Context: an optimization exercise on an open-source flow, tuned for small area. The choices shown serve that exercise and are no tape-out recipe. Where RTL was checked, it was by simulation tests only, not by an equivalence proof against the original. The series may have gaps, and a smaller design here may also do less where the tests do not look. No functional check of the RTL was part of runs 2 to 9. Power figures rest on the tool's default switching activity, not on a simulated workload.

===== flow/run.sh =====
#!/bin/bash
# synth_recipe.tcl (not shown) runs the flow's synth.tcl, then flattens the netlist and writes it again
# the make line also repeats each setting of config.mk as NAME=value (left out here)
make -C /OpenROAD-flow-scripts/flow DESIGN_CONFIG=/design/flow/config.mk WORK_HOME=/design/flow/orfs CLKGATE_MAP_FILE= SYNTH_SCRIPT=/design/flow/synth_recipe.tcl finish

===== flow/config.mk =====
export PLATFORM = sky130hd
export DESIGN_NAME = picoversat
export DESIGN_NICKNAME = picoversat
export VERILOG_FILES = /design/flow/design.v
export SDC_FILE = /design/flow/constraint.sdc
export NUM_CORES = 4
export LEC_CHECK = 0
export CAP_MARGIN = 20
export CORE_MARGIN = 2
export CORE_UTILIZATION = 40
export PLACE_DENSITY = 0.6
export SLEW_MARGIN = 20

===== flow/constraint.sdc =====
create_clock -name core_clock -period 7.5 [get_ports {clk}]
set_input_delay 1.5000 -clock core_clock [delete_from_list [all_inputs] [get_ports {clk}]]
set_output_delay 1.5000 -clock core_clock [all_outputs]
set_load 0.01 [all_outputs]

===== flow/design.v =====
`timescale 1ns / 1ps
module xctrl (
	      input                    clk,
	      input                    rst,
	      output reg [10-2:0] pc,
	      input [32-1:0]     instruction,
	      output                   mem_sel,
	      output                   mem_we,
	      output reg [10-1:0] mem_addr,
	      input [32-1:0]      mem_data_from,
	      output [32-1:0]     mem_data_to
	      );
   wire [4-1 :0] 		  opcode;
   wire signed [32-1:0] 		  imm;
   wire [32-1:0] 			  operand;
   reg [32-1:0] 			  regA;
   reg [32-1:0] 			  regB;
   reg [32-1:0] 			  regC;
   reg [32:0]                        alu_result;
   reg                                    alu_carry;
   reg                                    alu_overflow;
   reg                                    alu_negative;
   wire                                   load_imm_ops = (opcode == 6 || opcode == 7);
   wire                                   load_mem_ops = (opcode == 8 || opcode == 10);
   wire                                   load_ops = load_imm_ops | load_mem_ops;
   wire                                   store_mem_ops = (opcode == 9 || opcode == 11);
   wire                                   alu_imm_ops = (opcode == 0 || opcode == 3);
   wire                                   alu_arith_ops  = (opcode == 0 || opcode == 1 || opcode == 2);
   wire                                   alu_logic_ops  = (opcode == 4 || opcode == 5);
   wire                                   alu_mem_ops  = (alu_arith_ops && opcode != 0) || alu_logic_ops;
   wire                                   alu_ops  = alu_imm_ops | alu_logic_ops | alu_arith_ops ;
   wire                                   imm_ops = load_imm_ops | alu_imm_ops;
   wire                                   branch_ops = (opcode == 12 || opcode == 14 || opcode == 13 || opcode == 15);
   assign opcode  = instruction[32-1 -: 4];
   assign imm  = (opcode == 7)?                 
                 {instruction[32/2-1:0], regA[32/2-1:0]} :
                 { { (32-28) {instruction[28-1]} }, instruction[28-1:0]};
   assign mem_sel = (store_mem_ops | load_mem_ops | alu_mem_ops) && mem_addr != (512+2**4) && mem_addr != (512+2**4+1);
   assign mem_we = store_mem_ops;
   assign mem_data_to = regA;
   always @ * begin
      if(opcode == 10 || opcode == 11)
        mem_addr = regB[10-1:0];
      else
        mem_addr = imm[10-1:0];
   end
   reg [32-1:0]                     operand_int;
   always @ * begin
      operand_int = 0;
      if(load_ops || alu_ops) begin
         if (mem_addr == ((512+2**4)))
           operand_int = regB;
         else if (mem_addr == ((512+2**4+1)))
	   operand_int = regC;
         else if (imm_ops)
           operand_int = imm;
         else if (mem_sel)
           operand_int = mem_data_from;
      end
   end
   assign operand = (opcode == 2)? -operand_int: operand_int;
   always @(posedge clk, posedge rst)
      if(rst)
        pc  <= 0;
      else begin
         pc <= pc + 1'b1;
         if (opcode == 12 && regA == 0) begin 
	    pc <= imm[10-1:0];
         end else if (opcode == 14 && regA != 0) begin
	    pc <= imm[10-1:0];
         end else if (opcode == 13 && regA == 0) begin 
	    pc <= regB[10-1:0];
         end else if (opcode == 15 && regA != 0) begin
	    pc <= regB[10-1:0];
         end
      end
   always @(posedge clk, posedge rst)
      if(rst)
        regA <= 0;
      else if (load_ops)
	regA <= operand;
      else if(alu_ops)
	regA <= alu_result;
      else if(branch_ops)
        regA <= regA-1'b1;
   always @(posedge clk, posedge rst)
     if(rst)
       regB <= 0;
     else if (mem_addr == (512+2**4) && mem_we) 
       regB <= regA;
   always @(posedge clk, posedge rst)
      if(rst)
        regC <= 0;
      else if (alu_ops)
        regC <= {alu_negative, alu_overflow, alu_carry} | 0;
   wire [32-1:0] adder_res_1 = regA[32-2:0] + operand[32-2:0];
   wire [32:0]   adder_res_2 = regA + operand;
   wire carry_n_1 = adder_res_1[32-1];
   wire carry_n = adder_res_2[32];
   wire [32-1:0] and_res = regA & operand;
   wire [32-1:0] xor_res = regA ^ operand;
   always @* begin
      alu_result = 0;
      alu_carry = 0;
      alu_negative = 0;
      alu_overflow = 0;
      if(alu_arith_ops) begin
         alu_result = adder_res_2;
         alu_carry = carry_n;
         alu_overflow = carry_n ^ carry_n_1;
         alu_negative = adder_res_2[32-1];
      end else if(opcode == 3)
        if(operand[32-1]) begin  
           alu_result = regA << 1;
           alu_carry = regA[32-1];
           alu_overflow = regA[32-1] ^ regA[32-2];
           alu_negative = regA[32-2];
        end else begin  
           alu_result = {regA[32-1], regA[32-1:1]};
           alu_carry = 0;
           alu_overflow = 0;
           alu_negative = regA[32-1];
        end
      else if(opcode == 4) begin
         alu_result = and_res;
         alu_carry = 0;
         alu_negative = and_res[32-1];
         alu_overflow = 0;
      end
      else if(opcode == 5) begin
         alu_result = xor_res;
         alu_carry = 0;
         alu_negative = xor_res[32-1];
         alu_overflow = 0;
      end   
   end
endmodule
`timescale 1ns / 1ps
module xregf (
	      input                    clk,
	      input                    sel,
	      input                    we,
	      input [4-1:0] addr,
	      input [32-1:0]      data_in,
	      output [32-1:0]     data_out
	      );
   reg [32-1:0]                   regf [2**4-1:0];
   assign data_out = sel? regf[addr] : 32'h0;
   always @ (posedge clk)
      if (sel && we)
	 regf[addr] <= data_in;
endmodule
`timescale 1ns / 1ps
module xled (
		input   	    sel,
		input 		data_in,
		output  reg	data_out,		
		input 		clk,
		input 		rst
	);
always @ (posedge clk , posedge rst)
       if(rst)
	      data_out<=0;
      else if(sel)
	      data_out<=data_in;
endmodule
`timescale 1ns / 1ps
module xaddr_decoder (
	              input [10-1:0] addr,
                      input               sel,
	              output reg          mem_sel,
                      input [31:0]        mem_data_to_rd,
	              output reg          regf_sel,
                      input [31:0]        regf_data_to_rd,
                      output reg          ext_sel,
                      input [31:0]        ext_data_to_rd,
                      output reg          trap_sel,
                      output reg          led_sel,
                      output reg [31:0]   data_to_rd
                     );
   always @ * begin
      mem_sel = 1'b0;
      regf_sel = 1'b0;
      ext_sel = 1'b0;
      trap_sel = 1'b0;
      led_sel = 1'b0;
      if ( (addr & {  {10-9{1'b1}}, {9{1'b0}}  }) == 0)
        mem_sel = sel;
      else if ( (addr & {  {10-4{1'b1}}, {4{1'b0}}  }) == 512)
        regf_sel = sel;
	  else if ( (addr & {  {10-0{1'b1}}, {0{1'b0}}  }) == 602)
        led_sel = sel;
      else
          trap_sel = sel;
   end
   always @ * begin
      data_to_rd = 32'd0;
      if(mem_sel)
        data_to_rd = mem_data_to_rd;
      else if(regf_sel)
        data_to_rd = regf_data_to_rd;
      else if(ext_sel)
        data_to_rd = ext_data_to_rd;
   end
endmodule
`timescale 1ns / 1ps
module picoversat (
             input                 clk,
             input                 rst,
             output                trap,
             output                led,
             output [10-2:0]  imem_addr,
             input [32-1:0]  imem_rdata,
             output                dmem_en,
             output                dmem_we,
             output [10-2:0]  dmem_addr,
             output [32-1:0]  dmem_wdata,
             input [32-1:0]   dmem_rdata
             );
   wire [10-2:0]             pc;
   wire                           data_sel;
   wire                           data_we;
   wire [10-1:0]             data_addr;
   wire [32-1:0]             data_to_rd;
   wire [32-1:0]             data_to_wr;
   wire                           led_sel;
   wire                           mem_sel;
   wire                           regf_sel;
   wire [32-1:0]             regf_data_to_rd;
   wire                           ext_sel;
   assign imem_addr = pc;
   assign dmem_en = mem_sel;
   assign dmem_we = data_we;
   assign dmem_addr = data_addr[10-2:0];
   assign dmem_wdata = data_to_wr;
   xled ledcontroller (
            .clk(clk),
            .sel(led_sel),
            .data_in(data_to_wr[0]),
            .data_out(led),
            .rst(rst)
            );
   xctrl controller (
                     .clk(clk),
                     .rst(rst),
                     .pc(pc),
                     .instruction(imem_rdata),
                     .mem_sel(data_sel),
                     .mem_we (data_we),
                     .mem_addr(data_addr),
                     .mem_data_from(data_to_rd),
                     .mem_data_to(data_to_wr)
                     );
   xregf regf (
               .clk(clk),
               .sel(regf_sel),
               .we(data_we),
               .addr(data_addr[4-1:0]),
               .data_in(data_to_wr),
               .data_out(regf_data_to_rd)
               );
   xaddr_decoder addr_decoder (
                               .led_sel(led_sel),
                               .sel(data_sel),
                               .addr(data_addr),
                               .mem_sel(mem_sel),
                               .mem_data_to_rd(dmem_rdata),
                               .regf_sel(regf_sel),
                               .regf_data_to_rd(regf_data_to_rd),
                               .ext_sel(ext_sel),
                               .ext_data_to_rd(32'd0),
                               .trap_sel(trap),
                               .data_to_rd(data_to_rd)
                               );
endmodule

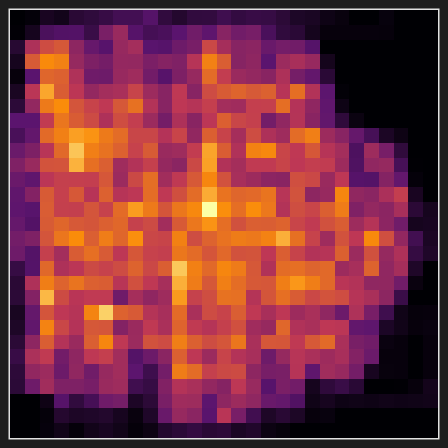
Figure 1: run 1, wiring heat map.
29 x 29 tiles, from black (low) to pale yellow (high), scaled to the fullest tile. Values are wire area over tile area, all layers added.
The fullest tile reaches 0.76. The emptiest ninth of the die: north-east. 14% of the tiles are nearly empty. The densest ninth of the die: center. 35% of the tiles are over half the peak. The mean over all tiles is 0.28.

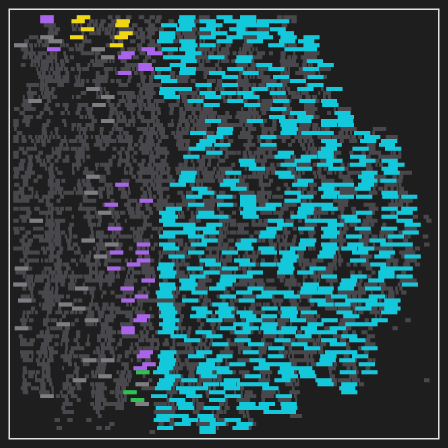
Figure 2: run 1, register map, names as in the netlist.
Other sequential cells in the stronger gray, the rest of the logic in the fainter gray.
controller.regB: in purple, placed flops 32. controller.regC: in green, placed flops 3. regf.regf: in cyan, placed flops 512. controller.pc: in yellow, placed flops 9, where north-west.
Another 33 sequential cells are not colored.

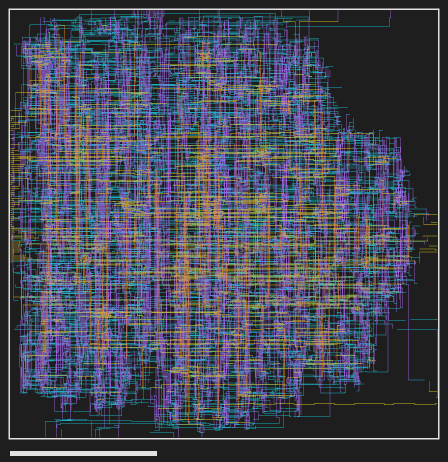
Figure 3: run 1, routed metal, one color a layer.
The bar under the picture is 100 um long.
M1: in cyan, wire length 53.1 mm. M3: in yellow, wire length 14600 um. M2: in purple, wire length 63.3 mm. M4: in orange, wire length 8220 um.

==> impl_metrics.yaml, run 1 <==
power_and_ir_drop:
  p_seq_frac: 0.407
  p_total_mw: 9.569
  p_sw_mw: 2.919
  switching_share: 0.3050
  p_leak_nw: 15.11
  p_int_mw: 6.651
  power_frac_comb: 0.243
  pwr-share-clk: 0.349
  ir_drop_v: 0.0001508
  p_per_area_nw_per_um2: 229.4
synth:
  ys_seq_elements: 589
  seq_area_frac_synth: 0.5218
  synth_area_per_cell_sq_um: 11.19
  synth_top_area_cell: "edfxtp_1"
  ys_types: 96
  synth_top_area_share: 0.4637
  async_flop_share: 0.1307
  syn-cell-area_sq_um: 33160
  synth_edf_count: 512
  syn_inst: 2964
  synth-main-ff-cell: "edfxtp_1"
  synth_nets: 3067
  synth_area_leaders: "edfxtp_1, dfrtp_1, mux4_2, mux2i_1, nor2_1"
  yosysWarnings: 4
placement:
  dp.cells: 4463
  gp_congestion: 1.033
  io_buffer_count: 119
  dpl.hpwl_um: 97030
clocking:
  clock_path_buffers: 3
  cts_tree: "built"
  cts_root_buf: "clkbuf_16"
  htreeDepth: 3
  insertion_delay_ns: 0.63
  clk_pin_slew_ns: 0.07
  cts_num_sinks: 589
  cts_buffers: 68
sta:
  hold_viol_final: 0
  clock_skew_ns: 0.03418
  rsz0062_at_grt: "no"
  clock.fmax_mhz: 138.9
  setup-violations-final: 0
  min_period_ns: 7.201
  worst_pin_slew_ns: 1.176
  fin_crit_sh: 0.9601
  maxSlewHeadroom: 0.2142
  slew_violations: 0
detailed_routing:
  initialDrtViolationCount: 3866
  wirelength_um: 139200
  drc: 0
  ant_nets: 0
  dr.max_layer_used: "met4"
  vias: 30110
  wl_met2_um: 63300
  viasPerCell: 6.547
  dr.pass1.iters: 6
  wl_met3_um: 14550
  drt-wirelength-per-cell_um: 30.26
  drt-met1-wl_um: 53090
min_path:
  hold_path_class: "reg2reg"
  hold_path_startpoint: "controller.regB[31]$_DFFE_PP0P_"
worst_setup_path:
  crit_slowest_cell: "or4b_2"
  worstPathRequired_ns: 8.00
  slowest_delay_ns: 0.58
  crit_top_cell: "buf_4"
  critPathKind: "in2reg"
  startpoint_type: "input port"
  cp.arrival_ns: 7.70
  reg2reg_slack_ns: 0.84
  critical_path.endpoint_type: "register"
  critPathBufInv: 6
  cp-startpoint: "imem_rdata[9]"
  cp_top_family: "compound AO/OA/AOI/OAI gates"
  r2r_start: "controller.regB[0]$_DFFE_PP0P_"
  critPathMaxFanout: 4
finish:
  instances_no_fill: 4599
  nFillCells: 7057
  drive_above_1_share: 0.2560
  post-route-util: 0.5081
  area_growth_syn_to_layout_pct: 25.83
  ff_latch_area_sq_um: 17310
  multiInputGateArea_sq_um: 15050
  final_nets: 3578
floorplanning:
  initial_core_util: 0.4038
  io_pins: 120
  core_area_sq_um: 82110
  rows: 105
  dieArea_sq_um: 85210
  die_w_um: 291.9
  fp.dieH_um: 291.9
global_routing:
  grt_pass1_vias: 29550
  grt_usage: 0.3190
  antenna_found_initial: 3
  grt_pass1_wl_um: 199800
  grt_max_degree: 64
  grt_overflow: 0
outcome:
  status: "no timing/DRC/antenna violations"
flow_run:
  maxCapViolations: 0
## run 1: final cells by class
cell class / count / area share
Sequential cell: 589 / 0.4149
Multi-Input combinational cell: 2105 / 0.3607
Timing Repair Buffer: 683 / 0.1371
Clock buffer: 81 / 0.04244
Tap cell: 1070 / 0.03209
Clock inverter: 42 / 0.01020
Inverter: 28 / 0.002549
Antenna cell: 1 / 0.00005998
## run 1: placed cells by master (no fill, tap or decap), types with 95 or more instances in the layout
master | synthesis | layout
clkdlybuf4s50_1 | 0 | 115
a21oi_1 | 198 | 191
nand2_1 | 154 | 150
nor2_1 | 322 | 304
mux2i_1 | 139 | 138
edfxtp_1 | 512 | 512
buf_4 | 27 | 539
o22ai_1 | 96 | 95
o21ai_0 | 146 | 140
nor3_1 | 156 | 153
## run 1: worst min-delay path: cells and delay by family, from the launching register on
kind               cells  cell delay, ns
AOI/OAI and AO/OA      1            0.06
DFF                    1            0.34
and+or+nand+nor        1            0.05
## run 1: power groups by stage
stage | combinational [mW] | sequential [mW] | clock (mW)
final | 2.33 | 3.90 | 3.34
after global routing | 2.45 | 3.90 | 3.51
after CTS | 2.24 | 3.89 | 3.37
after detailed placement | 2.23 | 3.96 | 0
after global placement | 2.20 | 3.96 | 0
after floorplan | 0.973 | 4.03 | 0
## run 1: repair_timing
item	4_1_cts	5_1_grt
gates resized for setup	10	61
endpoints found under the setup margin	10	17
pin swaps	0	26
hold buffers	0	0
buffers inserted	0	11
cloned	0	1
## run 1: path summary, 6_finish.rpt
path | end | cells past startpoint
worst max-delay path | controller.regA[25]$_DFFE_PP0P_ | 30
max in group asynchronous | ledcontroller.data_out$_DFFE_PP0P_ | 3
worst min register to register | controller.regB[31]$_DFFE_PP0P_ | 2
worst min-delay path | controller.regB[31]$_DFFE_PP0P_ | 2
worst max register to register | controller.regA[25]$_DFFE_PP0P_ | 27
min in group asynchronous | controller.regB[7]$_DFFE_PP0P_ | 2
## run 1: registers in the layout, indices dropped and copies added, names as in the netlist
signal	cells
controller.pc	9
controller.regA	32
controller.regB	32
controller.regC	3
ledcontroller.data_out	1
regf.regf	512
## run 1: cells by family after synthesis
kind of cell / Yosys count / synth area share
flops: 589 / 0.5218
simple gates: 892 / 0.1303
mux: 248 / 0.1016
compound gates: 857 / 0.1740
fa+ha+maj: 37 / 0.01419
xor+xnor: 71 / 0.01875
buf+inv: 270 / 0.03940
## run 1: metrics by stage
stage	worst slack [ns]	hold slack, ns	cell area (sq um)	setup TNS (ns)
after global placement	-0.7655	0.4715	39070	-10.02
after detailed placement	-0.8248	0.4763	39080	-10.76
after CTS	0.009015	0.4897	41320	0
after floorplan	0.3261	0.4497	33160	0
final	0.2995	0.4878	41720	0
after global routing	0.07382	0.5235	41720	0
## run 1: Yosys cell counts, types with 14 or more instances
cell type and count:
a211oi_1 14, a21o_1 27, a21oi_1 198, a221oi_1 22, a22oi_1 39, a2bb2oi_1 18
a31oi_1 32, buf_1 14, buf_2 77, buf_4 27, clkbuf_1 111, dfrtp_1 77
edfxtp_1 512, ha_1 36, inv_1 27, mux2_2 37, mux2i_1 139, mux4_2 63
nand2_1 154, nand2b_1 19, nand3_1 28, nor2_1 322, nor3_1 156, nor4_1 25
o2111ai_1 29, o211ai_1 27, o21ai_0 146, o221ai_1 23, o22ai_1 96, o2bb2ai_1 26
o31ai_1 29, o41ai_1 17, or3_1 92, xnor2_1 46, xor2_1 25
## run 1: layer usage
metal	global-route usage	vias up
met2	0.5064	2095
met3	0.06424	446
met1	0.4113	14960
li1	-	12620
met4	0.1719	0
met5	0	-
--- run 2 (changed files replaced; the others as in run 1) ---
==> flow/design.v <==
`timescale 1ns / 1ps
module picoversat (
             input                 clk,
             input                 rst,
             output                trap,
             output                led,
             output [10-2:0]  imem_addr,
             input [32-1:0]  imem_rdata,
             output                dmem_en,
             output                dmem_we,
             output [10-2:0]  dmem_addr,
             output [32-1:0]  dmem_wdata,
             input [32-1:0]   dmem_rdata
             );
   reg [8:0]   pc;
   reg [31:0]  ra;
   reg [31:0]  rb_q;       
   reg         rb_v;       
   reg [2:0]   rc;         
   reg         led_q;
   reg [31:0]  rf [0:15];
   wire [31:0] rb = rb_q & {32{rb_v}};
   wire [31:0] instr = imem_rdata;
   wire [3:0]  op = instr[31:28];
   wire [15:0] opd;
   genvar gi;
   generate
      for (gi = 0; gi < 16; gi = gi + 1) begin : g_opd
         assign opd[gi] = (op == gi);
      end
   endgenerate
   wire op_sub    = opd[2];
   wire op_shft   = opd[3];
   wire op_and    = opd[4];
   wire op_xor    = opd[5];
   wire op_ldih   = opd[7];
   wire arith_ops = opd[0] | opd[1] | opd[2];
   wire alu_ops   = arith_ops | opd[3] | opd[4] | opd[5];
   wire load_ops  = opd[6] | opd[7] | opd[8] | opd[10];
   wire imm_ops   = opd[0] | opd[3] | opd[6] | opd[7];
   wire store_ops = opd[9] | opd[11];
   wire mem_ops   = opd[1] | opd[2] | opd[4] | opd[5] | opd[8] | opd[10];
   wire branch_ops = op[3] & op[2];
   wire use_opnd  = alu_ops | load_ops;
   wire [9:0]  addr = (opd[10] | opd[11]) ? rb[9:0] :
                      op_ldih ? ra[9:0] : instr[9:0];
   wire        is_rb  = (addr == 10'd528);
   wire        is_rc  = (addr == 10'd529);
   wire        not_bc = ~is_rb & ~is_rc;
   wire        in_ram = ~addr[9];
   wire        in_rf  = (addr[9:4] == 6'b100000);
   wire        in_led = (addr == 10'd602);
   wire        data_sel = (store_ops | mem_ops) & not_bc;
   assign dmem_en   = data_sel & in_ram;
   assign dmem_we   = store_ops;
   assign dmem_addr = addr[8:0];
   assign dmem_wdata = ra;
   assign trap = data_sel & ~in_ram & ~in_rf & ~in_led;
   wire        led_sel = data_sel & in_led;
   wire        rf_we = store_ops & not_bc & in_rf;
   wire        rb_we = store_ops & is_rb;
   wire        rf_rd = mem_ops & not_bc & in_rf;
   reg [31:0]  rf_out;
   integer     i;
   always @* begin
      rf_out = 32'd0;
      for (i = 0; i < 16; i = i + 1)
        rf_out = rf_out | (rf[i] & {32{rf_rd && addr[3:0] == i}});
   end
   wire [31:0] imm = op_ldih ? {instr[15:0], ra[15:0]} : {{4{instr[27]}}, instr[27:0]};
   wire        sel_rb  = use_opnd & is_rb;
   wire        sel_rc  = use_opnd & is_rc;
   wire        sel_imm = imm_ops & not_bc;
   wire        sel_mem = mem_ops & not_bc & in_ram;
   wire [31:0] opnd = (rb & {32{sel_rb}}) |
                      ({29'd0, rc} & {32{sel_rc}}) |
                      (imm & {32{sel_imm}}) |
                      (dmem_rdata & {32{sel_mem}}) |
                      rf_out;
   wire        inv = op_sub | branch_ops;
   wire [31:0] b = opnd ^ {32{inv}};
   wire [31:0] p = ra ^ b;
   wire [31:0] g = ra & b;
   wire [32:0] c;
   assign c[0] = op_sub;
   generate
      for (gi = 0; gi < 32; gi = gi + 1) begin : g_add
         assign c[gi+1] = g[gi] | (p[gi] & c[gi]);
      end
   endgenerate
   wire [31:0] sum = p ^ c[31:0];
   wire        nz31 = |opnd[30:0];
   wire        nz32 = nz31 | opnd[31];
   wire        cf   = c[32] & ~(op_sub & ~nz32);
   wire        c31  = c[31] & ~(op_sub & ~nz31);
   wire        shl = opnd[31];
   wire [31:0] shres = shl ? {ra[30:0], 1'b0} : {ra[31], ra[31:1]};
   reg [31:0]  ra_nx;
   always @* begin
      if (load_ops)
        ra_nx = opnd;
      else if (op_and)
        ra_nx = g;
      else if (op_xor)
        ra_nx = p;
      else if (op_shft)
        ra_nx = shres;
      else
        ra_nx = sum;
   end
   reg [2:0]   rc_nx;
   always @* begin
      if (arith_ops)
        rc_nx = {sum[31], cf ^ c31, cf};
      else if (op_shft)
        rc_nx = shl ? {ra[30], ra[31] ^ ra[30], ra[31]} : {ra[31], 2'b00};
      else if (op_and)
        rc_nx = {g[31], 2'b00};
      else
        rc_nx = {p[31], 2'b00};
   end
   wire        ra_z = (ra == 32'd0);
   wire        taken = branch_ops & (op[1] ^ ra_z);
   wire [8:0]  target = op[0] ? rb[8:0] : instr[8:0];
   always @(posedge clk, posedge rst)
     if (rst) begin
        pc <= 9'd0;
        ra <= 32'd0;
        rc <= 3'd0;
        rb_v <= 1'b0;
        led_q <= 1'b0;
     end else begin
        pc <= taken ? target : pc + 9'd1;
        ra <= ra_nx;
        if (alu_ops)
          rc <= rc_nx;
        if (rb_we)
          rb_v <= 1'b1;
        if (led_sel)
          led_q <= ra[0];
     end
   always @(posedge clk)
     if (rb_we)
       rb_q <= ra;
   generate
      for (gi = 0; gi < 16; gi = gi + 1) begin : g_rf
         always @(posedge clk)
           if (rf_we && addr[3:0] == gi)
             rf[gi] <= ra;
      end
   endgenerate
   assign imem_addr = pc;
   assign led = led_q;
endmodule
==> run 2 against run 1 <==
Compared with the run above:
- the layout now fails its checks (setup timing)
- register-to-register slack worse by 8.1 ns
- hold slack better by 0.024 ns
- critical path depth up 22
- die area down 18%
- non-clock buffer count down 54
- area after synthesis down 19%
- clock-buffer cell count up 3
- core utilization up 2.2 points
- sequential share of layout area up 7.8 points
- synthesized cell count down 31%
- first-iteration DRC count down 18%
==> impl_metrics.yaml, run 2 <==
finish:
  final_common_cell: "edfxtp_1"
  ff_latch_area_sq_um: 17490
  drive_above_1_share: 0.2853
  design_area_sq_um: 35510
  regMostFlops: "rf"
  diodes: 0
  final_cell_mix: "edfxtp_1, buf_4, nand2_1"
  final_nets: 2734
  largest_reg_flops: 512
  multiInputGateArea_sq_um: 9214
detailed_routing:
  drc: 0
  wirelength_um: 124600
  drt-wirelength-per-cell_um: 35.38
  dr.pass1.iters: 9
  initialDrtViolationCount: 3177
  vias: 22110
  ant_nets: 0
sta:
  tns_ns: -109.34
  min_period_ns: 15.26
  rsz0062_at_grt: "yes"
  hold_viol_final: 0
  setup-violations-final: 25
  worst_pin_slew_ns: 1.071
  maxSlewHeadroom: 0.2861
  clock.fmax_mhz: 65.54
  final.setup.worst_slack_ns: -7.759
  slew_violations: 0
power_and_ir_drop:
  p_leak_nw: 12.95
  p_per_area_nw_per_um2: 304.7
  ir_drop_v: 0.0001956
floorplanning:
  dieArea_sq_um: 69470
  initial_core_util: 0.4027
clocking:
  cts_num_sinks: 590
  insertion_delay_ns: 0.62
  cts_tree: "built"
  clock_path_buffers: 3
worst_setup_path:
  crit_top_cell: "fa_2"
  r2r_start: "ra[6]$_DFF_PP0_"
  reg2reg_slack_ns: -7.23
  slowest_delay_ns: 0.45
  reg2reg_depth: 47
  crit_slowest_cell: "fa_2"
  critPathMaxFanout: 11
  rr_endpoint: "ra[31]$_DFFE_PP0P_"
  cp.arrival_ns: 15.74
  worstPathRequired_ns: 7.98
placement:
  dpl.hpwl_um: 86850
  placed_area_sq_um: 32870
  gp_congestion: 1.014
  preCtsSetupSlack_ns: -8.975
flow_run:
  maxCapViolations: 0
global_routing:
  top_usage_layer: "met2"
  grt_pass1_vias: 21450
  grt_use_met3: 0.07913
  global_route.usage.met2: 0.5527
  grt_max_degree: 65
  grt_usage: 0.3558
  grt_overflow: 0
  antenna_found_initial: 7
  grt_pass1_wl_um: 171000
synth:
  syn_inst: 2032
  yosysWarnings: 2
  syn-cell-area_sq_um: 26950
  async_flop_share: 0.07797
  synth_top_area_cell: "edfxtp_1"
  synth_top_area_share: 0.6061
  synth_nets: 2164
  synth_area_per_cell_sq_um: 13.26
  synth-main-ff-cell: "edfxtp_1"
  synth_commonest_cells: "edfxtp_1, nand2_1, nor2_1, a22oi_1, a21oi_1"
  seq_area_frac_synth: 0.6488
outcome:
  so.violations: "setup timing"
  status: "failed layout checks"
min_path:
  hold_path_startpoint: "led_q$_DFFE_PP0P_"
  hold_path_end: "led_q$_DFFE_PP0P_"
  holdPathStages: 1
  hold_path_class: "reg2reg"
[run 2: cell types whose count changed in the layout (fill, tap and decap cells not counted), moves of 42 or more]
| cell | previous run | this run |
|---|---|---|
| inv_1 | 25 | 67 |
| nor2_1 | 304 | 124 |
| mux2i_1 | 138 | 54 |
| a22oi_1 | 38 | 112 |
| or3_1 | 92 | 7 |
| a21oi_1 | 191 | 102 |
| o22ai_1 | 95 | 9 |
| o21ai_0 | 140 | 40 |
| nor3_1 | 153 | 24 |
| mux4_2 | 63 | 0 |
| buf_4 | 539 | 478 |
[run 2: where the power goes]
group | switching [mW] | internal, mW
combinational | 1.99 | 1.26
clock | 1.38 | 1.81
sequential | 0.227 | 4.16
[run 2: how the worst max path moves through the flow]
stage,start,end,slack [ns],depth (start not counted)
global route,imem_rdata[31],ra[31]$_DFFE_PP0P_,-8.06,51
global placement,imem_rdata[30],ra[31]$_DFFE_PP0P_,-9.05,49
floorplan,imem_rdata[28],ra[31]$_DFFE_PP0P_,-7.70,50
finish,imem_rdata[29],ra[31]$_DFFE_PP0P_,-7.76,52
CTS,imem_rdata[31],ra[31]$_DFFE_PP0P_,-7.72,51
detailed placement,imem_rdata[31],ra[31]$_DFFE_PP0P_,-8.97,49
[run 2: logic make-up (layout without fill, tap and decap cells)]
| logic type | Yosys count | in the layout | synth area share |
|---|---|---|---|
| AO/OA/AOI/OAI | 553 | 553 | 0.1523 |
| AND/OR/NAND/NOR | 520 | 520 | 0.09127 |
| multiplexers | 62 | 62 | 0.02354 |
| adder cells (fa/ha/maj) | 66 | 66 | 0.03955 |
| flip-flops | 590 | 590 | 0.6488 |
| XOR/XNOR | 43 | 43 | 0.01397 |
| buffers and inverters | 198 | 816 | 0.03055 |
[run 2: layer usage]
metal / part of all wire / routed length, um
met5: 0.00013 / 16
met4: 0.058 / 7185
met3: 0.11 / 14250
met2: 0.45 / 55670
met1: 0.38 / 47520
[run 2: timing repair]
action,in CTS,in global routing
setup buffers,21,9
pin swaps,24,20
cloned,2,0
endpoints found under the setup margin,27,26
hold buffers,0,0
resized for setup,73,20
[run 2: cell type report]
class | instances | area share
clock inverters | 33 | 0.009233
well taps | 873 | 0.03076
repair buffers | 629 | 0.1504
clock buffers | 84 | 0.05015
inverters | 70 | 0.007400
flip-flops and latches | 590 | 0.4925
multi-input cells | 1244 | 0.2595
[run 2: per-stage QoR]
step                      hold slack [ns]  instances
after floorplan                    0.4635       2032
after global placement             0.4889       3375
after detailed placement           0.5076       3375
after CTS                          0.5167       3514
after global routing               0.5464       3523
final                              0.5114       3523
[run 2: critical path: cells and delay by family]
family	cells	cell delay, ns
and+or+nand+nor	7	1.13
adders and majority gates	29	10.39
buffers and inverters	9	1.32
xor gates and xnor gates	1	0.22
AOI/OAI and AO/OA	6	1.11
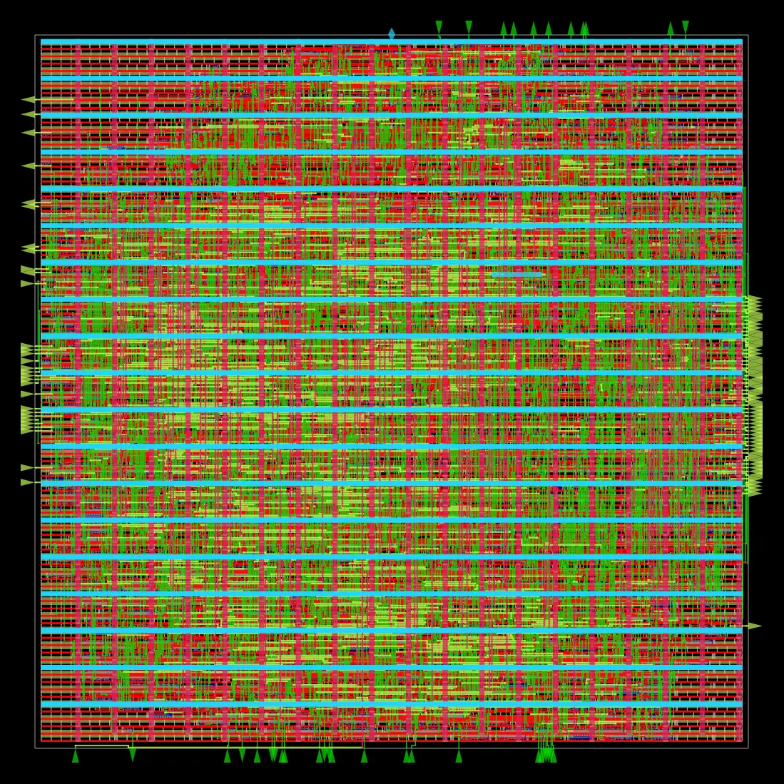
Figure 4: run 2, top view of the die.
chip height: 263.6 um
row cnt: 95
final cell count without fillers: 3523

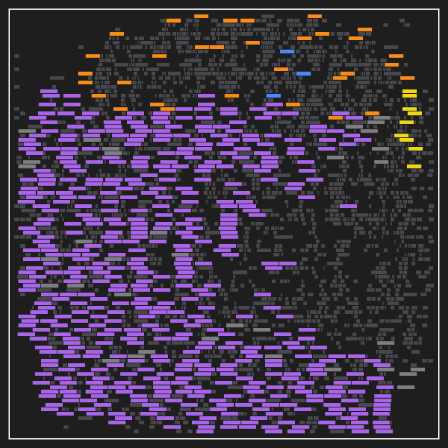
Figure 5: run 2, register map, names as in the netlist.
Other sequential cells in the stronger gray, the rest of the logic in the fainter gray.
rc: in blue, placed flops 3. pc: in yellow, placed flops 9, where north-east. ra: in orange, placed flops 32, where a band across the top. rf: in purple, placed flops 512, where widely spread.

==> run 2 -> run 3 <==
==> flow/config.mk (replaced) <==
export PLATFORM = sky130hd
export DESIGN_NAME = picoversat
export DESIGN_NICKNAME = picoversat
export VERILOG_FILES = /design/flow/design.v
export SDC_FILE = /design/flow/constraint.sdc
export NUM_CORES = 4
export LEC_CHECK = 0
export ABC_AREA = 1
export CAP_MARGIN = 0
export CORE_MARGIN = 2
export CORE_UTILIZATION = 60
export GPL_TIMING_DRIVEN = 0
export PLACE_DENSITY = 0.7
export SLEW_MARGIN = 0
==> run 3 against run 2 <==
Compared with the run above:
- critical path type unchanged
- largest power group unchanged
- the layout fails its checks (capacitance limit, slew limit, setup timing)
- sequential power up 19%
- worst setup slack worse by 0.52 ns
- total power down 5.0%
- final cell count up 9.0%
- flip-flop and latch count unchanged
- clock-buffer cell count down 5
==> impl_metrics.yaml, run 3 <==
clocking:
  htreeDepth: 2
  cts_root_buf: "clkbuf_16"
  insertion_delay_ns: 0.65
  cts_tree: "built"
  cts_buffers: 59
  clock_path_buffers: 3
  clk_pin_slew_ns: 0.07
  cts_num_sinks: 590
synth:
  synth_nets: 3019
  synth_area_leaders: "edfxtp_1, nand2_1, nand4_1, nor2_1, dfrtp_1"
  synth_mux_area_frac: 0.001938
  synth_xor_area_frac: 0.01146
  synth_top_area_cell: "edfxtp_1"
  async_flop_share: 0.07797
  ys_types: 46
  synth-main-ff-cell: "edfxtp_1"
  ys_seq_elements: 590
  syn_inst: 2887
  synth_top_family_by_area: "simple AND/OR/NAND/NOR gates"
  yosysWarnings: 2
  synth_area_per_cell_sq_um: 10.06
  synth-simple-area-share: 0.2457
  seq_area_frac_synth: 0.6019
  synth_compound_area_frac: 0.03191
  synth.most_common_cell: "edfxtp_1"
  yosys.area_share.adder: 0.03669
  synth_edf_count: 544
  synth_top_area_share: 0.5623
  syn-cell-area_sq_um: 29050
  synth_commonest_cells: "edfxtp_1, nand2_1, nor2_1, inv_1, nand4_1"
finish:
  instances_no_fill: 3840
  largest_reg_flops: 512
  design_area_sq_um: 34980
  final_common_cell: "edfxtp_1"
  reg.largest.list: "rf (512), ra (32), rb_q (32)"
  final_cell_mix: "edfxtp_1, nand2_1, nor2_1"
  regMostFlops: "rf"
  final_nets: 3304
  drive_above_1_share: 0.1645
  area_growth_syn_to_layout_pct: 20.39
detailed_routing:
  drc: 0
  ant_nets: 0
  initialDrtViolationCount: 5085
  viasPerCell: 6.765
  drt-wirelength-per-cell_um: 31.39
  wirelength_um: 120600
  dr.pass1.iters: 10
  vias: 25980
outcome:
  so.violations: "capacitance limit, slew limit, setup timing"
  status: "failed layout checks"
worst_setup_path:
  critical_path.endpoint_type: "register"
  cp-startpoint: "imem_rdata[28]"
  r2r_start: "ra[2]$_DFF_PP0_"
  reg2reg_depth: 55
  crit_top_cell: "fa_2"
  critPathMaxFanout: 10
  startpoint_type: "input port"
  crit_slowest_cell: "fa_2"
  rr_endpoint: "ra[31]$_DFFE_PP0P_"
  worstPathRequired_ns: 8.04
  cp.arrival_ns: 16.32
  critPathKind: "in2reg"
  cp-endpoint: "ra[31]$_DFFE_PP0P_"
  reg2reg_slack_ns: -8.26
  slowest_delay_ns: 0.45
power_and_ir_drop:
  switching_share: 0.3475
  pwr-share-clk: 0.290
  p_per_area_nw_per_um2: 293.8
  ir_drop_v: 0.0001956
  p_seq_frac: 0.508
  p_sw_mw: 3.570
  p_total_mw: 10.27
  p_int_mw: 6.705
  p_leak_nw: 14.27
  power_frac_comb: 0.202
floorplanning:
  dieArea_sq_um: 50200
  die_w_um: 224.1
  fp.dieH_um: 224.1
  initial_core_util: 0.6085
  core_area_sq_um: 47750
  io_pins: 120
  rows: 80
placement:
  preCtsSetupSlack_ns: -10.62
  io_buffer_count: 118
  placed_area_sq_um: 31940
  dp.cells: 3673
  dpl.hpwl_um: 82330
  gp_congestion: 0.9937
global_routing:
  grt_pass1_vias: 24360
  grt_max_degree: 31
  antenna_found_initial: 8
  grt_usage: 0.4779
  grt_pass1_wl_um: 168100
  grt_overflow: 0
sta:
  setup-violations-final: 26
  hold_viol_final: 0
  holdWs_ns: 0.5278
  fin_crit_sh: 2.104
  min_period_ns: 15.78
  worst_pin_slew_ns: 1.537
  rsz0062_at_grt: "yes"
  clock_skew_ns: 0.01963
  slew_violations: 24
  maxSlewHeadroom: -0.02460
  final.setup.worst_slack_ns: -8.283
  clock.fmax_mhz: 63.36
min_path:
  holdPathStages: 2
  hold_path_class: "reg2reg"
flow_run:
  maxCapViolations: 1
## run 3: cell count changes after synthesis, moves of 45 or more
cell | before | now
nand2_1 | 174 | 489
a22oi_1 | 116 | 0
a21oi_1 | 103 | 58
inv_1 | 70 | 305
mux2i_1 | 54 | 0
nand4_1 | 27 | 282
nor2_1 | 148 | 463
nand3_1 | 45 | 205
## run 3: timing repair
item,4_1_cts,5_1_grt
cloned,0,1
hold buffers,0,0
pin swaps,25,17
setup buffers,46,6
resized for setup,193,32
setup endpoints to repair,32,27
## run 3: stage by stage
step / utilization / setup TNS (ns)
3_5_place_dp: 0.6691 / -193.17
2_1_floorplan: - / -107.82
3_3_place_gp: 0.6534 / -1254.55
6_report: 0.7326 / -123.22
4_1_cts: 0.7288 / -118.79
5_1_grt: 0.7324 / -125.80
## run 3: kinds of logic after synthesis
kind of cell	after synthesis
multiplexers	5
adder cells (fa/ha/maj)	66
flip-flops	590
AO/OA/AOI/OAI	173
XOR/XNOR	38
AND/OR/NAND/NOR	1543
buffers and inverters	472
## run 3: how the worst min path moves through the flow
stage	from	end	slack, ns
after CTS	led_q$_DFFE_PP0P_	led_q$_DFFE_PP0P_	0.53
final	led_q$_DFFE_PP0P_	led_q$_DFFE_PP0P_	0.53
after global placement	led_q$_DFFE_PP0P_	led_q$_DFFE_PP0P_	0.50
after detailed placement	led_q$_DFFE_PP0P_	led_q$_DFFE_PP0P_	0.51
after global routing	led_q$_DFFE_PP0P_	led_q$_DFFE_PP0P_	0.59
after floorplan	rc[2]$_DFFE_PP0P_	rc[2]$_DFFE_PP0P_	0.46
## run 3: worst max-delay path, delay by kind of cell
kind | cells | cell delay (ns)
adders and majority gates | 32 | 11.53
xor gates and xnor gates | 1 | 0.16
AOI/OAI and AO/OA | 2 | 0.31
and+or+nand+nor | 18 | 1.91
buffers and inverters | 7 | 0.88
## run 3: cell type report
cell class,count,area (sq um)
timing repair buffer,224,2312
buffer,151,1072
clock buffer,79,1572
tap,615,769.5
multi-input combinational,1825,10210
fill,3346,12770
clock inverter,32,320.3
inverter,321,1220
sequential,590,17500
antenna,3,7.507
## run 3: per-layer routing
metal	part of all wire	GRT usage	vias up
met2	0.41	0.6623	2658
li1	-	-	10490
met4	0.074	0.2761	8
met5	0.0016	0.02444	-
met1	0.34	0.6375	12280
met3	0.18	0.1886	542
## run 3: power groups by stage
| stage | registers [mW] | clock network, mW | logic (mW) |
|---|---|---|---|
| floorplan | 4.63 | 0 | 1.14 |
| global placement | 5.16 | 0 | 1.85 |
| detailed placement | 5.18 | 0 | 1.89 |
| CTS | 5.12 | 2.94 | 1.99 |
| global route | 5.17 | 3.05 | 2.23 |
| finish | 5.22 | 2.98 | 2.07 |
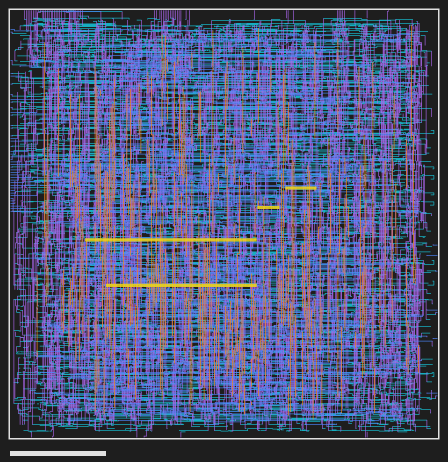
Figure 6: run 3, routed metal, one color a layer.
The bar under the picture is 50 um long.
M5: in yellow, wire length 190 um. M3: in blue, wire length 21.6 mm. M4: in orange, wire length 8910 um. M2: in purple, wire length 49.0 mm. M1: in cyan, wire length 40.8 mm.

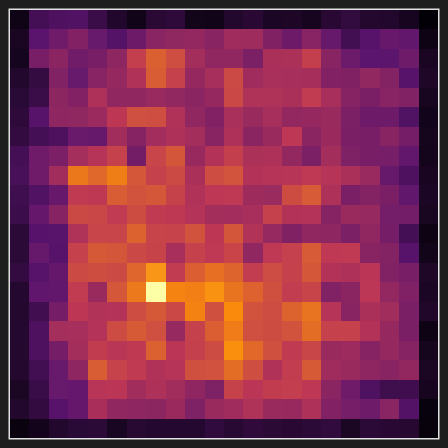
Figure 7: run 3, wiring heat map.
22 x 22 tiles, from black (low) to pale yellow (high), scaled to the fullest tile. Values are wire area over tile area, all layers added.
The densest ninth of the die: center. The mean over all tiles is 0.46. 27% of the tiles are over half the peak. The fullest tile reaches 1.2.

--- run 4: outline of the changes from run 3 ---
flow/design.v: 154 -> 1520 lines; modules unchanged: 0
  xctrl: new, 633 lines
  xflags: new, 26 lines
  xregf: new, 619 lines
  c_aoi222: new, 3 lines
  c_ao22: new, 3 lines
  c_ao21: new, 3 lines
  c_nand2: new, 3 lines
  c_nand3: new, 3 lines
  c_nand4: new, 3 lines
  c_and2: new, 3 lines
  c_and3: new, 3 lines
  c_or2: new, 3 lines
  c_or3: new, 3 lines
  c_xor2: new, 3 lines
  c_ha: new, 4 lines
  xaddr_decoder: new, 84 lines
  picoversat: edited, 153 -> 116 lines
==> module c_aoi222 as of run 4 <==
module c_aoi222 (input a1, a2, b1, b2, c1, c2, output y);
   assign y = ~((a1 & a2) | (b1 & b2) | (c1 & c2));
endmodule
==> module xflags as of run 4 <==
module xflags (
               input        ra31,
               input        ra30,
               input [31:0] opnd,
               input        cin,
               input        c32,
               input        c31,
               input        sum31,
               input        p31,
               input        g31,
               input        arith,
               input        shl,
               input        shr,
               input        op_and,
               output [2:0] rc_nx
               );
   wire nz31 = |opnd[30:0];
   wire nz32 = nz31 | opnd[31];
   wire cf   = c32 & ~(cin & ~nz32);
   wire cv   = c31 & ~(cin & ~nz31);
   assign rc_nx = arith ? {sum31, cf ^ cv, cf} :
                  shl ? {ra30, ra31 ^ ra30, ra31} :
                  shr ? {ra31, 2'b00} :
                  op_and ? {g31, 2'b00} :
                  {p31, 2'b00};
endmodule
==> module c_ao21 as of run 4 <==
module c_ao21 (input a1, a2, b, output y);
   assign y = (a1 & a2) | b;
endmodule
==> module c_ao22 as of run 4 <==
module c_ao22 (input a1, a2, b1, b2, output y);
   assign y = (a1 & a2) | (b1 & b2);
endmodule
==> module c_nand4 as of run 4 <==
module c_nand4 (input a, b, c, d, output y);
   assign y = ~(a & b & c & d);
endmodule
==> module c_nand3 as of run 4 <==
module c_nand3 (input a, b, c, output y);
   assign y = ~(a & b & c);
endmodule
==> module picoversat as of run 4 <==
module picoversat (
             input                 clk,
             input                 rst,
             output                trap,
             output                led,
             output [10-2:0]  imem_addr,
             input [32-1:0]  imem_rdata,
             output                dmem_en,
             output                dmem_we,
             output [10-2:0]  dmem_addr,
             output [32-1:0]  dmem_wdata,
             input [32-1:0]   dmem_rdata
             );
   reg [8:0]   pc;
   reg [31:0]  ra;
   reg [31:0]  rb;
   reg [2:0]   rc;         
   reg         led_q;
   reg [511:0] rf;         
   wire [31:0] instr = imem_rdata;
   wire [3:0]  op = instr[31:28];
   wire [20:0] opnd_sel;
   wire [15:0] rf_wsel, rf_wseln;
   wire        rb_we, led_sel;
   wire        alu_inv, alu_cin, alu_ld, alu_and, alu_xor, alu_shft, alu_arith, alu_ops;
   xaddr_decoder dec (
                      .instr(instr),
                      .ra(ra[9:0]),
                      .rb(rb[9:0]),
                      .opnd_sel(opnd_sel),
                      .rf_wsel(rf_wsel),
                      .rf_wseln(rf_wseln),
                      .rb_we(rb_we),
                      .led_sel(led_sel),
                      .dmem_en(dmem_en),
                      .dmem_we(dmem_we),
                      .trap(trap),
                      .daddr(dmem_addr),
                      .alu_inv(alu_inv),
                      .alu_cin(alu_cin),
                      .alu_ld(alu_ld),
                      .alu_and(alu_and),
                      .alu_xor(alu_xor),
                      .alu_shft(alu_shft),
                      .alu_arith(alu_arith),
                      .alu_ops(alu_ops)
                      );
   genvar       gi, gj;
   wire [31:0] opnd;
   xregf opmux (
                .sel(opnd_sel),
                .rf(rf),
                .rb(rb),
                .rc(rc),
                .dmem(dmem_rdata),
                .instr(instr[27:0]),
                .ra(ra[15:0]),
                .q(opnd)
                );
   wire [31:0] ra_nx;
   wire [2:0]  rc_nx;
   xctrl alu (
              .ra(ra),
              .opnd(opnd),
              .inv(alu_inv),
              .cin(alu_cin),
              .ld(alu_ld),
              .op_and(alu_and),
              .op_xor(alu_xor),
              .op_shft(alu_shft),
              .arith(alu_arith),
              .ra_nx(ra_nx),
              .rc_nx(rc_nx)
              );
   wire        ra_z = ~|ra;
   wire        taken = op[3] & op[2] & (op[1] ^ ra_z);
   wire [8:0]  target = op[0] ? rb[8:0] : instr[8:0];
   wire [511:0] rf_d;
   wire [31:0]  rb_d;
   wire [2:0]   rc_d;
   wire         led_d;
   generate
      for (gj = 0; gj < 16; gj = gj + 1) begin : g_rfw
         for (gi = 0; gi < 32; gi = gi + 1) begin : g_b
            c_ao22 u (.a1(ra[gi]), .a2(rf_wsel[gj]), .b1(rf[32*gj+gi]), .b2(rf_wseln[gj]),
                      .y(rf_d[32*gj+gi]));
         end
      end
      for (gi = 0; gi < 32; gi = gi + 1) begin : g_rbw
         c_ao22 u (.a1(ra[gi]), .a2(rb_we), .b1(rb[gi]), .b2(~rb_we), .y(rb_d[gi]));
      end
      for (gi = 0; gi < 3; gi = gi + 1) begin : g_rcw
         c_ao22 u (.a1(rc_nx[gi]), .a2(alu_ops), .b1(rc[gi]), .b2(~alu_ops), .y(rc_d[gi]));
      end
   endgenerate
   c_ao22 u_ledw (.a1(ra[0]), .a2(led_sel), .b1(led_q), .b2(~led_sel), .y(led_d));
   always @(posedge clk, posedge rst)
     if (rst) begin
        pc <= 9'd0;
        ra <= 32'd0;
        rb <= 32'd0;
        rc <= 3'd0;
        led_q <= 1'b0;
     end else begin
        pc <= taken ? target : pc + 9'd1;
        ra <= ra_nx;
        rb <= rb_d;
        rc <= rc_d;
        led_q <= led_d;
     end
   always @(posedge clk)
     rf <= rf_d;
   assign imem_addr = pc;
   assign dmem_wdata = ra;
   assign led = led_q;
endmodule
==> module c_and3 as of run 4 <==
module c_and3 (input a, b, c, output y);
   assign y = a & b & c;
endmodule
==> module c_ha as of run 4 <==
module c_ha (input a, input b, output s, output co);
   assign s = a ^ b;
   assign co = a & b;
endmodule
==> module c_or3 as of run 4 <==
module c_or3 (input a, b, c, output y);
   assign y = a | b | c;
endmodule
==> module c_and2 as of run 4 <==
module c_and2 (input a, b, output y);
   assign y = a & b;
endmodule
==> module c_xor2 as of run 4 <==
module c_xor2 (input a, b, output y);
   assign y = a ^ b;
endmodule
==> module c_or2 as of run 4 <==
module c_or2 (input a, b, output y);
   assign y = a | b;
endmodule
==> module xaddr_decoder as of run 4 <==
module xaddr_decoder (
                      input [31:0]  instr,
                      input [9:0]   ra,
                      input [9:0]   rb,
                      output [20:0] opnd_sel,   
                      output [15:0] rf_wsel,
                      output [15:0] rf_wseln,
                      output        rb_we,
                      output        led_sel,
                      output        dmem_en,
                      output        dmem_we,
                      output        trap,
                      output [8:0]  daddr,
                      output        alu_inv,    
                      output        alu_cin,    
                      output        alu_ld,     
                      output        alu_and,
                      output        alu_xor,
                      output        alu_shft,
                      output        alu_arith,
                      output        alu_ops     
                      );
   wire [3:0]  op = instr[31:28];
   wire [15:0] opd;
   genvar      k;
   generate
      for (k = 0; k < 16; k = k + 1) begin : g_opd
         assign opd[k] = (op == k);
      end
   endgenerate
   wire arith_ops = opd[0] | opd[1] | opd[2];
   wire alu_all   = arith_ops | opd[3] | opd[4] | opd[5];
   wire load_ops  = opd[6] | opd[7] | opd[8] | opd[10];
   wire store_ops = opd[9] | opd[11];
   wire mem_ops   = opd[1] | opd[2] | opd[4] | opd[5] | opd[8] | opd[10];
   wire acc_ops   = store_ops | mem_ops;
   wire use_opnd  = alu_all | load_ops;
   wire branch_ops = op[3] & op[2];
   wire src_b = opd[10] | opd[11];
   wire src_a = opd[7];
   wire src_i = ~src_b & ~src_a;
   wire [9:0] ai = instr[9:0];
   wire i_rb = (ai == 10'd528);
   wire i_rc = (ai == 10'd529);
   wire b_rb = (rb == 10'd528);
   wire b_rc = (rb == 10'd529);
   wire a_rb = (ra == 10'd528);
   wire a_rc = (ra == 10'd529);
   wire is_rb = (src_i & i_rb) | (src_b & b_rb) | (src_a & a_rb);
   wire is_rc = (src_i & i_rc) | (src_b & b_rc) | (src_a & a_rc);
   wire in_ram = src_b ? ~rb[9] : ~ai[9];
   wire in_rf  = src_b ? (rb[9:4] == 6'b100000) : (ai[9:4] == 6'b100000);
   wire in_led = src_b ? (rb == 10'd602) : (ai == 10'd602);
   assign daddr = src_b ? rb[8:0] : ai[8:0];
   wire [15:0] rf_dec;
   generate
      for (k = 0; k < 16; k = k + 1) begin : g_dec
         assign rf_dec[k] = (daddr[3:0] == k);
      end
   endgenerate
   wire rf_rd = mem_ops & in_rf;
   wire rf_wr = store_ops & in_rf;
   assign rf_wsel = rf_dec & {16{rf_wr}};
   assign rf_wseln = ~rf_wsel;
   assign opnd_sel[15:0] = rf_dec & {16{rf_rd}};
   assign opnd_sel[16] = use_opnd & is_rb;
   assign opnd_sel[17] = use_opnd & is_rc;
   assign opnd_sel[18] = mem_ops & in_ram;
   assign opnd_sel[19] = (opd[0] | opd[3] | opd[6]) & ~i_rb & ~i_rc;
   assign opnd_sel[20] = opd[7] & ~a_rb & ~a_rc;
   assign rb_we   = store_ops & is_rb;
   assign led_sel = acc_ops & in_led;
   assign dmem_en = acc_ops & in_ram;
   assign dmem_we = store_ops;
   assign trap    = acc_ops & ~in_ram & ~in_rf & ~in_led & ~is_rb & ~is_rc;
   assign alu_inv   = opd[2] | branch_ops;
   assign alu_cin   = opd[2];
   assign alu_ld    = load_ops;
   assign alu_and   = opd[4];
   assign alu_xor   = opd[5];
   assign alu_shft  = opd[3];
   assign alu_arith = arith_ops;
   assign alu_ops   = alu_all;
endmodule
==> module c_nand2 as of run 4 <==
module c_nand2 (input a, b, output y);
   assign y = ~(a & b);
endmodule
==> flow/config.mk (replaced) <==
export PLATFORM = sky130hd
export DESIGN_NAME = picoversat
export DESIGN_NICKNAME = picoversat
export VERILOG_FILES = /design/flow/design.v
export SDC_FILE = /design/flow/constraint.sdc
export NUM_CORES = 4
export LEC_CHECK = 0
export CAP_MARGIN = 20
export CORE_MARGIN = 2
export CORE_UTILIZATION = 55
export CTS_CLUSTER_DIAMETER = 150
export CTS_CLUSTER_SIZE = 30
export GPL_TIMING_DRIVEN = 0
export PLACE_DENSITY = 0.65
export SETUP_SLACK_MARGIN = 0.15
export SLEW_MARGIN = 20
export SYNTH_HIERARCHICAL = 1
==> run 4 against run 3 <==
Compared with the run above:
- the run now finishes clean
- clock power decreased by 48%
- highest routed layer is now met4
- routed wire length decreased by 26%
- critical endpoint is now rc[2]$_DFF_PP0_
- hold slack got worse by 0.040 ns
- register-to-register slack improved by 9.7 ns
- worst setup slack improved by 8.7 ns
- clock-buffer cell count decreased by 47
- fmax increased by 120%
- global-route usage decreased by 9.4 points
- combinational power decreased by about 20%
- area after synthesis decreased by 18%
- total power decreased by 29%
- synthesized cell count decreased by 30%
==> impl_metrics.yaml, run 4 <==
outcome:
  status: "no timing/DRC/antenna violations"
worst_setup_path:
  startpoint_type: "input port"
  critPathKind: "in2reg"
  worstPathRequired_ns: 7.99
  critPathMaxFanout: 28
  critical_path.endpoint_type: "register"
  cp.arrival_ns: 7.63
sta:
  setup-violations-final: 0
  rsz0062_at_grt: "no"
  clock_skew_ns: 0.02429
  tns_ns: 0
  hold_viol_final: 0
  clock.fmax_mhz: 140.2
  final.setup.worst_slack_ns: 0.3679
  min_period_ns: 7.132
  maxSlewHeadroom: 0.2461
  fin_crit_sh: 0.9510
  worst_pin_slew_ns: 1.131
  slew_violations: 0
clocking:
  clock_path_buffers: 3
  cts_num_sinks: 589
  cts_tree: "built"
  clk_pin_slew_ns: 0.12
  cts_buffers: 23
  cts_root_buf: "clkbuf_16"
  insertion_delay_ns: 0.60
  htreeDepth: 1
global_routing:
  grt_max_degree: 42
  grt_pass1_vias: 21040
  grt_overflow: 0
  grt_usage: 0.3842
  antenna_found_initial: 2
  grt_pass1_wl_um: 132700
finish:
  final_cell_mix: "a22o_1, dfxtp_1, a222oi_1"
  regMostFlops: "rf"
  largest_reg_flops: 512
  area_growth_syn_to_layout_pct: 17.30
  final_common_cell: "a22o_1"
  final_nets: 2342
  reg.largest.list: "rf (512), ra (32), rb (32)"
  drive_above_1_share: 0.08352
  nFillCells: 3384
synth:
  synth_area_per_cell_sq_um: 11.78
  synth_nets: 2130
  ys_types: 61
  ys_seq_elements: 589
  synth_top_area_share: 0.4283
  synth.most_common_cell: "a22o_1"
  yosysWarnings: 7
  seq_area_frac_synth: 0.5088
  synth_top_area_cell: "dfxtp_1"
  async_flop_share: 0.1307
  synth-main-ff-cell: "dfxtp_1"
  synth_area_leaders: "dfxtp_1, a22o_1, a222oi_1, dfrtp_1, xor2_1"
  synth_commonest_cells: "a22o_1, dfxtp_1, a222oi_1, nand2_1, dfrtp_1"
  syn-cell-area_sq_um: 23930
  synth_edf_count: 0
  syn_inst: 2031
placement:
  preCtsSetupSlack_ns: -0.7365
  dpl.hpwl_um: 55630
  gp_congestion: 0.9448
  io_buffer_count: 119
floorplanning:
  initial_core_util: 0.5568
  rows: 76
  die_w_um: 212.6
  fp.dieH_um: 212.6
  io_pins: 120
  core_area_sq_um: 42980
  dieArea_sq_um: 45200
detailed_routing:
  drt-wirelength-per-cell_um: 31.36
  ant_nets: 0
  wirelength_um: 88980
  drc: 0
  dr.pass1.iters: 13
  viasPerCell: 7.660
  initialDrtViolationCount: 4037
  vias: 21730
power_and_ir_drop:
  p_per_area_nw_per_um2: 258.6
  ir_drop_v: 0.0002017
  p_leak_nw: 11.35
flow_run:
  maxCapViolations: 0
min_path:
  hold_path_class: "reg2reg"
## run 4: cells by family after synthesis
| family | after synthesis | synth area share |
|---|---|---|
| AO/OA/AOI/OAI | 952 | 0.3559 |
| AND/OR/NAND/NOR | 331 | 0.07576 |
| adder cells (fa/ha/maj) | 33 | 0.01725 |
| other | 1 | 0.0001567 |
| flip-flops | 589 | 0.5088 |
| multiplexers | 22 | 0.009515 |
| XOR/XNOR | 75 | 0.02745 |
| buffers and inverters | 28 | 0.005124 |
## run 4: modules after synthesis, one instance, submodules excluded, excerpt
module / copies in the design / area [sq um] / flip-flops and latches
c_ha: 32 / 12.51 / 0
c_or2: 3 / 6.256 / 0
c_aoi222: 259 / 10.01 / 0
c_and2: 30 / 6.256 / 0
xctrl: 1 / 28.78 / 0
c_nand3: 3 / 5.005 / 0
## run 4: per-stage QoR
| stage | total power, mW | utilization | instances | cell area [sq um] | hold WS (ns) |
|---|---|---|---|---|---|
| CTS | 7.204 | 0.6511 | 2833 | 27980 | 0.4866 |
| global route | 7.546 | 0.6531 | 2836 | 28070 | 0.4991 |
| finish | 7.259 | 0.6531 | 2837 | 28070 | 0.4882 |
| floorplan | 4.836 | - | 2031 | 23930 | 0.4421 |
| global placement | 5.613 | 0.6015 | 2735 | 25850 | 0.4550 |
| detailed placement | 5.695 | 0.6353 | 2794 | 27300 | 0.4540 |
## run 4: timing repair
action / 4_1_cts / 5_1_grt
pin swaps: 3 / 2
buffers inserted: 6 / 3
resized for setup: 4 / 17
endpoints found under the setup margin: 11 / 11
hold buffers: 0 / 0
hold endpoints to repair: 0 / 0
## run 4: layout make-up
class                   instances  area (sq um)  share of cell area
multi-input cells            1414         11990              0.4271
repair buffers                187          2399             0.08544
plain buffers                  18         105.1            0.003744
well taps                     585         732.0             0.02607
diodes                          1         2.502          0.00008914
inverters                      10         40.04            0.001426
clock buffers                  32         609.3             0.02171
flip-flops and latches        589         12180              0.4339
clock inverters                 1         16.27           0.0005794
## run 4: per-layer routing
metal	vias to the layer above	wire, um	global-route usage
met3	214	9647	0.06455
met4	0	4105	0.1645
met5	-	0	0
met2	1518	39480	0.5902
li1	9165	-	-
met1	10830	35740	0.5349
## run 4: worst max-delay path: stages
cell and delay (ns):
clkdlybuf4s50_1 0.54, clkbuf_4 0.22, and3b_1 0.18, buf_2 0.18, and3_1 0.15, buf_2 0.17, o211ai_1 0.19, buf_4 0.21
buf_4 0.14, nor2_4 0.06, buf_12 0.18, a222oi_1 0.39, nand2_1 0.21, or3_1 0.51, xor2_1 0.18, ha_1 0.37
and2_1 0.18, and2_1 0.19, a21o_1 0.22, a21o_1 0.16, a21o_2 0.28, a21o_1 0.25, a21o_1 0.21, xor2_1 0.19
nand2_1 0.08, o21ai_0 0.15, a22o_1 0.30
## run 4: path summary, 6_finish.rpt
| kind | slack, ns | start | depth (start not counted) | end |
|---|---|---|---|---|
| hold / removal | 0.49 | rf[252]$_DFF_P_ | 1 | rf[252]$_DFF_P_ |
| hold reg to reg | 0.49 | rf[252]$_DFF_P_ | 1 | rf[252]$_DFF_P_ |
| setup / recovery | 0.37 | imem_rdata[30] | 27 | rc[2]$_DFF_PP0_ |
| max in group asynchronous | 5.56 | rst | 3 | pc[0]$_DFF_PP0_ |
| min in group asynchronous | 1.30 | rst | 2 | rb[25]$_DFF_PP0_ |
| setup reg to reg | 1.43 | rb[9]$_DFF_PP0_ | 24 | rc[2]$_DFF_PP0_ |
## run 4: power breakdown
group	internal [mW]	total [mW]	switching [mW]
sequential	3.25	4.06	0.805
clock	0.579	1.56	0.977
combinational	0.824	1.65	0.823
total	4.65	7.26	2.61
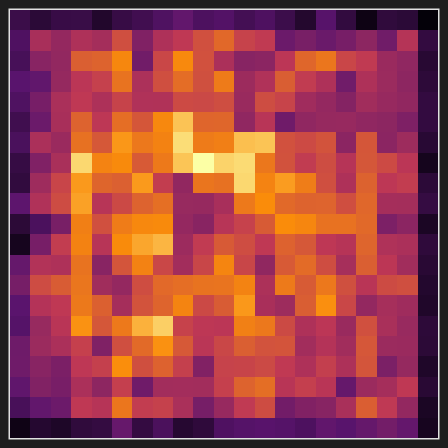
Figure 8: run 4, wiring heat map.
21 x 21 tiles, from black (low) to pale yellow (high), scaled to the fullest tile. Values are wire area over tile area, all layers added.
46% of the tiles are over half the peak. The fullest tile reaches 0.72. The emptiest ninth of the die: north-east. The mean over all tiles is 0.34.

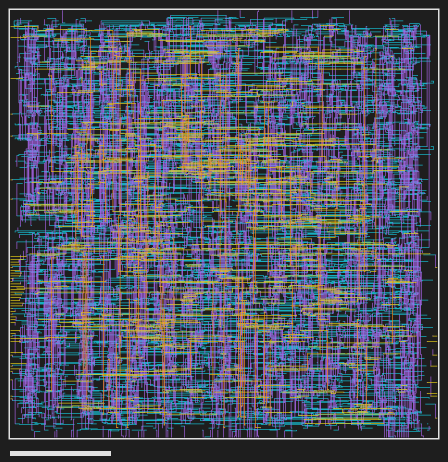
Figure 9: run 4, routed metal, one color a layer.
The bar under the picture is 50 um long.
M2: in purple, wire length 39.5 mm. M3: in yellow, wire length 9650 um. M4: in orange, wire length 4110 um. M1: in cyan, wire length 35.7 mm.

==> run 4 -> run 5 <==
==> flow/config.mk (replaced) <==
export PLATFORM = sky130hd
export DESIGN_NAME = picoversat
export DESIGN_NICKNAME = picoversat
export VERILOG_FILES = /design/flow/design.v
export SDC_FILE = /design/flow/constraint.sdc
export NUM_CORES = 4
export LEC_CHECK = 0
export CAP_MARGIN = 5
export CORE_MARGIN = 2
export CORE_UTILIZATION = 55
export CTS_CLUSTER_DIAMETER = 100
export CTS_CLUSTER_SIZE = 20
export GPL_TIMING_DRIVEN = 0
export PLACE_DENSITY = 0.65
export SETUP_SLACK_MARGIN = 0.15
export SLEW_MARGIN = 5
export SYNTH_HIERARCHICAL = 1
==> run 5 against run 4 <==
Compared with the run above:
- critical path type unchanged
- area after synthesis did not move
- die area did not move
- total power rose by 5.0%
- still clean
- global-route usage rose by 0.31 points
- hold slack got worse by 0.0076 ns
- core utilization rose by 0.21 points
==> impl_metrics.yaml, run 5 <==
sta:
  worst_pin_slew_ns: 1.322
  clock.fmax_mhz: 138.2
  rsz0062_at_grt: "no"
  clock_skew_ns: 0.01942
  min_period_ns: 7.238
  setup-violations-final: 0
  slew_violations: 0
  final.setup.worst_slack_ns: 0.2621
  hold_viol_final: 0
  maxSlewHeadroom: 0.1190
  fin_crit_sh: 0.9651
clocking:
  cts_tree: "built"
  cts_buffers: 35
  clk_pin_slew_ns: 0.09
  clock_path_buffers: 3
  hold_buffers: 0
  htreeDepth: 2
  insertion_delay_ns: 0.58
  cts_num_sinks: 589
  cts_root_buf: "clkbuf_16"
floorplanning:
  dieArea_sq_um: 45200
  io_pins: 120
  core_area_sq_um: 42980
  rows: 76
  initial_core_util: 0.5568
  die_w_um: 212.6
  fp.dieH_um: 212.6
synth:
  ys_seq_elements: 589
  yosysWarnings: 7
  synth_top_area_cell: "dfxtp_1"
  synth.most_common_cell: "a22o_1"
  synth_area_leaders: "dfxtp_1, a22o_1, a222oi_1, dfrtp_1, xor2_1"
  syn_inst: 2031
  ys_types: 61
  synth-main-ff-cell: "dfxtp_1"
  seq_area_frac_synth: 0.5088
  synth_edf_count: 0
  synth_commonest_cells: "a22o_1, dfxtp_1, a222oi_1, nand2_1, dfrtp_1"
  synth_top_area_share: 0.4283
  syn-cell-area_sq_um: 23930
  async_flop_share: 0.1307
  synth_area_per_cell_sq_um: 11.78
  synth_nets: 2130
global_routing:
  antenna_found_initial: 1
  grt_usage: 0.3872
  grt_pass1_wl_um: 133200
  grt_pass1_vias: 20990
  grt_overflow: 0
  grt_max_degree: 42
power_and_ir_drop:
  p_total_mw: 7.621
  p_int_mw: 4.936
  ir_drop_v: 0.0002184
  p_leak_nw: 11.41
  switching_share: 0.3524
  pwr-share-clk: 0.254
  p_seq_frac: 0.531
  p_sw_mw: 2.686
  p_per_area_nw_per_um2: 270.6
  power_frac_comb: 0.214
finish:
  final_common_cell: "a22o_1"
  regMostFlops: "rf"
  area_growth_syn_to_layout_pct: 17.67
  reg.largest.list: "rf (512), ra (32), rb (32)"
  post-route-util: 0.6552
  final_cell_mix: "a22o_1, dfxtp_1, a222oi_1"
  largest_reg_flops: 512
  drive_above_1_share: 0.08241
  final_nets: 2345
detailed_routing:
  vias: 21790
  ant_nets: 0
  viasPerCell: 7.663
  initialDrtViolationCount: 3777
  wirelength_um: 89590
  dr.pass1.iters: 9
  drc: 0
  drt-wirelength-per-cell_um: 31.50
placement:
  preCtsSetupSlack_ns: -0.7580
  dpl.hpwl_um: 54450
  io_buffer_count: 119
  gp_congestion: 0.9448
worst_setup_path:
  reg2reg_slack_ns: 1.47
  cp.arrival_ns: 7.71
  path_cells: "clkdlybuf4s50_1 -> buf_2 -> nand3b_1 -> a31oi_1 -> clkbuf_4 -> nor2_4 -> buf_16 -> a222oi_1 -> nand4_1 -> or3_1 -> xor2_1 -> ha_1 -> and2_1 -> and2_1 -> a21o_1 -> a21o_1 -> a21o_2 -> a21o_1 -> a21o_1 -> xor2_1 -> nand2_1 -> o21ai_0 -> a22o_1"
  critical_path.endpoint_type: "register"
  reg2reg_depth: 24
  worstPathRequired_ns: 7.98
  critPathBufInv: 4
  crit_top_cell: "a21o_1"
  cp.depth: 23
  critPathMaxFanout: 19
  startpoint_type: "input port"
  crit_slowest_cell: "clkdlybuf4s50_1"
  slowest_delay_ns: 0.59
  critPathKind: "in2reg"
  cp_top_family: "compound AO/OA/AOI/OAI gates"
min_path:
  holdPathStages: 1
  hold_path_class: "reg2reg"
flow_run:
  maxCapViolations: 0
outcome:
  status: "no timing/DRC/antenna violations"
-- run 5: cell types whose count changed in the layout (fill, tap and decap cells not counted), moves of 2 or more --
cell,change
dfrtp_2,-2
buf_4,-4
buf_12,-3
dfrtp_1,+2
nor2_2,+4
clkinv_8,+2
clkbuf_16,+12
buf_16,-7
-- run 5: power by group through the flow --
stage	sequential, mW	clock, mW	combinational (mW)
2_1_floorplan	3.80	0	1.04
3_5_place_dp	4.09	0	1.59
6_report	4.05	1.94	1.63
4_1_cts	4.03	1.95	1.60
5_1_grt	4.08	2.06	1.78
3_3_place_gp	4.07	0	1.54
-- run 5: metrics by stage --
| stage | instance area, sq um | TNS, ns | instances | hold WS, ns |
|---|---|---|---|---|
| 6_report | 28160 | 0 | 2844 | 0.4807 |
| 5_1_grt | 28160 | 0 | 2842 | 0.4877 |
| 4_1_cts | 28080 | 0 | 2836 | 0.4801 |
| 3_5_place_dp | 27040 | -11.11 | 2782 | 0.4540 |
| 3_3_place_gp | 25850 | -176.90 | 2735 | 0.4550 |
| 2_1_floorplan | 23930 | 0 | 2031 | 0.4421 |
-- run 5: path summary, 6_finish.rpt --
kind	startpoint	endpoint
min in group asynchronous	rst	rb[25]$_DFF_PP0_
min	rf[221]$_DFF_P_	rf[221]$_DFF_P_
max reg2reg	rb[8]$_DFF_PP0_	rc[2]$_DFF_PP0_
min reg2reg	rf[221]$_DFF_P_	rf[221]$_DFF_P_
max	imem_rdata[31]	rc[2]$_DFF_PP0_
max in group asynchronous	rst	rb[8]$_DFF_PP0_
-- run 5: modules after synthesis, one instance, submodules excluded, excerpt --
module,cell area [sq um],times used,cells inside,flops+latches
xctrl,28.78,1,4,0
c_aoi222,10.01,259,1,0
c_nand3,5.005,3,1,0
c_ao22,8.758,577,1,0
c_ha,12.51,32,1,0
xflags,173.9,1,25,0
c_and3,6.256,10,1,0
c_ao21,7.507,72,1,0
picoversat,12600,1,643,589
c_nand2,3.754,61,1,0
c_and2,6.256,30,1,0
c_or3,6.256,29,1,0
c_xor2,8.758,64,1,0
c_or2,6.256,3,1,0
xaddr_decoder,1090,1,187,0
c_nand4,6.256,32,1,0
-- run 5: area by class of cell --
type | instances | area (sq um)
Sequential cell | 589 | 12180
Antenna cell | 2 | 5.005
Multi-Input combinational cell | 1418 | 12000
Tap cell | 585 | 732.0
Inverter | 10 | 40.04
Buffer | 18 | 102.6
Fill cell | 3349 | 14820
Timing Repair Buffer | 174 | 2140
Clock inverter | 3 | 48.80
Clock buffer | 45 | 913.4
-- run 5: what timing repair did --
action / CTS / global route
endpoints found under the setup margin: 14 / 13
buffers inserted: 6 / 2
pin swaps: 3 / 6
resized for setup: 4 / 14
hold endpoints to repair: 0 / 0
cloned: 0 / 4
-- run 5: cells by family after synthesis --
kind of cell | share of synthesized area
AOI/OAI and AO/OA | 0.3559
xor gates and xnor gates | 0.02745
adders and majority gates | 0.01725
buffers and inverters | 0.005124
DFF | 0.5088
muxes | 0.009515
other | 0.0001567
and+or+nand+nor | 0.07576
-- run 5: routing by layer --
layer	up-vias	GRT usage	part of all wire
li1	9190	-	-
met1	10920	0.5339	0.40
met2	1459	0.5920	0.45
met3	224	0.07341	0.11
met4	0	0.1717	0.042
met5	-	0	0
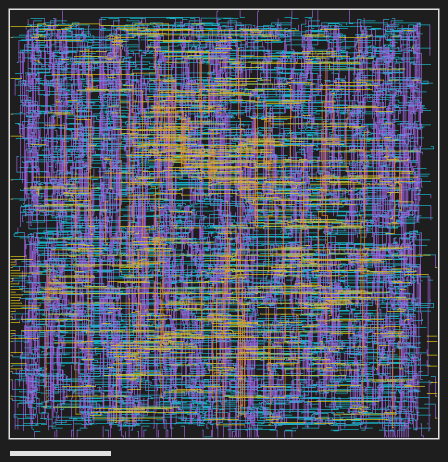
Figure 10: run 5, routed metal, one color a layer.
The bar under the picture is 50 um long.
M1: in cyan, wire length 35.8 mm. M2: in purple, wire length 39.9 mm. M4: in orange, wire length 3800 um. M3: in yellow, wire length 10100 um.

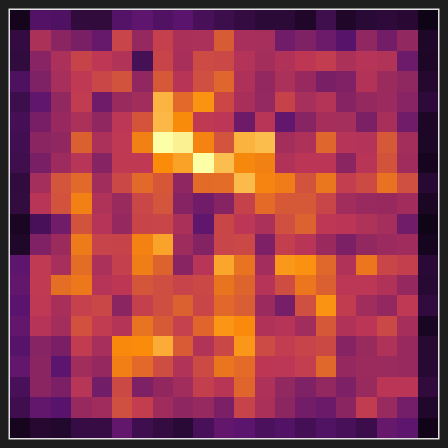
Figure 11: run 5, wiring heat map.
21 x 21 tiles, from black (low) to pale yellow (high), scaled to the fullest tile. Values are wire area over tile area, all layers added.
The mean over all tiles is 0.34. The fullest tile reaches 0.78. The densest ninth of the die: center. 36% of the tiles are over half the peak.

Figure 12. Register map, names as in the netlist (run 5).
Other sequential cells in the stronger gray, the rest of the logic in the fainter gray.
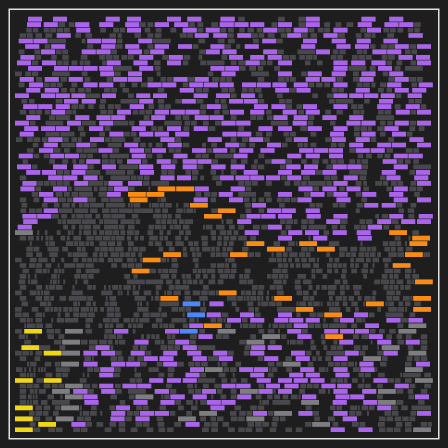

==> run 5 -> run 6 <==
==> flow/flow/run.sh (new file) <==
#!/bin/bash
set -euo pipefail
export BUFFER_PORTS_ARGS="-buffer_cell sky130_fd_sc_hd__buf_1"
export RECOVER_POWER=100
bash standard.sh > standard.log 2>&1
==> flow/standard.sh (new file) <==
#!/bin/bash
# synth_recipe.tcl (not shown) runs the flow's synth.tcl, then flattens the netlist and writes it again
# the make line also repeats each setting of config.mk as NAME=value (left out here)
make -C /OpenROAD-flow-scripts/flow DESIGN_CONFIG=/design/flow/config.mk WORK_HOME=/design/flow/orfs CLKGATE_MAP_FILE= SYNTH_SCRIPT=/design/flow/synth_recipe.tcl "${@:-finish}"
--- a/flow/config.mk
+++ b/flow/config.mk
@@ -5,7 +5,7 @@
 export SDC_FILE = /design/flow/constraint.sdc
 export NUM_CORES = 4
 export LEC_CHECK = 0
-export CAP_MARGIN = 5
+export CAP_MARGIN = 20
 export CORE_MARGIN = 2
 export CORE_UTILIZATION = 55
 export CTS_CLUSTER_DIAMETER = 100
@@ -13,5 +13,5 @@
 export GPL_TIMING_DRIVEN = 0
 export PLACE_DENSITY = 0.65
 export SETUP_SLACK_MARGIN = 0.15
-export SLEW_MARGIN = 5
+export SLEW_MARGIN = 20
 export SYNTH_HIERARCHICAL = 1
removed: flow/run.sh
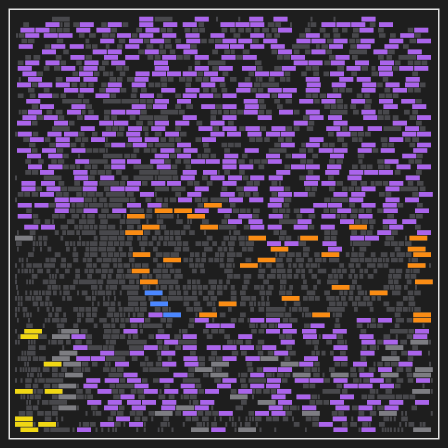
Figure 13: run 6, register map, names as in the netlist.
Other sequential cells in the stronger gray, the rest of the logic in the fainter gray.
rc: in blue, placed flops 3. pc: in yellow, placed flops 9, where south-west. ra: in orange, placed flops 32, where a band across the middle. rf: in purple, placed flops 512, where widely spread.
Another 33 sequential cells are not colored.

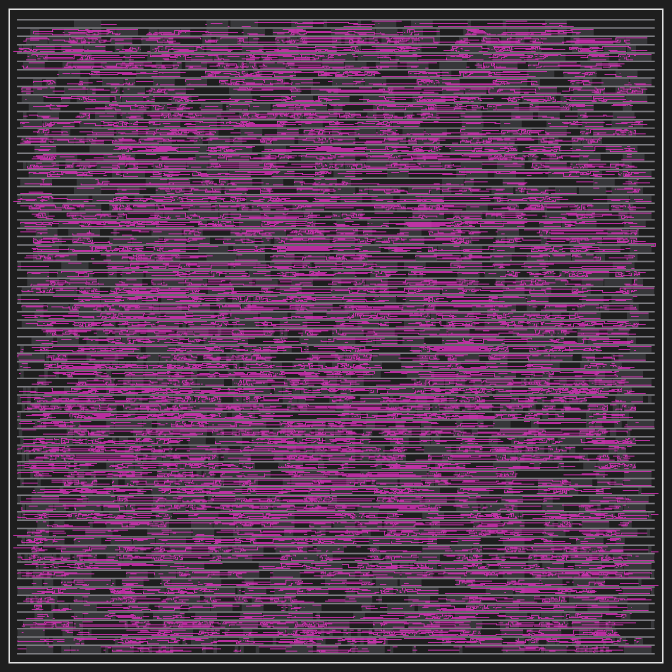
Figure 14: run 6, signal wires on met1.
Supply wires on this layer in gray.
The layer carries 36.0 mm of wire. The layer holds 40% of the routed length.

==> run 6 against run 5 <==
Compared with the run above:
- the layout now fails its checks (capacitance limit, slew limit)
- register-to-register slack got worse by 0.34 ns
- die area did not move
- clock skew fell by 0.00076 ns
- area after synthesis did not move
- sequential share of layout area rose by 1.2 points
- final cell count rose by 0.25%
- total power fell by 1.7%
- worst setup slack improved by 0.010 ns
==> impl_metrics.yaml, run 6 <==
synth:
  synth_area_per_cell_sq_um: 11.78
  synth.most_common_cell: "a22o_1"
  synth_top_area_share: 0.4283
  ys_seq_elements: 589
  syn-cell-area_sq_um: 23930
  synth_top_area_cell: "dfxtp_1"
  synth_edf_count: 0
  ys_types: 61
  yosysWarnings: 7
  async_flop_share: 0.1307
  syn_inst: 2031
  synth_commonest_cells: "a22o_1, dfxtp_1, a222oi_1, nand2_1, dfrtp_1"
  synth_nets: 2130
  synth_area_leaders: "dfxtp_1, a22o_1, a222oi_1, dfrtp_1, xor2_1"
global_routing:
  antenna_found_initial: 1
  grt_overflow: 0
  grt_pass1_wl_um: 133800
  grt_usage: 0.3900
  grt_max_degree: 41
  grt_pass1_vias: 20810
detailed_routing:
  wirelength_um: 89460
  ant_nets: 0
  viasPerCell: 7.703
  drt-wirelength-per-cell_um: 31.38
  drc: 0
  dr.pass1.iters: 11
  vias: 21960
finish:
  final_cell_mix: "a22o_1, dfxtp_1, a222oi_1"
  instances_no_fill: 2851
  reg.largest.list: "rf (512), ra (32), rb (32)"
  drive_above_1_share: 0.07020
  largest_reg_flops: 512
  final_nets: 2352
  design_area_sq_um: 27430
  post-route-util: 0.6381
  final_common_cell: "a22o_1"
worst_setup_path:
  r2r_start: "rb[8]$_DFF_PP0_"
  crit_slowest_cell: "or3_1"
  critPathKind: "in2reg"
  cp.depth: 25
  cp_top_family: "simple AND/OR/NAND/NOR gates"
  cp-endpoint: "rc[2]$_DFF_PP0_"
  rr_endpoint: "rc[2]$_DFF_PP0_"
  crit_top_cell: "a21o_1"
  reg2reg_depth: 23
  reg2reg_slack_ns: 1.13
  slowest_delay_ns: 0.53
  worstPathRequired_ns: 7.97
  cp-startpoint: "imem_rdata[30]"
  startpoint_type: "input port"
floorplanning:
  die_w_um: 212.6
  dieArea_sq_um: 45200
  rows: 76
  core_area_sq_um: 42980
  initial_core_util: 0.5568
sta:
  maxSlewHeadroom: -1.093
  holdWs_ns: 0.4791
  slew_violations: 497
  rsz0062_at_grt: "no"
  setup-violations-final: 0
  min_period_ns: 7.228
  final.setup.worst_slack_ns: 0.2720
  worst_pin_slew_ns: 3.139
  hold_viol_final: 0
power_and_ir_drop:
  p_per_area_nw_per_um2: 273.2
  p_total_mw: 7.493
  p_leak_nw: 11.07
placement:
  dpl.hpwl_um: 55660
  gp_congestion: 0.9135
  dp.cells: 2794
  io_buffer_count: 119
  preCtsSetupSlack_ns: -0.4574
clocking:
  insertion_delay_ns: 0.58
  clk_pin_slew_ns: 0.09
  cts_buffers: 35
  cts_tree: "built"
  htreeDepth: 2
flow_run:
  maxCapViolations: 17
outcome:
  status: "failed layout checks"
  so.violations: "capacitance limit, slew limit"
min_path:
  hold_path_startpoint: "rf[118]$_DFF_P_"
run 6: cell counts after synthesis:
No cell type changed its count.
run 6: kinds of logic (layout without fill, tap and decap cells):
| family | count (synthesis) | count (layout) | share of synthesized area |
|---|---|---|---|
| AO/OA/AOI/OAI | 952 | 952 | 0.3559 |
| other | 1 | 2 | 0.0001567 |
| buffers and inverters | 28 | 262 | 0.005124 |
| AND/OR/NAND/NOR | 331 | 331 | 0.07576 |
| multiplexers | 22 | 22 | 0.009515 |
| flip-flops | 589 | 589 | 0.5088 |
| XOR/XNOR | 75 | 75 | 0.02745 |
| adder cells (fa/ha/maj) | 33 | 33 | 0.01725 |
run 6: worst reg2reg max path, cell delays in order, from the launching register on:
cell,delay [ns]
dfrtp_1,0.48
nor4b_1,0.71
and3_1,0.27
clkbuf_1,0.25
o211ai_1,0.13
buf_4,0.20
nor2_4,0.50
buf_16,0.26
a222oi_1,0.14
nand4_1,0.33
or3_1,0.24
xor2_1,0.18
ha_1,0.31
and2_0,0.17
and2_1,0.18
and2_1,0.15
and2_0,0.15
a21o_1,0.32
a21o_1,0.29
a21o_1,0.21
xor2_1,0.18
nand2_1,0.07
o21ai_0,0.21
a22o_1,0.33
run 6: modules after synthesis (local to each module, per instance), excerpt:
module | cell area (sq um) | times used | flip-flops and latches | cells
c_and2 | 6.256 | 30 | 0 | 1
c_and3 | 6.256 | 10 | 0 | 1
c_or2 | 6.256 | 3 | 0 | 1
c_or3 | 6.256 | 29 | 0 | 1
picoversat | 12600 | 1 | 589 | 643
xaddr_decoder | 1090 | 1 | 0 | 187
run 6: power breakdown:
| group | internal [mW] | switching [mW] |
|---|---|---|
| sequential | 3.25 | 0.809 |
| clock | 0.889 | 1.08 |
| combinational | 0.662 | 0.809 |
| total | 4.80 | 2.70 |
run 6: repair_timing:
item                                    CTS  global route
pin swaps                                 1             3
hold buffers                              0             0
cloned                                    0             0
resized for setup                         0            11
endpoints found under the setup margin    1            14
setup buffers                             0             7
run 6: final cells by class:
| class | instances | area (sq um) |
|---|---|---|
| Multi-Input combinational cell | 1414 | 11910 |
| Clock inverter | 3 | 41.29 |
| Clock buffer | 46 | 938.4 |
| Antenna cell | 1 | 2.502 |
| Tap cell | 585 | 732.0 |
| Inverter | 10 | 38.79 |
| Timing Repair Buffer | 185 | 1511 |
| Buffer | 18 | 77.57 |
| Fill cell | 3400 | 15550 |
| Sequential cell | 589 | 12180 |
run 6: worst min-delay path by stage:
stage / to / slack (ns) / depth (start not counted)
CTS: rf[296]$_DFF_P_ / 0.48 / 1
global route: rf[118]$_DFF_P_ / 0.49 / 1
finish: rf[118]$_DFF_P_ / 0.48 / 1
floorplan: rf[0]$_DFF_P_ / 0.44 / 1
detailed placement: rf[399]$_DFF_P_ / 0.45 / 1
global placement: rf[510]$_DFF_P_ / 0.46 / 1
run 6: per-layer routing:
layer	vias to the layer above	routed length, um	global-route usage
met2	1565	38950	0.5844
met3	228	10290	0.07578
met1	10960	36030	0.5444
met4	0	4186	0.1784
met5	-	0	0
li1	9209	-	-
==> run 6 -> run 7 <==
==> flow/flow/run.sh (replaced) <==
#!/bin/bash
# The standard layout (standard.sh: the standard flow's own ORFS run with the standard
# synthesis), with the port buffers made of the smallest buffer cell
# (sky130_fd_sc_hd__buf_1) instead of ORFS's default choice. Every input and
# output port still gets its own buffer. ORFS writes each step's log under
# orfs/logs; standard.log holds make's own output.
set -euo pipefail
export BUFFER_PORTS_ARGS="-buffer_cell sky130_fd_sc_hd__buf_1"
bash standard.sh > standard.log 2>&1
==> flow/config.mk (replaced) <==
export PLATFORM = sky130hd
export DESIGN_NAME = picoversat
export DESIGN_NICKNAME = picoversat
export VERILOG_FILES = /design/flow/design.v
export SDC_FILE = /design/flow/constraint.sdc
export NUM_CORES = 4
export LEC_CHECK = 0
export CAP_MARGIN = 5
export CORE_MARGIN = 2
export CORE_UTILIZATION = 55
export CTS_CLUSTER_DIAMETER = 150
export CTS_CLUSTER_SIZE = 30
export GPL_TIMING_DRIVEN = 0
export PLACE_DENSITY = 0.65
export SETUP_SLACK_MARGIN = 0.15
export SLEW_MARGIN = 5
export SYNTH_HIERARCHICAL = 1
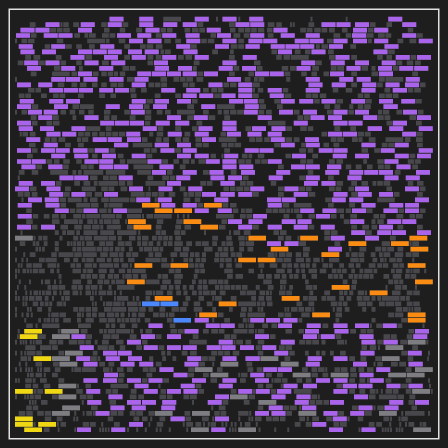
Figure 15: run 7, register map, names as in the netlist.
Other sequential cells in the stronger gray, the rest of the logic in the fainter gray.
ra: in orange, placed flops 32, where a band across the middle. rf: in purple, placed flops 512, where widely spread. rc: in blue, placed flops 3. pc: in yellow, placed flops 9, where south-west.

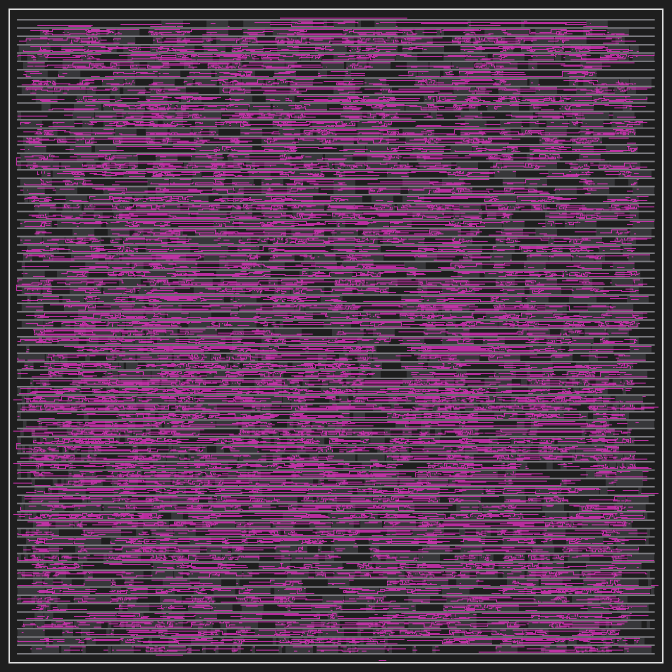
Figure 16: run 7, signal wires on met1.
Supply wires on this layer in gray.
The wires run mostly horizontal. The longest straight run is 76.4 um.

==> run 7 against run 6 <==
Compared with the run above:
- now clean on timing, DRC and antenna
- synthesized cell count is the same
- sequential share of layout area grew 0.64 points
- register-to-register slack lost 0.14 ns
- clock skew grew 0.0081 ns
- flip-flop and latch count is the same
- routed wire length grew 0.22%
- worst setup slack gained 0.0012 ns
- combinational power is essentially flat
- critical endpoint unchanged
- total power shrank 5.2%
- critical path type unchanged
- clock-buffer cell count shrank 16
==> impl_metrics.yaml, run 7 <==
worst_setup_path:
  critPathKind: "in2reg"
  startpoint_type: "input port"
  critPathMaxFanout: 20
  path_cells: "buf_1 -> clkbuf_1 -> or2_2 -> xnor2_1 -> o21ai_1 -> nor2_4 -> buf_16 -> a222oi_1 -> nand4_1 -> or3_1 -> xor2_1 -> ha_1 -> a21o_1 -> a21o_1 -> a21o_1 -> a21o_1 -> a21o_1 -> a21o_1 -> a21o_1 -> xor2_1 -> nand2_1 -> o21ai_0 -> a22o_1"
  reg2reg_slack_ns: 0.99
  reg2reg_depth: 23
  worstPathRequired_ns: 8.00
  crit_slowest_cell: "o21ai_1"
  r2r_start: "rb[8]$_DFF_PP0_"
  rr_endpoint: "rc[2]$_DFF_PP0_"
  crit_top_cell: "a21o_1"
  cp-startpoint: "imem_rdata[28]"
  cp.arrival_ns: 7.73
  slowest_delay_ns: 0.62
sta:
  clock.fmax_mhz: 138.4
  slew_violations: 0
  min_period_ns: 7.227
  clock_skew_ns: 0.02680
  fin_crit_sh: 0.9636
  maxSlewHeadroom: 0.07470
  tns_ns: 0
  hold_viol_final: 0
  worst_pin_slew_ns: 1.386
  setup-violations-final: 0
detailed_routing:
  ant_nets: 0
  drc: 0
  initialDrtViolationCount: 4036
  viasPerCell: 7.724
  dr.pass1.iters: 10
  drt-wirelength-per-cell_um: 31.77
global_routing:
  grt_max_degree: 41
  grt_usage: 0.3867
  grt_overflow: 0
  grt_pass1_vias: 20690
  grt_pass1_wl_um: 132700
power_and_ir_drop:
  ir_drop_v: 0.0001833
  p_leak_nw: 10.92
  p_per_area_nw_per_um2: 262.7
flow_run:
  maxCapViolations: 0
finish:
  post-route-util: 0.6291
  regMostFlops: "rf"
  drive_above_1_share: 0.07421
  largest_reg_flops: 512
  reg.largest.list: "rf (512), ra (32), rb (32)"
  final_common_cell: "a22o_1"
  diodes: 0
  final_nets: 2329
  final_cell_mix: "a22o_1, dfxtp_1, a222oi_1"
  area_growth_syn_to_layout_pct: 12.98
synth:
  syn-cell-area_sq_um: 23930
  synth_top_area_share: 0.4283
  synth-main-ff-cell: "dfxtp_1"
  synth_edf_count: 0
  ys_seq_elements: 589
  async_flop_share: 0.1307
  synth.most_common_cell: "a22o_1"
  ys_types: 61
  yosysWarnings: 7
  synth_top_area_cell: "dfxtp_1"
  seq_area_frac_synth: 0.5088
  synth_area_per_cell_sq_um: 11.78
  syn_inst: 2031
floorplanning:
  fp.dieH_um: 212.6
  die_w_um: 212.6
  initial_core_util: 0.5568
  rows: 76
  dieArea_sq_um: 45200
  io_pins: 120
  core_area_sq_um: 42980
clocking:
  insertion_delay_ns: 0.61
  cts_tree: "built"
  clk_pin_slew_ns: 0.12
  hold_buffers: 0
  cts_buffers: 23
  htreeDepth: 1
  cts_num_sinks: 589
  cts_root_buf: "clkbuf_16"
min_path:
  hold_path_startpoint: "rf[485]$_DFF_P_"
  holdPathStages: 1
placement:
  gp_congestion: 0.9135
  io_buffer_count: 119
outcome:
  status: "no timing/DRC/antenna violations"
## run 7: cell count changes in the layout (fill, tap and decap cells not counted), moves of 3 or more
cell,before,now
buf_12,19,25
clkbuf_16,36,23
buf_16,17,10
or2_0,17,0
o211ai_2,0,3
buf_4,15,12
o211ai_1,8,4
clkbuf_1,26,11
or2_2,2,18
and2_1,29,32
o21ai_1,0,3
## run 7: routing by layer
layer	GRT usage	vias up	share of wire
met2	0.5791	1584	0.43
li1	-	9140	-
met4	0.1717	0	0.046
met1	0.5529	10850	0.40
met5	0	-	0
met3	0.05849	224	0.12
## run 7: metrics by stage
step           instances  setup slack (ns)  power [mW]  instance area [sq um]
4_1_cts             2814            0.1543       7.058                  26950
3_3_place_gp        2735            -3.363       5.459                  25110
5_1_grt             2822            0.1340       7.391                  27040
2_1_floorplan       2031            0.6754       4.836                  23930
3_5_place_dp        2782           -0.4930       5.538                  26310
6_report            2822            0.2732       7.102                  27040
## run 7: layout make-up
class,count,area (sq um)
fillers,3467,15940
repair buffers,174,1410
inverters,10,40.04
clock inverters,2,36.28
clock buffers,30,601.8
multi-input cells,1414,11950
flip-flops and latches,589,12180
plain buffers,18,88.84
well taps,585,732.0
## run 7: how the worst max path moves through the flow
stage                     slack, ns               end  cells past startpoint
after floorplan                0.68   rc[1]$_DFF_PP0_                     22
after global placement        -3.36  ra[26]$_DFF_PP0_                      7
after detailed placement      -0.49   rc[2]$_DFF_PP0_                     25
after CTS                      0.15   rc[2]$_DFF_PP0_                     25
after global routing           0.13   rc[2]$_DFF_PP0_                     23
final                          0.27   rc[2]$_DFF_PP0_                     23
## run 7: timing repair
item,CTS,global route
cloned,0,0
buffers inserted,0,8
setup endpoints to repair,2,13
pin swaps,1,3
gates resized for setup,0,10
## run 7: cell families after synthesis
kind of cell | count (synthesis) | share of synthesized area
XOR/XNOR | 75 | 0.02745
flip-flops | 589 | 0.5088
adder cells (fa/ha/maj) | 33 | 0.01725
buffers and inverters | 28 | 0.005124
multiplexers | 22 | 0.009515
other | 1 | 0.0001567
AO/OA/AOI/OAI | 952 | 0.3559
AND/OR/NAND/NOR | 331 | 0.07576
## run 7: modules after synthesis (local to each module, per instance), excerpt
module         cell area (sq um)  flops+latches  times used
c_nand2                    3.754              0          61
xaddr_decoder               1090              0           1
c_ha                       12.51              0          32
c_ao22                     8.758              0         577
c_xor2                     8.758              0          64
xflags                     173.9              0           1
c_and3                     6.256              0          10
## run 7: report_power, final
group	internal [mW]	switching, mW	leakage [nW]
Clock	0.582	0.986	0.308
Combinational	0.667	0.817	5.49
Sequential	3.25	0.802	5.13
==> run 7 -> run 8 <==
--- a/flow/config.mk
+++ b/flow/config.mk
@@ -8,7 +8,7 @@
 export CAP_MARGIN = 5
 export CORE_MARGIN = 2
 export CORE_UTILIZATION = 55
-export CTS_CLUSTER_DIAMETER = 150
+export CTS_CLUSTER_DIAMETER = 100
 export CTS_CLUSTER_SIZE = 30
 export GPL_TIMING_DRIVEN = 0
 export PLACE_DENSITY = 0.65
==> run 8 against run 7 <==
Compared with the run above:
- total power up 0.96%
- combinational power hardly changed
- sequential power about the same
- clock-buffer cell count up 4
- hold slack lost 0.0034 ns
- routed wire length barely moved
- synthesized cell count stayed put
- clock skew is 0.017 ns higher
- critical path type unchanged
- highest routed layer unchanged
==> impl_metrics.yaml, run 8 <==
sta:
  slew_violations: 0
  clock_skew_ns: 0.04373
  fin_crit_sh: 0.9599
  worst_pin_slew_ns: 1.395
  clock.fmax_mhz: 138.9
  setup-violations-final: 0
  maxSlewHeadroom: 0.06896
  final.setup.worst_slack_ns: 0.3009
  rsz0062_at_grt: "no"
  min_period_ns: 7.199
outcome:
  status: "no timing/DRC/antenna violations"
synth:
  synth.most_common_cell: "a22o_1"
  synth_top_area_share: 0.4283
  synth_edf_count: 0
  async_flop_share: 0.1307
  yosysWarnings: 7
  synth-main-ff-cell: "dfxtp_1"
  synth_area_leaders: "dfxtp_1, a22o_1, a222oi_1, dfrtp_1, xor2_1"
  synth_area_per_cell_sq_um: 11.78
  syn-cell-area_sq_um: 23930
  synth_nets: 2130
  synth_top_area_cell: "dfxtp_1"
  ys_seq_elements: 589
  synth_commonest_cells: "a22o_1, dfxtp_1, a222oi_1, nand2_1, dfrtp_1"
  ys_types: 61
  syn_inst: 2031
  seq_area_frac_synth: 0.5088
clocking:
  cts_num_sinks: 589
  cts_tree: "built"
  insertion_delay_ns: 0.61
  cts_root_buf: "clkbuf_16"
  clk_pin_slew_ns: 0.12
  hold_buffers: 0
  clock_path_buffers: 3
  cts_buffers: 24
  htreeDepth: 1
worst_setup_path:
  cp.arrival_ns: 7.71
  rr_endpoint: "rc[2]$_DFF_PP0_"
  critPathMaxFanout: 20
  worstPathRequired_ns: 8.01
  startpoint_type: "input port"
  crit_top_cell: "a21o_1"
  critPathBufInv: 3
  reg2reg_depth: 22
  r2r_start: "rb[8]$_DFF_PP0_"
  crit_slowest_cell: "o21ai_1"
  path_cells: "buf_1 -> buf_2 -> and4b_1 -> and4_1 -> o21ai_1 -> nor2_4 -> buf_16 -> a222oi_1 -> nand4_1 -> or3_1 -> xor2_1 -> ha_1 -> a21o_1 -> a21o_1 -> a21o_1 -> a21o_1 -> a21o_1 -> a21o_1 -> a21o_1 -> xor2_1 -> nand2_1 -> o21ai_0 -> a22o_1"
  cp_top_family: "compound AO/OA/AOI/OAI gates"
  critical_path.endpoint_type: "register"
  slowest_delay_ns: 0.79
  reg2reg_slack_ns: 1.05
  critPathKind: "in2reg"
power_and_ir_drop:
  switching_share: 0.3657
  p_per_area_nw_per_um2: 264.8
  pwr-share-clk: 0.228
  ir_drop_v: 0.0002122
  p_seq_frac: 0.565
  p_sw_mw: 2.623
  p_leak_nw: 10.93
  p_total_mw: 7.171
  power_frac_comb: 0.206
  p_int_mw: 4.548
min_path:
  hold_path_class: "reg2reg"
  hold_path_startpoint: "rf[260]$_DFF_P_"
  hold_path_end: "rf[260]$_DFF_P_"
  holdPathStages: 1
finish:
  reg.largest.list: "rf (512), ra (32), rb (32)"
  area_growth_syn_to_layout_pct: 13.16
  final_nets: 2328
  final_common_cell: "a22o_1"
  final_cell_mix: "a22o_1, dfxtp_1, a222oi_1"
  regMostFlops: "rf"
  largest_reg_flops: 512
placement:
  preCtsSetupSlack_ns: -0.4930
  io_buffer_count: 119
  gp_congestion: 0.9135
  dpl.hpwl_um: 54500
detailed_routing:
  ant_nets: 0
  viasPerCell: 7.711
  drc: 0
  dr.pass1.iters: 9
  drt-wirelength-per-cell_um: 31.71
  wirelength_um: 89580
  vias: 21780
flow_run:
  maxCapViolations: 0
global_routing:
  antenna_found_initial: 2
  grt_max_degree: 41
  grt_overflow: 0
  grt_pass1_wl_um: 132800
  grt_usage: 0.3872
  grt_pass1_vias: 20710
floorplanning:
  io_pins: 120
  core_area_sq_um: 42980
  initial_core_util: 0.5568
[run 8: cell counts after synthesis]
No cell type changed its count.
[run 8: stage by stage]
stage / setup TNS [ns] / cells / utilization / cell area, sq um / hold WS [ns]
3_3_place_gp: -159.54 / 2735 / 0.5842 / 25110 / 0.4553
4_1_cts: 0 / 2818 / 0.6286 / 27020 / 0.4800
5_1_grt: 0 / 2824 / 0.6300 / 27080 / 0.4957
6_report: 0 / 2825 / 0.6301 / 27080 / 0.4803
2_1_floorplan: 0 / 2031 / - / 23930 / 0.4421
3_5_place_dp: -4.330 / 2782 / 0.6122 / 26310 / 0.4538
[run 8: modules after synthesis (local to each module, per instance), a selection]
module | cell area, sq um | cells inside
c_xor2 | 8.758 | 1
c_ao22 | 8.758 | 1
c_and2 | 6.256 | 1
c_or2 | 6.256 | 1
xaddr_decoder | 1090 | 187
picoversat | 12600 | 643
xflags | 173.9 | 25
xctrl | 28.78 | 4
[run 8: layout make-up]
cell class / count / area [sq um]
tap: 585 / 732.0
sequential: 589 / 12180
multi-input combinational: 1414 / 11950
antenna: 1 / 2.502
buffer: 18 / 88.84
timing repair buffer: 172 / 1383
clock buffer: 34 / 659.4
clock inverter: 2 / 46.29
fill: 3465 / 15900
inverter: 10 / 40.04
[run 8: kinds of logic (layout without fill, tap and decap cells)]
group                      Yosys count  after routing  share of synthesized area
muxes                               22             22                   0.009515
adders and majority gates           33             33                    0.01725
other                                1              2                  0.0001567
DFF                                589            589                     0.5088
buffers and inverters               28            236                   0.005124
xor gates and xnor gates            75             75                    0.02745
AOI/OAI and AO/OA                  952            952                     0.3559
and+or+nand+nor                    331            331                    0.07576
[run 8: layer usage]
layer	track usage	wire length (um)
met1	0.5518	36340
met2	0.5778	38740
met3	0.06381	10180
met4	0.1729	4314
met5	0	0
[run 8: power by group through the flow]
stage / sequential [mW] / clock [mW] / combinational, mW
2_1_floorplan: 3.80 / 0 / 1.04
6_report: 4.05 / 1.64 / 1.48
3_3_place_gp: 4.07 / 0 / 1.39
5_1_grt: 4.09 / 1.75 / 1.62
4_1_cts: 4.03 / 1.65 / 1.45
3_5_place_dp: 4.10 / 0 / 1.44
[run 8: worst max path at each step]
stage / slack (ns) / end / depth (start not counted) / start
CTS: 0.16 / rc[2]$_DFF_PP0_ / 25 / imem_rdata[30]
floorplan: 0.68 / rc[1]$_DFF_PP0_ / 22 / imem_rdata[30]
finish: 0.30 / rc[2]$_DFF_PP0_ / 23 / imem_rdata[30]
global placement: -3.36 / ra[26]$_DFF_PP0_ / 7 / imem_rdata[30]
detailed placement: -0.49 / rc[2]$_DFF_PP0_ / 25 / imem_rdata[30]
global route: 0.13 / rc[2]$_DFF_PP0_ / 23 / imem_rdata[28]
[run 8: worst reg2reg max path, cell delays in order, from the launching register on]
cell and delay, ns:
dfrtp_1 0.49, nor4b_1 0.70, and3_1 0.27, buf_2 0.21
o211ai_1 0.12, buf_4 0.22, nor2_4 0.76, a222oi_1 0.32
nand2_1 0.22, or3_1 0.22, xor2_1 0.18, ha_1 0.31
and2_1 0.19, and2_1 0.20, a21o_1 0.24, a21o_1 0.17
a21o_1 0.29, a21o_1 0.28, a21o_1 0.21, xor2_1 0.18
nand2_1 0.07, o21ai_0 0.18, a22o_1 0.31
[run 8: timing repair]
action / 4_1_cts / 5_1_grt
setup endpoints to repair: 1 / 13
cloned: 0 / 0
resized for setup: 0 / 10
setup buffers: 0 / 6
pin swaps: 1 / 3
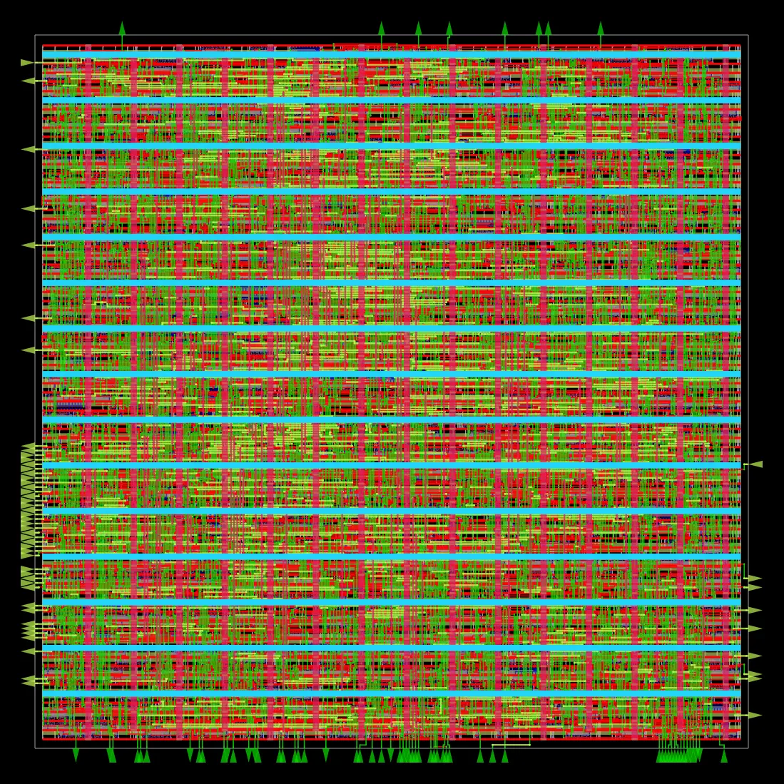
Figure 17: run 8, top view of the die.
die width: 212.6 um
die area: 45200 sq um
row cnt: 76
chip height: 212.6 um
design area: 27080 sq um

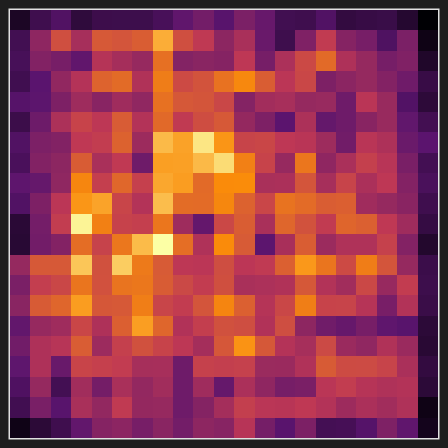
Figure 18: run 8, wiring heat map.
21 x 21 tiles, from black (low) to pale yellow (high), scaled to the fullest tile. Values are wire area over tile area, all layers added.
The fullest tile reaches 0.76. The mean over all tiles is 0.34. The emptiest ninth of the die: north-east. 0.20% of the tiles are nearly empty.

==> run 8 -> run 9 <==
==> flow/flow/run.sh (replaced) <==
#!/bin/bash
# The standard layout (standard.sh: the standard flow's own ORFS run with the standard
# synthesis), with the port buffers made of the smallest buffer cell
# (sky130_fd_sc_hd__buf_1) instead of ORFS's default choice, and the largest
# plain buffers (buf_12, buf_16) kept out of buffer insertion and sizing, so
# long nets are repaired with smaller buffers. Every input and output port
# still gets its own buffer. ORFS writes each step's log under orfs/logs;
# standard.log holds make's own output.
set -euo pipefail
export BUFFER_PORTS_ARGS="-buffer_cell sky130_fd_sc_hd__buf_1"
export DONT_USE_CELLS="sky130_fd_sc_hd__buf_12 sky130_fd_sc_hd__buf_16"
bash standard.sh > standard.log 2>&1
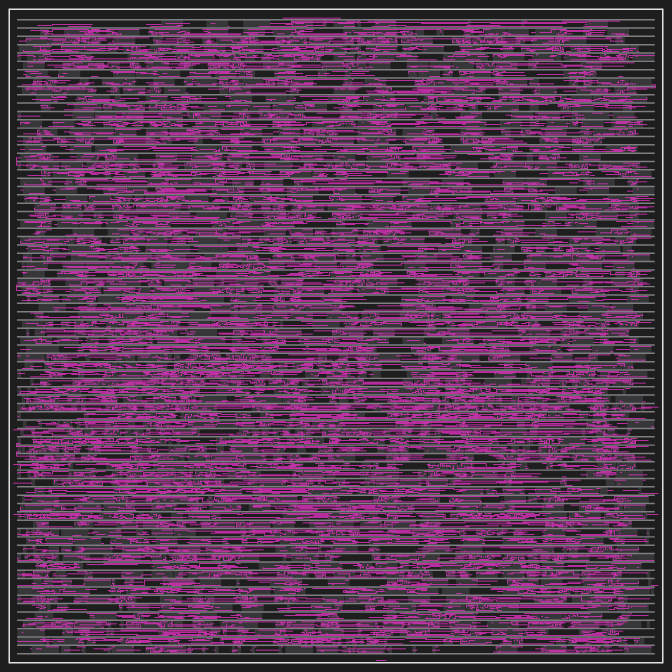
Figure 19: run 9, signal wires on met1.
Supply wires on this layer in gray.
The layer holds 41% of the routed length. The wires run mostly horizontal. The layer carries 36.3 mm of wire. 2206 nets have wire on it.

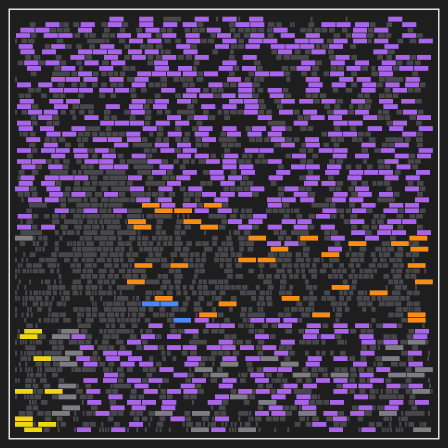
Figure 20: run 9, register map, names as in the netlist.
Other sequential cells in the stronger gray, the rest of the logic in the fainter gray.
rc: in blue, placed flops 3. ra: in orange, placed flops 32, where a band across the middle. pc: in yellow, placed flops 9, where south-west. rf: in purple, placed flops 512, where widely spread.
Another 33 sequential cells are not colored.

==> run 9 against run 8 <==
Compared with the run above:
- clock-buffer cell count unchanged
- largest power group unchanged
- still clean
- critical endpoint unchanged
- combinational power hardly changed
- worst setup slack stayed put
- critical path type unchanged
- sequential share of layout area unchanged
- core utilization stayed put
- sequential power about the same
- largest cell class unchanged
==> impl_metrics.yaml, run 9 <==
floorplanning:
  initial_core_util: 0.5568
  fp.dieH_um: 212.6
  die_w_um: 212.6
  io_pins: 120
  rows: 76
  dieArea_sq_um: 45200
  core_area_sq_um: 42980
sta:
  clock_skew_ns: 0.04373
  rsz0062_at_grt: "no"
  maxSlewHeadroom: 0.06896
  min_period_ns: 7.199
  worst_pin_slew_ns: 1.395
  slew_violations: 0
  fin_crit_sh: 0.9599
  clock.fmax_mhz: 138.9
  setup-violations-final: 0
  hold_viol_final: 0
power_and_ir_drop:
  p_leak_nw: 10.93
  p_per_area_nw_per_um2: 264.8
  ir_drop_v: 0.0002122
finish:
  reg.largest.list: "rf (512), ra (32), rb (32)"
  design_area_sq_um: 27080
  final_nets: 2328
  area_growth_syn_to_layout_pct: 13.16
  final_common_cell: "a22o_1"
  final_cell_mix: "a22o_1, dfxtp_1, a222oi_1"
  regMostFlops: "rf"
  largest_reg_flops: 512
  instances_no_fill: 2825
  drive_above_1_share: 0.07414
synth:
  synth_area_leaders: "dfxtp_1, a22o_1, a222oi_1, dfrtp_1, xor2_1"
  synth.most_common_cell: "a22o_1"
  synth-main-ff-cell: "dfxtp_1"
  synth_nets: 2130
  seq_area_frac_synth: 0.5088
  ys_types: 61
  yosysWarnings: 7
  ys_seq_elements: 589
  syn_inst: 2031
  synth_top_area_cell: "dfxtp_1"
  syn-cell-area_sq_um: 23930
  synth_commonest_cells: "a22o_1, dfxtp_1, a222oi_1, nand2_1, dfrtp_1"
  synth_edf_count: 0
  synth_top_area_share: 0.4283
  synth_area_per_cell_sq_um: 11.78
  async_flop_share: 0.1307
clocking:
  insertion_delay_ns: 0.61
  hold_buffers: 0
  clock_path_buffers: 3
  htreeDepth: 1
  cts_root_buf: "clkbuf_16"
  cts_buffers: 24
  cts_tree: "built"
  cts_num_sinks: 589
  clk_pin_slew_ns: 0.12
detailed_routing:
  ant_nets: 0
  viasPerCell: 7.711
  vias: 21780
  wirelength_um: 89580
  initialDrtViolationCount: 3971
  dr.pass1.iters: 9
  drt-wirelength-per-cell_um: 31.71
  drc: 0
worst_setup_path:
  crit_top_cell: "a21o_1"
  worstPathRequired_ns: 8.01
  critPathBufInv: 3
  slowest_delay_ns: 0.79
  critical_path.endpoint_type: "register"
  cp.arrival_ns: 7.71
  r2r_start: "rb[8]$_DFF_PP0_"
  startpoint_type: "input port"
  cp_top_family: "compound AO/OA/AOI/OAI gates"
  path_cells: "buf_1 -> buf_2 -> and4b_1 -> and4_1 -> o21ai_1 -> nor2_4 -> buf_16 -> a222oi_1 -> nand4_1 -> or3_1 -> xor2_1 -> ha_1 -> a21o_1 -> a21o_1 -> a21o_1 -> a21o_1 -> a21o_1 -> a21o_1 -> a21o_1 -> xor2_1 -> nand2_1 -> o21ai_0 -> a22o_1"
  critPathMaxFanout: 20
  cp-startpoint: "imem_rdata[30]"
  critPathKind: "in2reg"
  crit_slowest_cell: "o21ai_1"
global_routing:
  grt_usage: 0.3872
  grt_pass1_wl_um: 132800
  grt_overflow: 0
  grt_pass1_vias: 20710
  antenna_found_initial: 2
  grt_max_degree: 41
placement:
  gp_congestion: 0.9135
  placed_area_sq_um: 26310
  io_buffer_count: 119
  dpl.hpwl_um: 54500
  dp.cells: 2782
flow_run:
  maxCapViolations: 0
outcome:
  status: "no timing/DRC/antenna violations"
min_path:
  hold_path_startpoint: "rf[260]$_DFF_P_"
  hold_path_class: "reg2reg"
run 9: cell counts after synthesis:
Identical to the previous run, type by type.
run 9: cell families (layout without fill, tap and decap cells):
| group | Yosys count | count (layout) | share of synthesized area |
|---|---|---|---|
| buf+inv | 28 | 236 | 0.005124 |
| mux | 22 | 22 | 0.009515 |
| fa+ha+maj | 33 | 33 | 0.01725 |
| other cells | 1 | 2 | 0.0001567 |
| compound gates | 952 | 952 | 0.3559 |
| xor+xnor | 75 | 75 | 0.02745 |
| flops | 589 | 589 | 0.5088 |
| simple gates | 331 | 331 | 0.07576 |
run 9: power breakdown:
group	internal [mW]	total, mW	switching [mW]
clock	0.633	1.64	1.00
sequential	3.25	4.05	0.805
combinational	0.666	1.48	0.814
run 9: metrics by stage:
step	utilization	TNS, ns	power [mW]	hold WS, ns	worst slack, ns
floorplan	-	0	4.836	0.4421	0.6754
global placement	0.5842	-159.54	5.459	0.4553	-3.363
detailed placement	0.6122	-4.330	5.538	0.4538	-0.4930
CTS	0.6286	0	7.126	0.4800	0.1606
global route	0.6300	0	7.458	0.4957	0.1327
finish	0.6301	0	7.171	0.4803	0.3009
run 9: cell type report:
class                   instances  area, sq um
clock inverters                 2        46.29
flip-flops and latches        589        12180
clock buffers                  34        659.4
fillers                      3465        15900
plain buffers                  18        88.84
repair buffers                172         1383
multi-input cells            1414        11950
inverters                      10        40.04
diodes                          1        2.502
well taps                     585        732.0
run 9: routing by layer:
| metal | up-vias | routed length [um] | track usage |
|---|---|---|---|
| met5 | - | 0 | 0 |
| met3 | 234 | 10180 | 0.06381 |
| met4 | 0 | 4314 | 0.1729 |
| met1 | 10870 | 36340 | 0.5518 |
| li1 | 9158 | - | - |
| met2 | 1517 | 38740 | 0.5778 |
run 9: worst paths after layout:
path | end | slack [ns] | cells past startpoint
setup / recovery | rc[2]$_DFF_PP0_ | 0.30 | 23
hold / removal | rf[260]$_DFF_P_ | 0.48 | 1
setup reg to reg | rc[2]$_DFF_PP0_ | 1.05 | 22
hold reg to reg | rf[260]$_DFF_P_ | 0.48 | 1
max in group asynchronous | led_q$_DFF_PP0_ | 5.87 | 3
min in group asynchronous | rb[25]$_DFF_PP0_ | 0.95 | 2
run 9: timing repair:
action                                  4_1_cts  5_1_grt
gates resized for setup                       0       10
buffers inserted                              0        6
endpoints found under the setup margin        1       13
pin swaps                                     1        3
gates cloned                                  0        0
run 9: Yosys stat by module (local to each module, per instance), excerpt:
module / flip-flops and latches / copies in the design / cells inside
xctrl: 0 / 1 / 4
c_ao22: 0 / 577 / 1
c_nand2: 0 / 61 / 1
c_and2: 0 / 30 / 1
c_nand3: 0 / 3 / 1
c_xor2: 0 / 64 / 1
c_or3: 0 / 29 / 1
picoversat: 589 / 1 / 643
xaddr_decoder: 0 / 1 / 187
xflags: 0 / 1 / 25
c_ha: 0 / 32 / 1
==> run 9 -> run 10 <==
--- a/flow/design.v
+++ b/flow/design.v
@@ -1323,7 +1323,6 @@
                       input [9:0]   rb,
                       output [20:0] opnd_sel,   
                       output [15:0] rf_wsel,
-                      output [15:0] rf_wseln,
                       output        rb_we,
                       output        led_sel,
                       output        dmem_en,
@@ -1380,7 +1379,6 @@
    wire rf_rd = mem_ops & in_rf;
    wire rf_wr = store_ops & in_rf;
    assign rf_wsel = rf_dec & {16{rf_wr}};
-   assign rf_wseln = ~rf_wsel;
    assign opnd_sel[15:0] = rf_dec & {16{rf_rd}};
    assign opnd_sel[16] = use_opnd & is_rb;
    assign opnd_sel[17] = use_opnd & is_rc;
@@ -1420,11 +1418,11 @@
    reg [31:0]  rb;
    reg [2:0]   rc;         
    reg         led_q;
-   reg [511:0] rf;         
+   reg [31:0]  rf [0:15];
    wire [31:0] instr = imem_rdata;
    wire [3:0]  op = instr[31:28];
    wire [20:0] opnd_sel;
-   wire [15:0] rf_wsel, rf_wseln;
+   wire [15:0] rf_wsel;
    wire        rb_we, led_sel;
    wire        alu_inv, alu_cin, alu_ld, alu_and, alu_xor, alu_shft, alu_arith, alu_ops;
    xaddr_decoder dec (
@@ -1433,7 +1431,6 @@
                       .rb(rb[9:0]),
                       .opnd_sel(opnd_sel),
                       .rf_wsel(rf_wsel),
-                      .rf_wseln(rf_wseln),
                       .rb_we(rb_we),
                       .led_sel(led_sel),
                       .dmem_en(dmem_en),
@@ -1449,11 +1446,17 @@
                       .alu_arith(alu_arith),
                       .alu_ops(alu_ops)
                       );
-   genvar       gi, gj;
+   wire [511:0] rf_all;
+   genvar       gi;
+   generate
+      for (gi = 0; gi < 16; gi = gi + 1) begin : g_rfall
+         assign rf_all[32*gi +: 32] = rf[gi];
+      end
+   endgenerate
    wire [31:0] opnd;
    xregf opmux (
                 .sel(opnd_sel),
-                .rf(rf),
+                .rf(rf_all),
                 .rb(rb),
                 .rc(rc),
                 .dmem(dmem_rdata),
@@ -1479,25 +1482,6 @@
    wire        ra_z = ~|ra;
    wire        taken = op[3] & op[2] & (op[1] ^ ra_z);
    wire [8:0]  target = op[0] ? rb[8:0] : instr[8:0];
-   wire [511:0] rf_d;
-   wire [31:0]  rb_d;
-   wire [2:0]   rc_d;
-   wire         led_d;
-   generate
-      for (gj = 0; gj < 16; gj = gj + 1) begin : g_rfw
-         for (gi = 0; gi < 32; gi = gi + 1) begin : g_b
-            c_ao22 u (.a1(ra[gi]), .a2(rf_wsel[gj]), .b1(rf[32*gj+gi]), .b2(rf_wseln[gj]),
-                      .y(rf_d[32*gj+gi]));
-         end
-      end
-      for (gi = 0; gi < 32; gi = gi + 1) begin : g_rbw
-         c_ao22 u (.a1(ra[gi]), .a2(rb_we), .b1(rb[gi]), .b2(~rb_we), .y(rb_d[gi]));
-      end
-      for (gi = 0; gi < 3; gi = gi + 1) begin : g_rcw
-         c_ao22 u (.a1(rc_nx[gi]), .a2(alu_ops), .b1(rc[gi]), .b2(~alu_ops), .y(rc_d[gi]));
-      end
-   endgenerate
-   c_ao22 u_ledw (.a1(ra[0]), .a2(led_sel), .b1(led_q), .b2(~led_sel), .y(led_d));
    always @(posedge clk, posedge rst)
      if (rst) begin
         pc <= 9'd0;
@@ -1508,12 +1492,20 @@
      end else begin
         pc <= taken ? target : pc + 9'd1;
         ra <= ra_nx;
-        rb <= rb_d;
-        rc <= rc_d;
-        led_q <= led_d;
+        if (rb_we)
+          rb <= ra;
+        if (alu_ops)
+          rc <= rc_nx;
+        if (led_sel)
+          led_q <= ra[0];
      end
-   always @(posedge clk)
-     rf <= rf_d;
+   generate
+      for (gi = 0; gi < 16; gi = gi + 1) begin : g_rf
+         always @(posedge clk)
+           if (rf_wsel[gi])
+             rf[gi] <= ra;
+      end
+   endgenerate
    assign imem_addr = pc;
    assign dmem_wdata = ra;
    assign led = led_q;
==> flow/run.sh (new file) <==
#!/bin/bash
# synth_recipe.tcl (not shown) runs the flow's synth.tcl, then flattens the netlist and writes it again
# the make line also repeats each setting of config.mk as NAME=value (left out here)
make -C /OpenROAD-flow-scripts/flow DESIGN_CONFIG=/design/flow/config.mk WORK_HOME=/design/flow/orfs CLKGATE_MAP_FILE= SYNTH_SCRIPT=/design/flow/synth_recipe.tcl finish
==> flow/config.mk (replaced) <==
export PLATFORM = sky130hd
export DESIGN_NAME = picoversat
export DESIGN_NICKNAME = picoversat
export VERILOG_FILES = /design/flow/design.v
export SDC_FILE = /design/flow/constraint.sdc
export NUM_CORES = 4
export LEC_CHECK = 0
export CAP_MARGIN = 20
export CORE_MARGIN = 2
export CORE_UTILIZATION = 55
export CTS_CLUSTER_DIAMETER = 100
export CTS_CLUSTER_SIZE = 20
export GPL_TIMING_DRIVEN = 0
export PLACE_DENSITY = 0.65
export SETUP_SLACK_MARGIN = 0.15
export SLEW_MARGIN = 20
export SYNTH_HIERARCHICAL = 1
removed: flow/flow/run.sh
removed: flow/standard.sh
==> run 10 against run 9 <==
Compared with the run above:
- still clean on timing, DRC and antenna
- clock-buffer cell count rose by 15
- combinational power rose by 11%
- flip-flop and latch count did not move
- critical path depth fell by 1
- worst setup slack improved by 0.028 ns
- design area rose by 8.6%
- clock skew fell by 0.022 ns
- non-clock buffer count rose by 22
- hold slack improved by 0.020 ns
- sequential share of layout area rose by 14 points
- via count fell by 23%
- largest cell class unchanged
- highest routed layer unchanged
==> impl_metrics.yaml, run 10 <==
outcome:
  status: "no timing/DRC/antenna violations"
power_and_ir_drop:
  p_total_mw: 8.374
  p_leak_nw: 10.68
  p_per_area_nw_per_um2: 284.8
  ir_drop_v: 0.0002062
floorplanning:
  initial_core_util: 0.5578
  die_w_um: 215.8
  core_area_sq_um: 44220
  rows: 77
  io_pins: 120
sta:
  rsz0062_at_grt: "no"
  clock.fmax_mhz: 139.4
  worst_pin_slew_ns: 1.067
  hold_viol_final: 0
  setup-violations-final: 0
  min_period_ns: 7.171
  slew_violations: 0
  maxSlewHeadroom: 0.2888
  fin_crit_sh: 0.9562
  clock_skew_ns: 0.02157
detailed_routing:
  initialDrtViolationCount: 3055
  viasPerCell: 7.132
  vias: 16700
  ant_nets: 0
  wirelength_um: 72700
  drc: 0
  dr.pass1.iters: 11
  drt-wirelength-per-cell_um: 31.05
synth:
  synth_top_area_cell: "edfxtp_1"
  ys_types: 68
  synth.most_common_cell: "edfxtp_1"
  synth-main-ff-cell: "edfxtp_1"
  synth_area_per_cell_sq_um: 16.45
  synth_commonest_cells: "edfxtp_1, a222oi_1, nand2_1, dfrtp_1, a21o_1"
  synth_edf_count: 512
  synth_nets: 1599
  ys_seq_elements: 589
  yosysWarnings: 8
  synth_area_leaders: "edfxtp_1, a222oi_1, dfrtp_1, xor2_1, a21o_1"
  syn_inst: 1500
  async_flop_share: 0.1307
  seq_area_frac_synth: 0.7014
  synth_top_area_share: 0.6233
  syn-cell-area_sq_um: 24670
clocking:
  clk_pin_slew_ns: 0.08
  cts_tree: "built"
  htreeDepth: 2
  hold_buffers: 0
  cts_buffers: 35
  cts_num_sinks: 589
  cts_root_buf: "clkbuf_16"
  clock_path_buffers: 3
  insertion_delay_ns: 0.59
worst_setup_path:
  path_cells: "clkdlybuf4s50_1 -> clkbuf_1 -> or2_2 -> xnor2_2 -> o21ai_4 -> nor2_4 -> a222oi_1 -> nand4_1 -> or2_1 -> xor2_1 -> ha_1 -> and2_1 -> a21o_1 -> a21o_1 -> a21o_1 -> a21o_1 -> a21o_1 -> a21o_1 -> xor2_1 -> a2bb2oi_1 -> o22ai_1 -> mux2_2"
  crit_top_cell: "a21o_1"
  worstPathRequired_ns: 7.97
  startpoint_type: "input port"
  crit_slowest_cell: "nor2_4"
  cp_top_family: "compound AO/OA/AOI/OAI gates"
  slowest_delay_ns: 0.66
  critPathMaxFanout: 21
  critPathKind: "in2reg"
  critical_path.endpoint_type: "register"
  critPathBufInv: 2
  cp.arrival_ns: 7.64
finish:
  drive_above_1_share: 0.1349
  final_cell_mix: "edfxtp_1, a222oi_1, clkdlybuf4s50_1"
  post-route-util: 0.6648
  nFillCells: 3094
  reg.largest.list: "rf (512), ra (32), rb (32)"
  diodes: 0
  regMostFlops: "rf"
  final_common_cell: "edfxtp_1"
  final_nets: 1832
  largest_reg_flops: 512
  area_growth_syn_to_layout_pct: 19.18
placement:
  dpl.hpwl_um: 48980
  io_buffer_count: 119
  gp_congestion: 0.8977
global_routing:
  grt_usage: 0.3107
  grt_pass1_vias: 16400
  grt_max_degree: 64
  antenna_found_initial: 4
  grt_overflow: 0
  grt_pass1_wl_um: 107000
min_path:
  hold_path_class: "reg2reg"
flow_run:
  maxCapViolations: 0
## run 10: per-layer routing
metal  global-route usage  part of all wire  vias up
li1                     -                 -     7086
met1               0.4374              0.40     8532
met2               0.4968              0.48      937
met3              0.05088             0.094      140
met4               0.1057             0.032        0
met5                    0                 0        -
## run 10: cell families (layout without fill, tap and decap cells)
kind of cell,Yosys count,after routing,share of synthesized area
fa+ha+maj,33,33,0.01674
mux,58,58,0.02566
buf+inv,25,272,0.004970
flops,589,589,0.7014
simple gates,317,319,0.07324
other cells,1,1,0.0001520
xor+xnor,75,75,0.02693
compound gates,402,402,0.1509
## run 10: repair_timing
item                       in CTS  in global routing
pin swaps                       3                 14
setup buffers                   5                 12
gates cloned                    0                  2
resized for setup               7                 12
setup endpoints to repair      16                 12
## run 10: area by class of cell
class,instances,area [sq um],area share
multi-input cells,888,7689,0.2615
repair buffers,194,2532,0.08614
plain buffers,18,105.1,0.003575
flip-flops and latches,589,17300,0.5885
clock buffers,49,928.4,0.03158
inverters,7,31.28,0.001064
well taps,592,740.7,0.02519
clock inverters,4,71.32,0.002426
## run 10: modules after synthesis, one instance, submodules excluded, a selection
module         cell area [sq um]  copies in the design  flops+latches
c_nand2                    3.754                    61              0
c_aoi222                   10.01                   259              0
xctrl                      28.78                     1              0
c_or2                      6.256                     3              0
c_ao22                     8.758                    29              0
c_ao21                     7.507                    72              0
c_ha                       12.51                    32              0
c_and2                     6.256                    30              0
c_nand3                    5.005                     3              0
c_and3                     6.256                    10              0
xflags                     173.9                     1              0
xaddr_decoder               1064                     1              0
c_xor2                     8.758                    64              0
c_or3                      6.256                    29              0
c_nand4                    6.256                    32              0
picoversat                 18160                     1            589
## run 10: worst paths after layout
path,end,depth (start not counted),from,slack [ns]
max in group asynchronous,rb[16]$_DFFE_PP0P_,3,rst,5.65
min reg2reg,rb[31]$_DFFE_PP0P_,1,rb[31]$_DFFE_PP0P_,0.50
max reg2reg,rc[1]$_DFFE_PP0P_,22,rb[8]$_DFFE_PP0P_,1.51
min in group asynchronous,pc[8]$_DFF_PP0_,2,rst,1.21
max,rc[1]$_DFFE_PP0P_,22,imem_rdata[28],0.33
min,rb[31]$_DFFE_PP0P_,1,rb[31]$_DFFE_PP0P_,0.50
## run 10: worst reg2reg max path, cell delays in order (launching register included)
cell and delay (ns):
dfrtp_1 0.48, or4b_1 0.54, buf_4 0.18, nor3_1 0.40, o21ai_4 0.21, nor2_4 0.62, buf_16 0.24, a222oi_1 0.13
nand3_1 0.11, or2_1 0.26, xor2_1 0.19, ha_1 0.30, and2_1 0.17, a21o_1 0.21, a21o_1 0.21, a21o_1 0.17
a21o_1 0.26, a21o_1 0.25, a21o_1 0.21, xor2_1 0.15, a2bb2oi_1 0.16, o22ai_1 0.14, mux2_2 0.29
## run 10: power by group
part           total, mW  internal, mW  switching (mW)
Sequential          4.78          4.08           0.695
Combinational       1.65         0.829           0.821
Clock               1.95         0.909            1.04
## run 10: through the flow
step	worst slack (ns)	setup TNS, ns	instances	instance area, sq um	hold WS, ns
after global placement	-3.638	-120.80	2211	26610	0.4699
after floorplan	0.9047	0	1500	24670	0.4591
after global routing	0.1471	0	2341	29400	0.5093
after detailed placement	-0.8584	-12.81	2269	28150	0.4770
final	0.3288	0	2341	29400	0.5002
after CTS	0.1718	0	2327	29240	0.4948
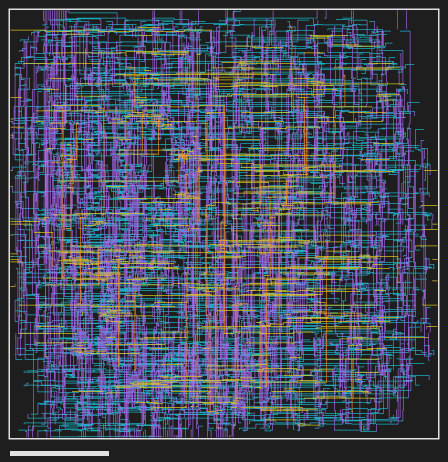
Figure 21: run 10, routed metal, one color a layer.
The bar under the picture is 50 um long.
M4: in orange, wire length 2360 um. M2: in purple, wire length 34.6 mm. M1: in cyan, wire length 29.0 mm. M3: in yellow, wire length 6820 um.

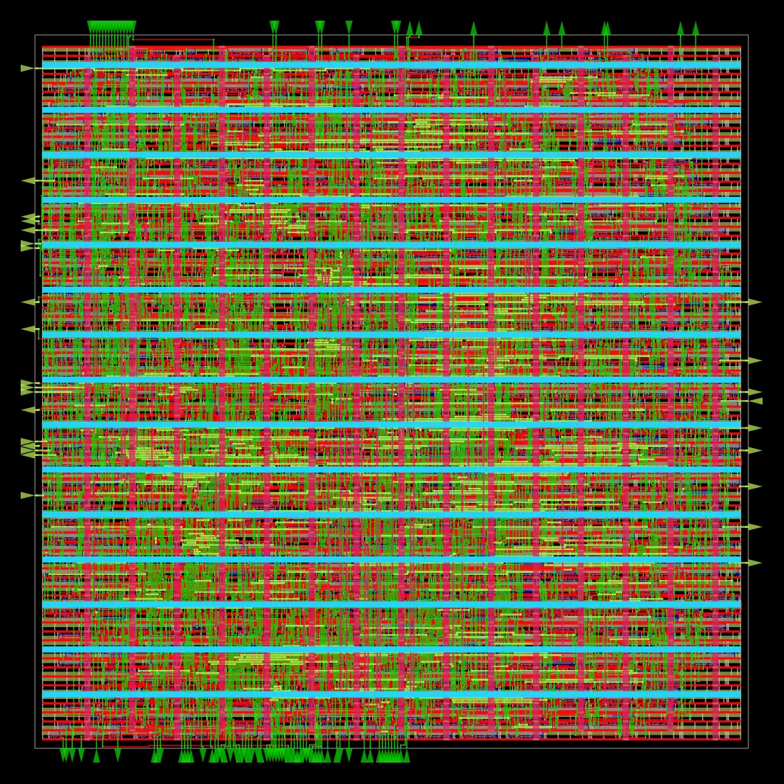
Figure 22: run 10, top view of the die.
chip height: 215.8 um
final cell count without fillers: 2341
die area: 46560 sq um


==> layout pictures side by side <==
Signal wires on met1.
Supply wires on this layer in gray.
image #1
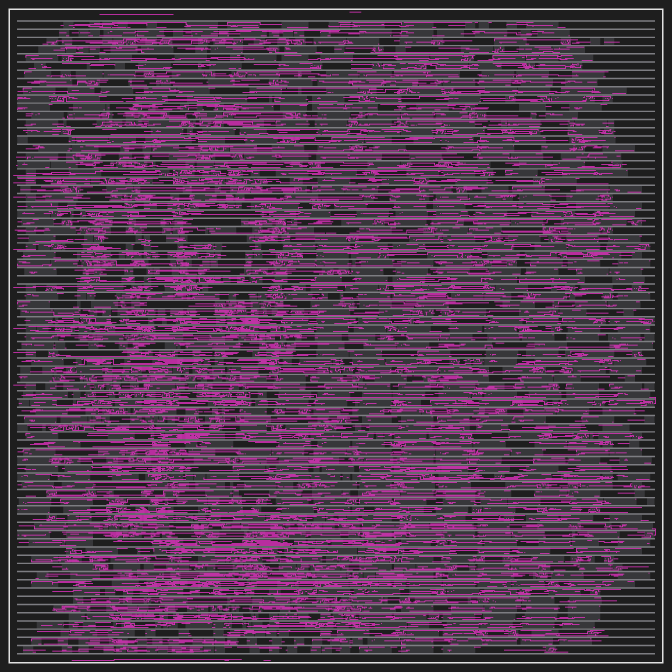
image #2
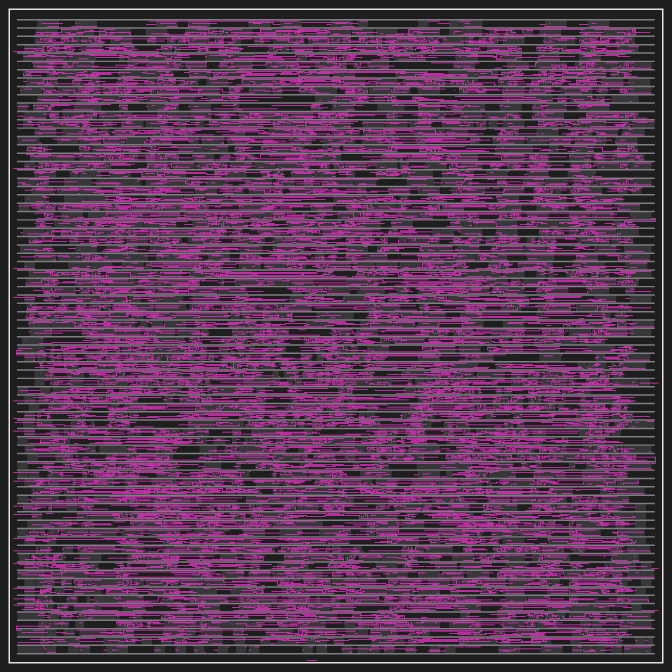
image #3
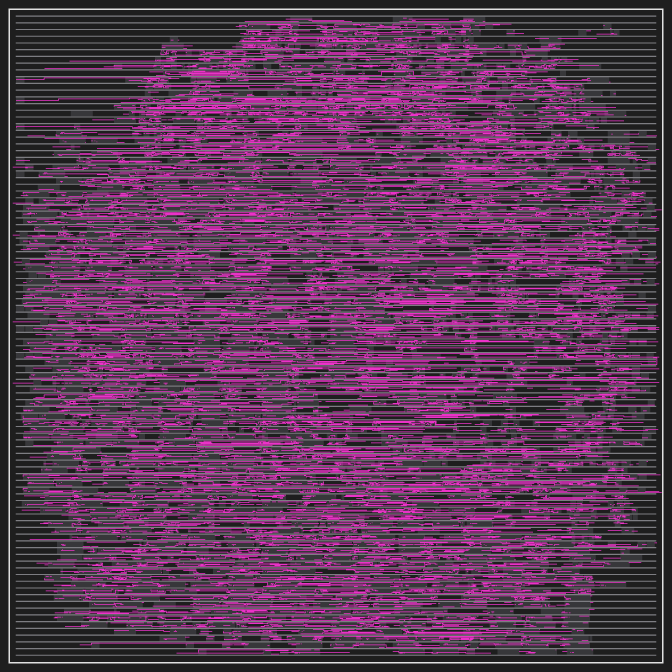
image #4
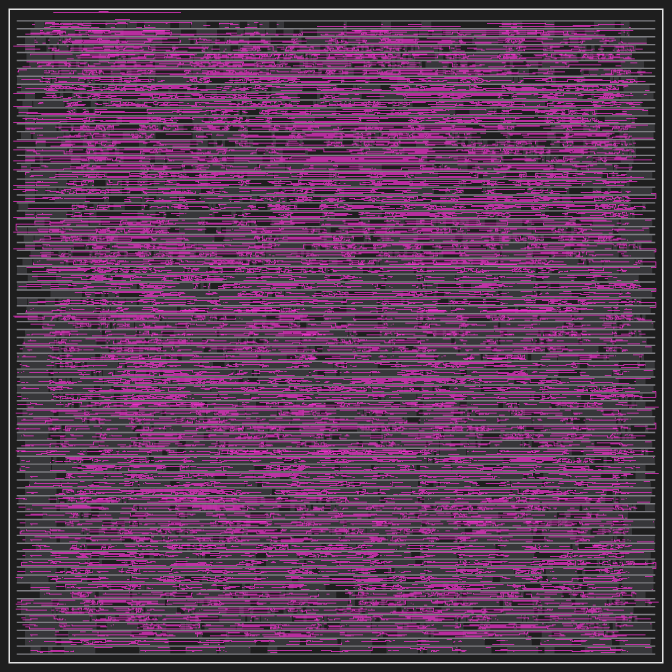
image #5
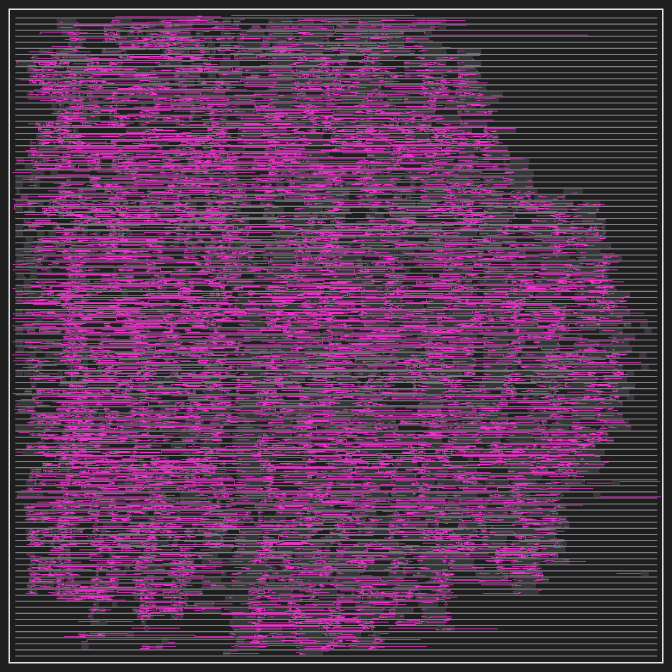
- run 10 = image #1
- run 3 = image #4
- run 2 = image #3
- run 1 = image #5
- run 5 = image #2

Key to image #4:
The wires run mostly horizontal. 3138 nets have wire on it. The longest straight run is 81.6 um.


==> layout pictures side by side <==
Top view of the die.
(a)
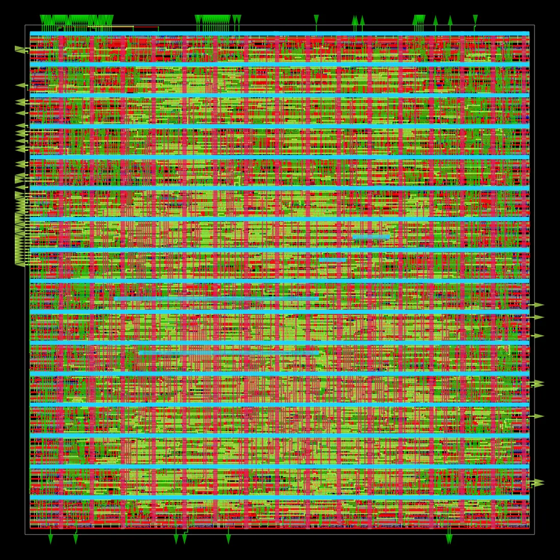
(b)
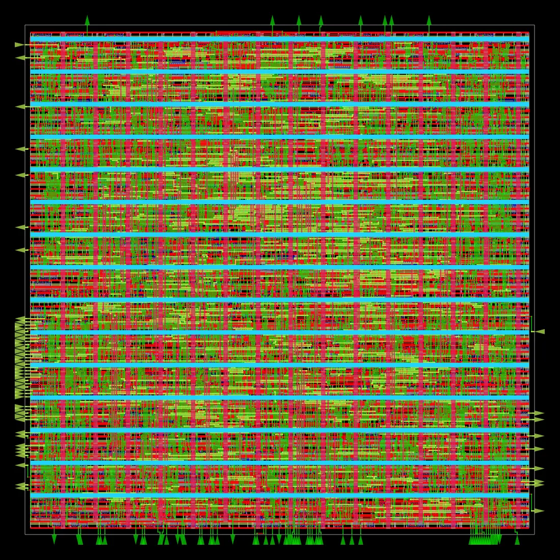
(b) is run 4.
(a) is run 3.
The one with the most wire is (a).

Re-timed with assumed drivers on the ports (clkbuf_16 on the clock, buf_2 on other inputs), run 10 has 0.370 ns of setup slack against 0.329 ns with ideal ports, and -0.269 ns once port delays also move by the mid clock arrival of 0.639 ns.
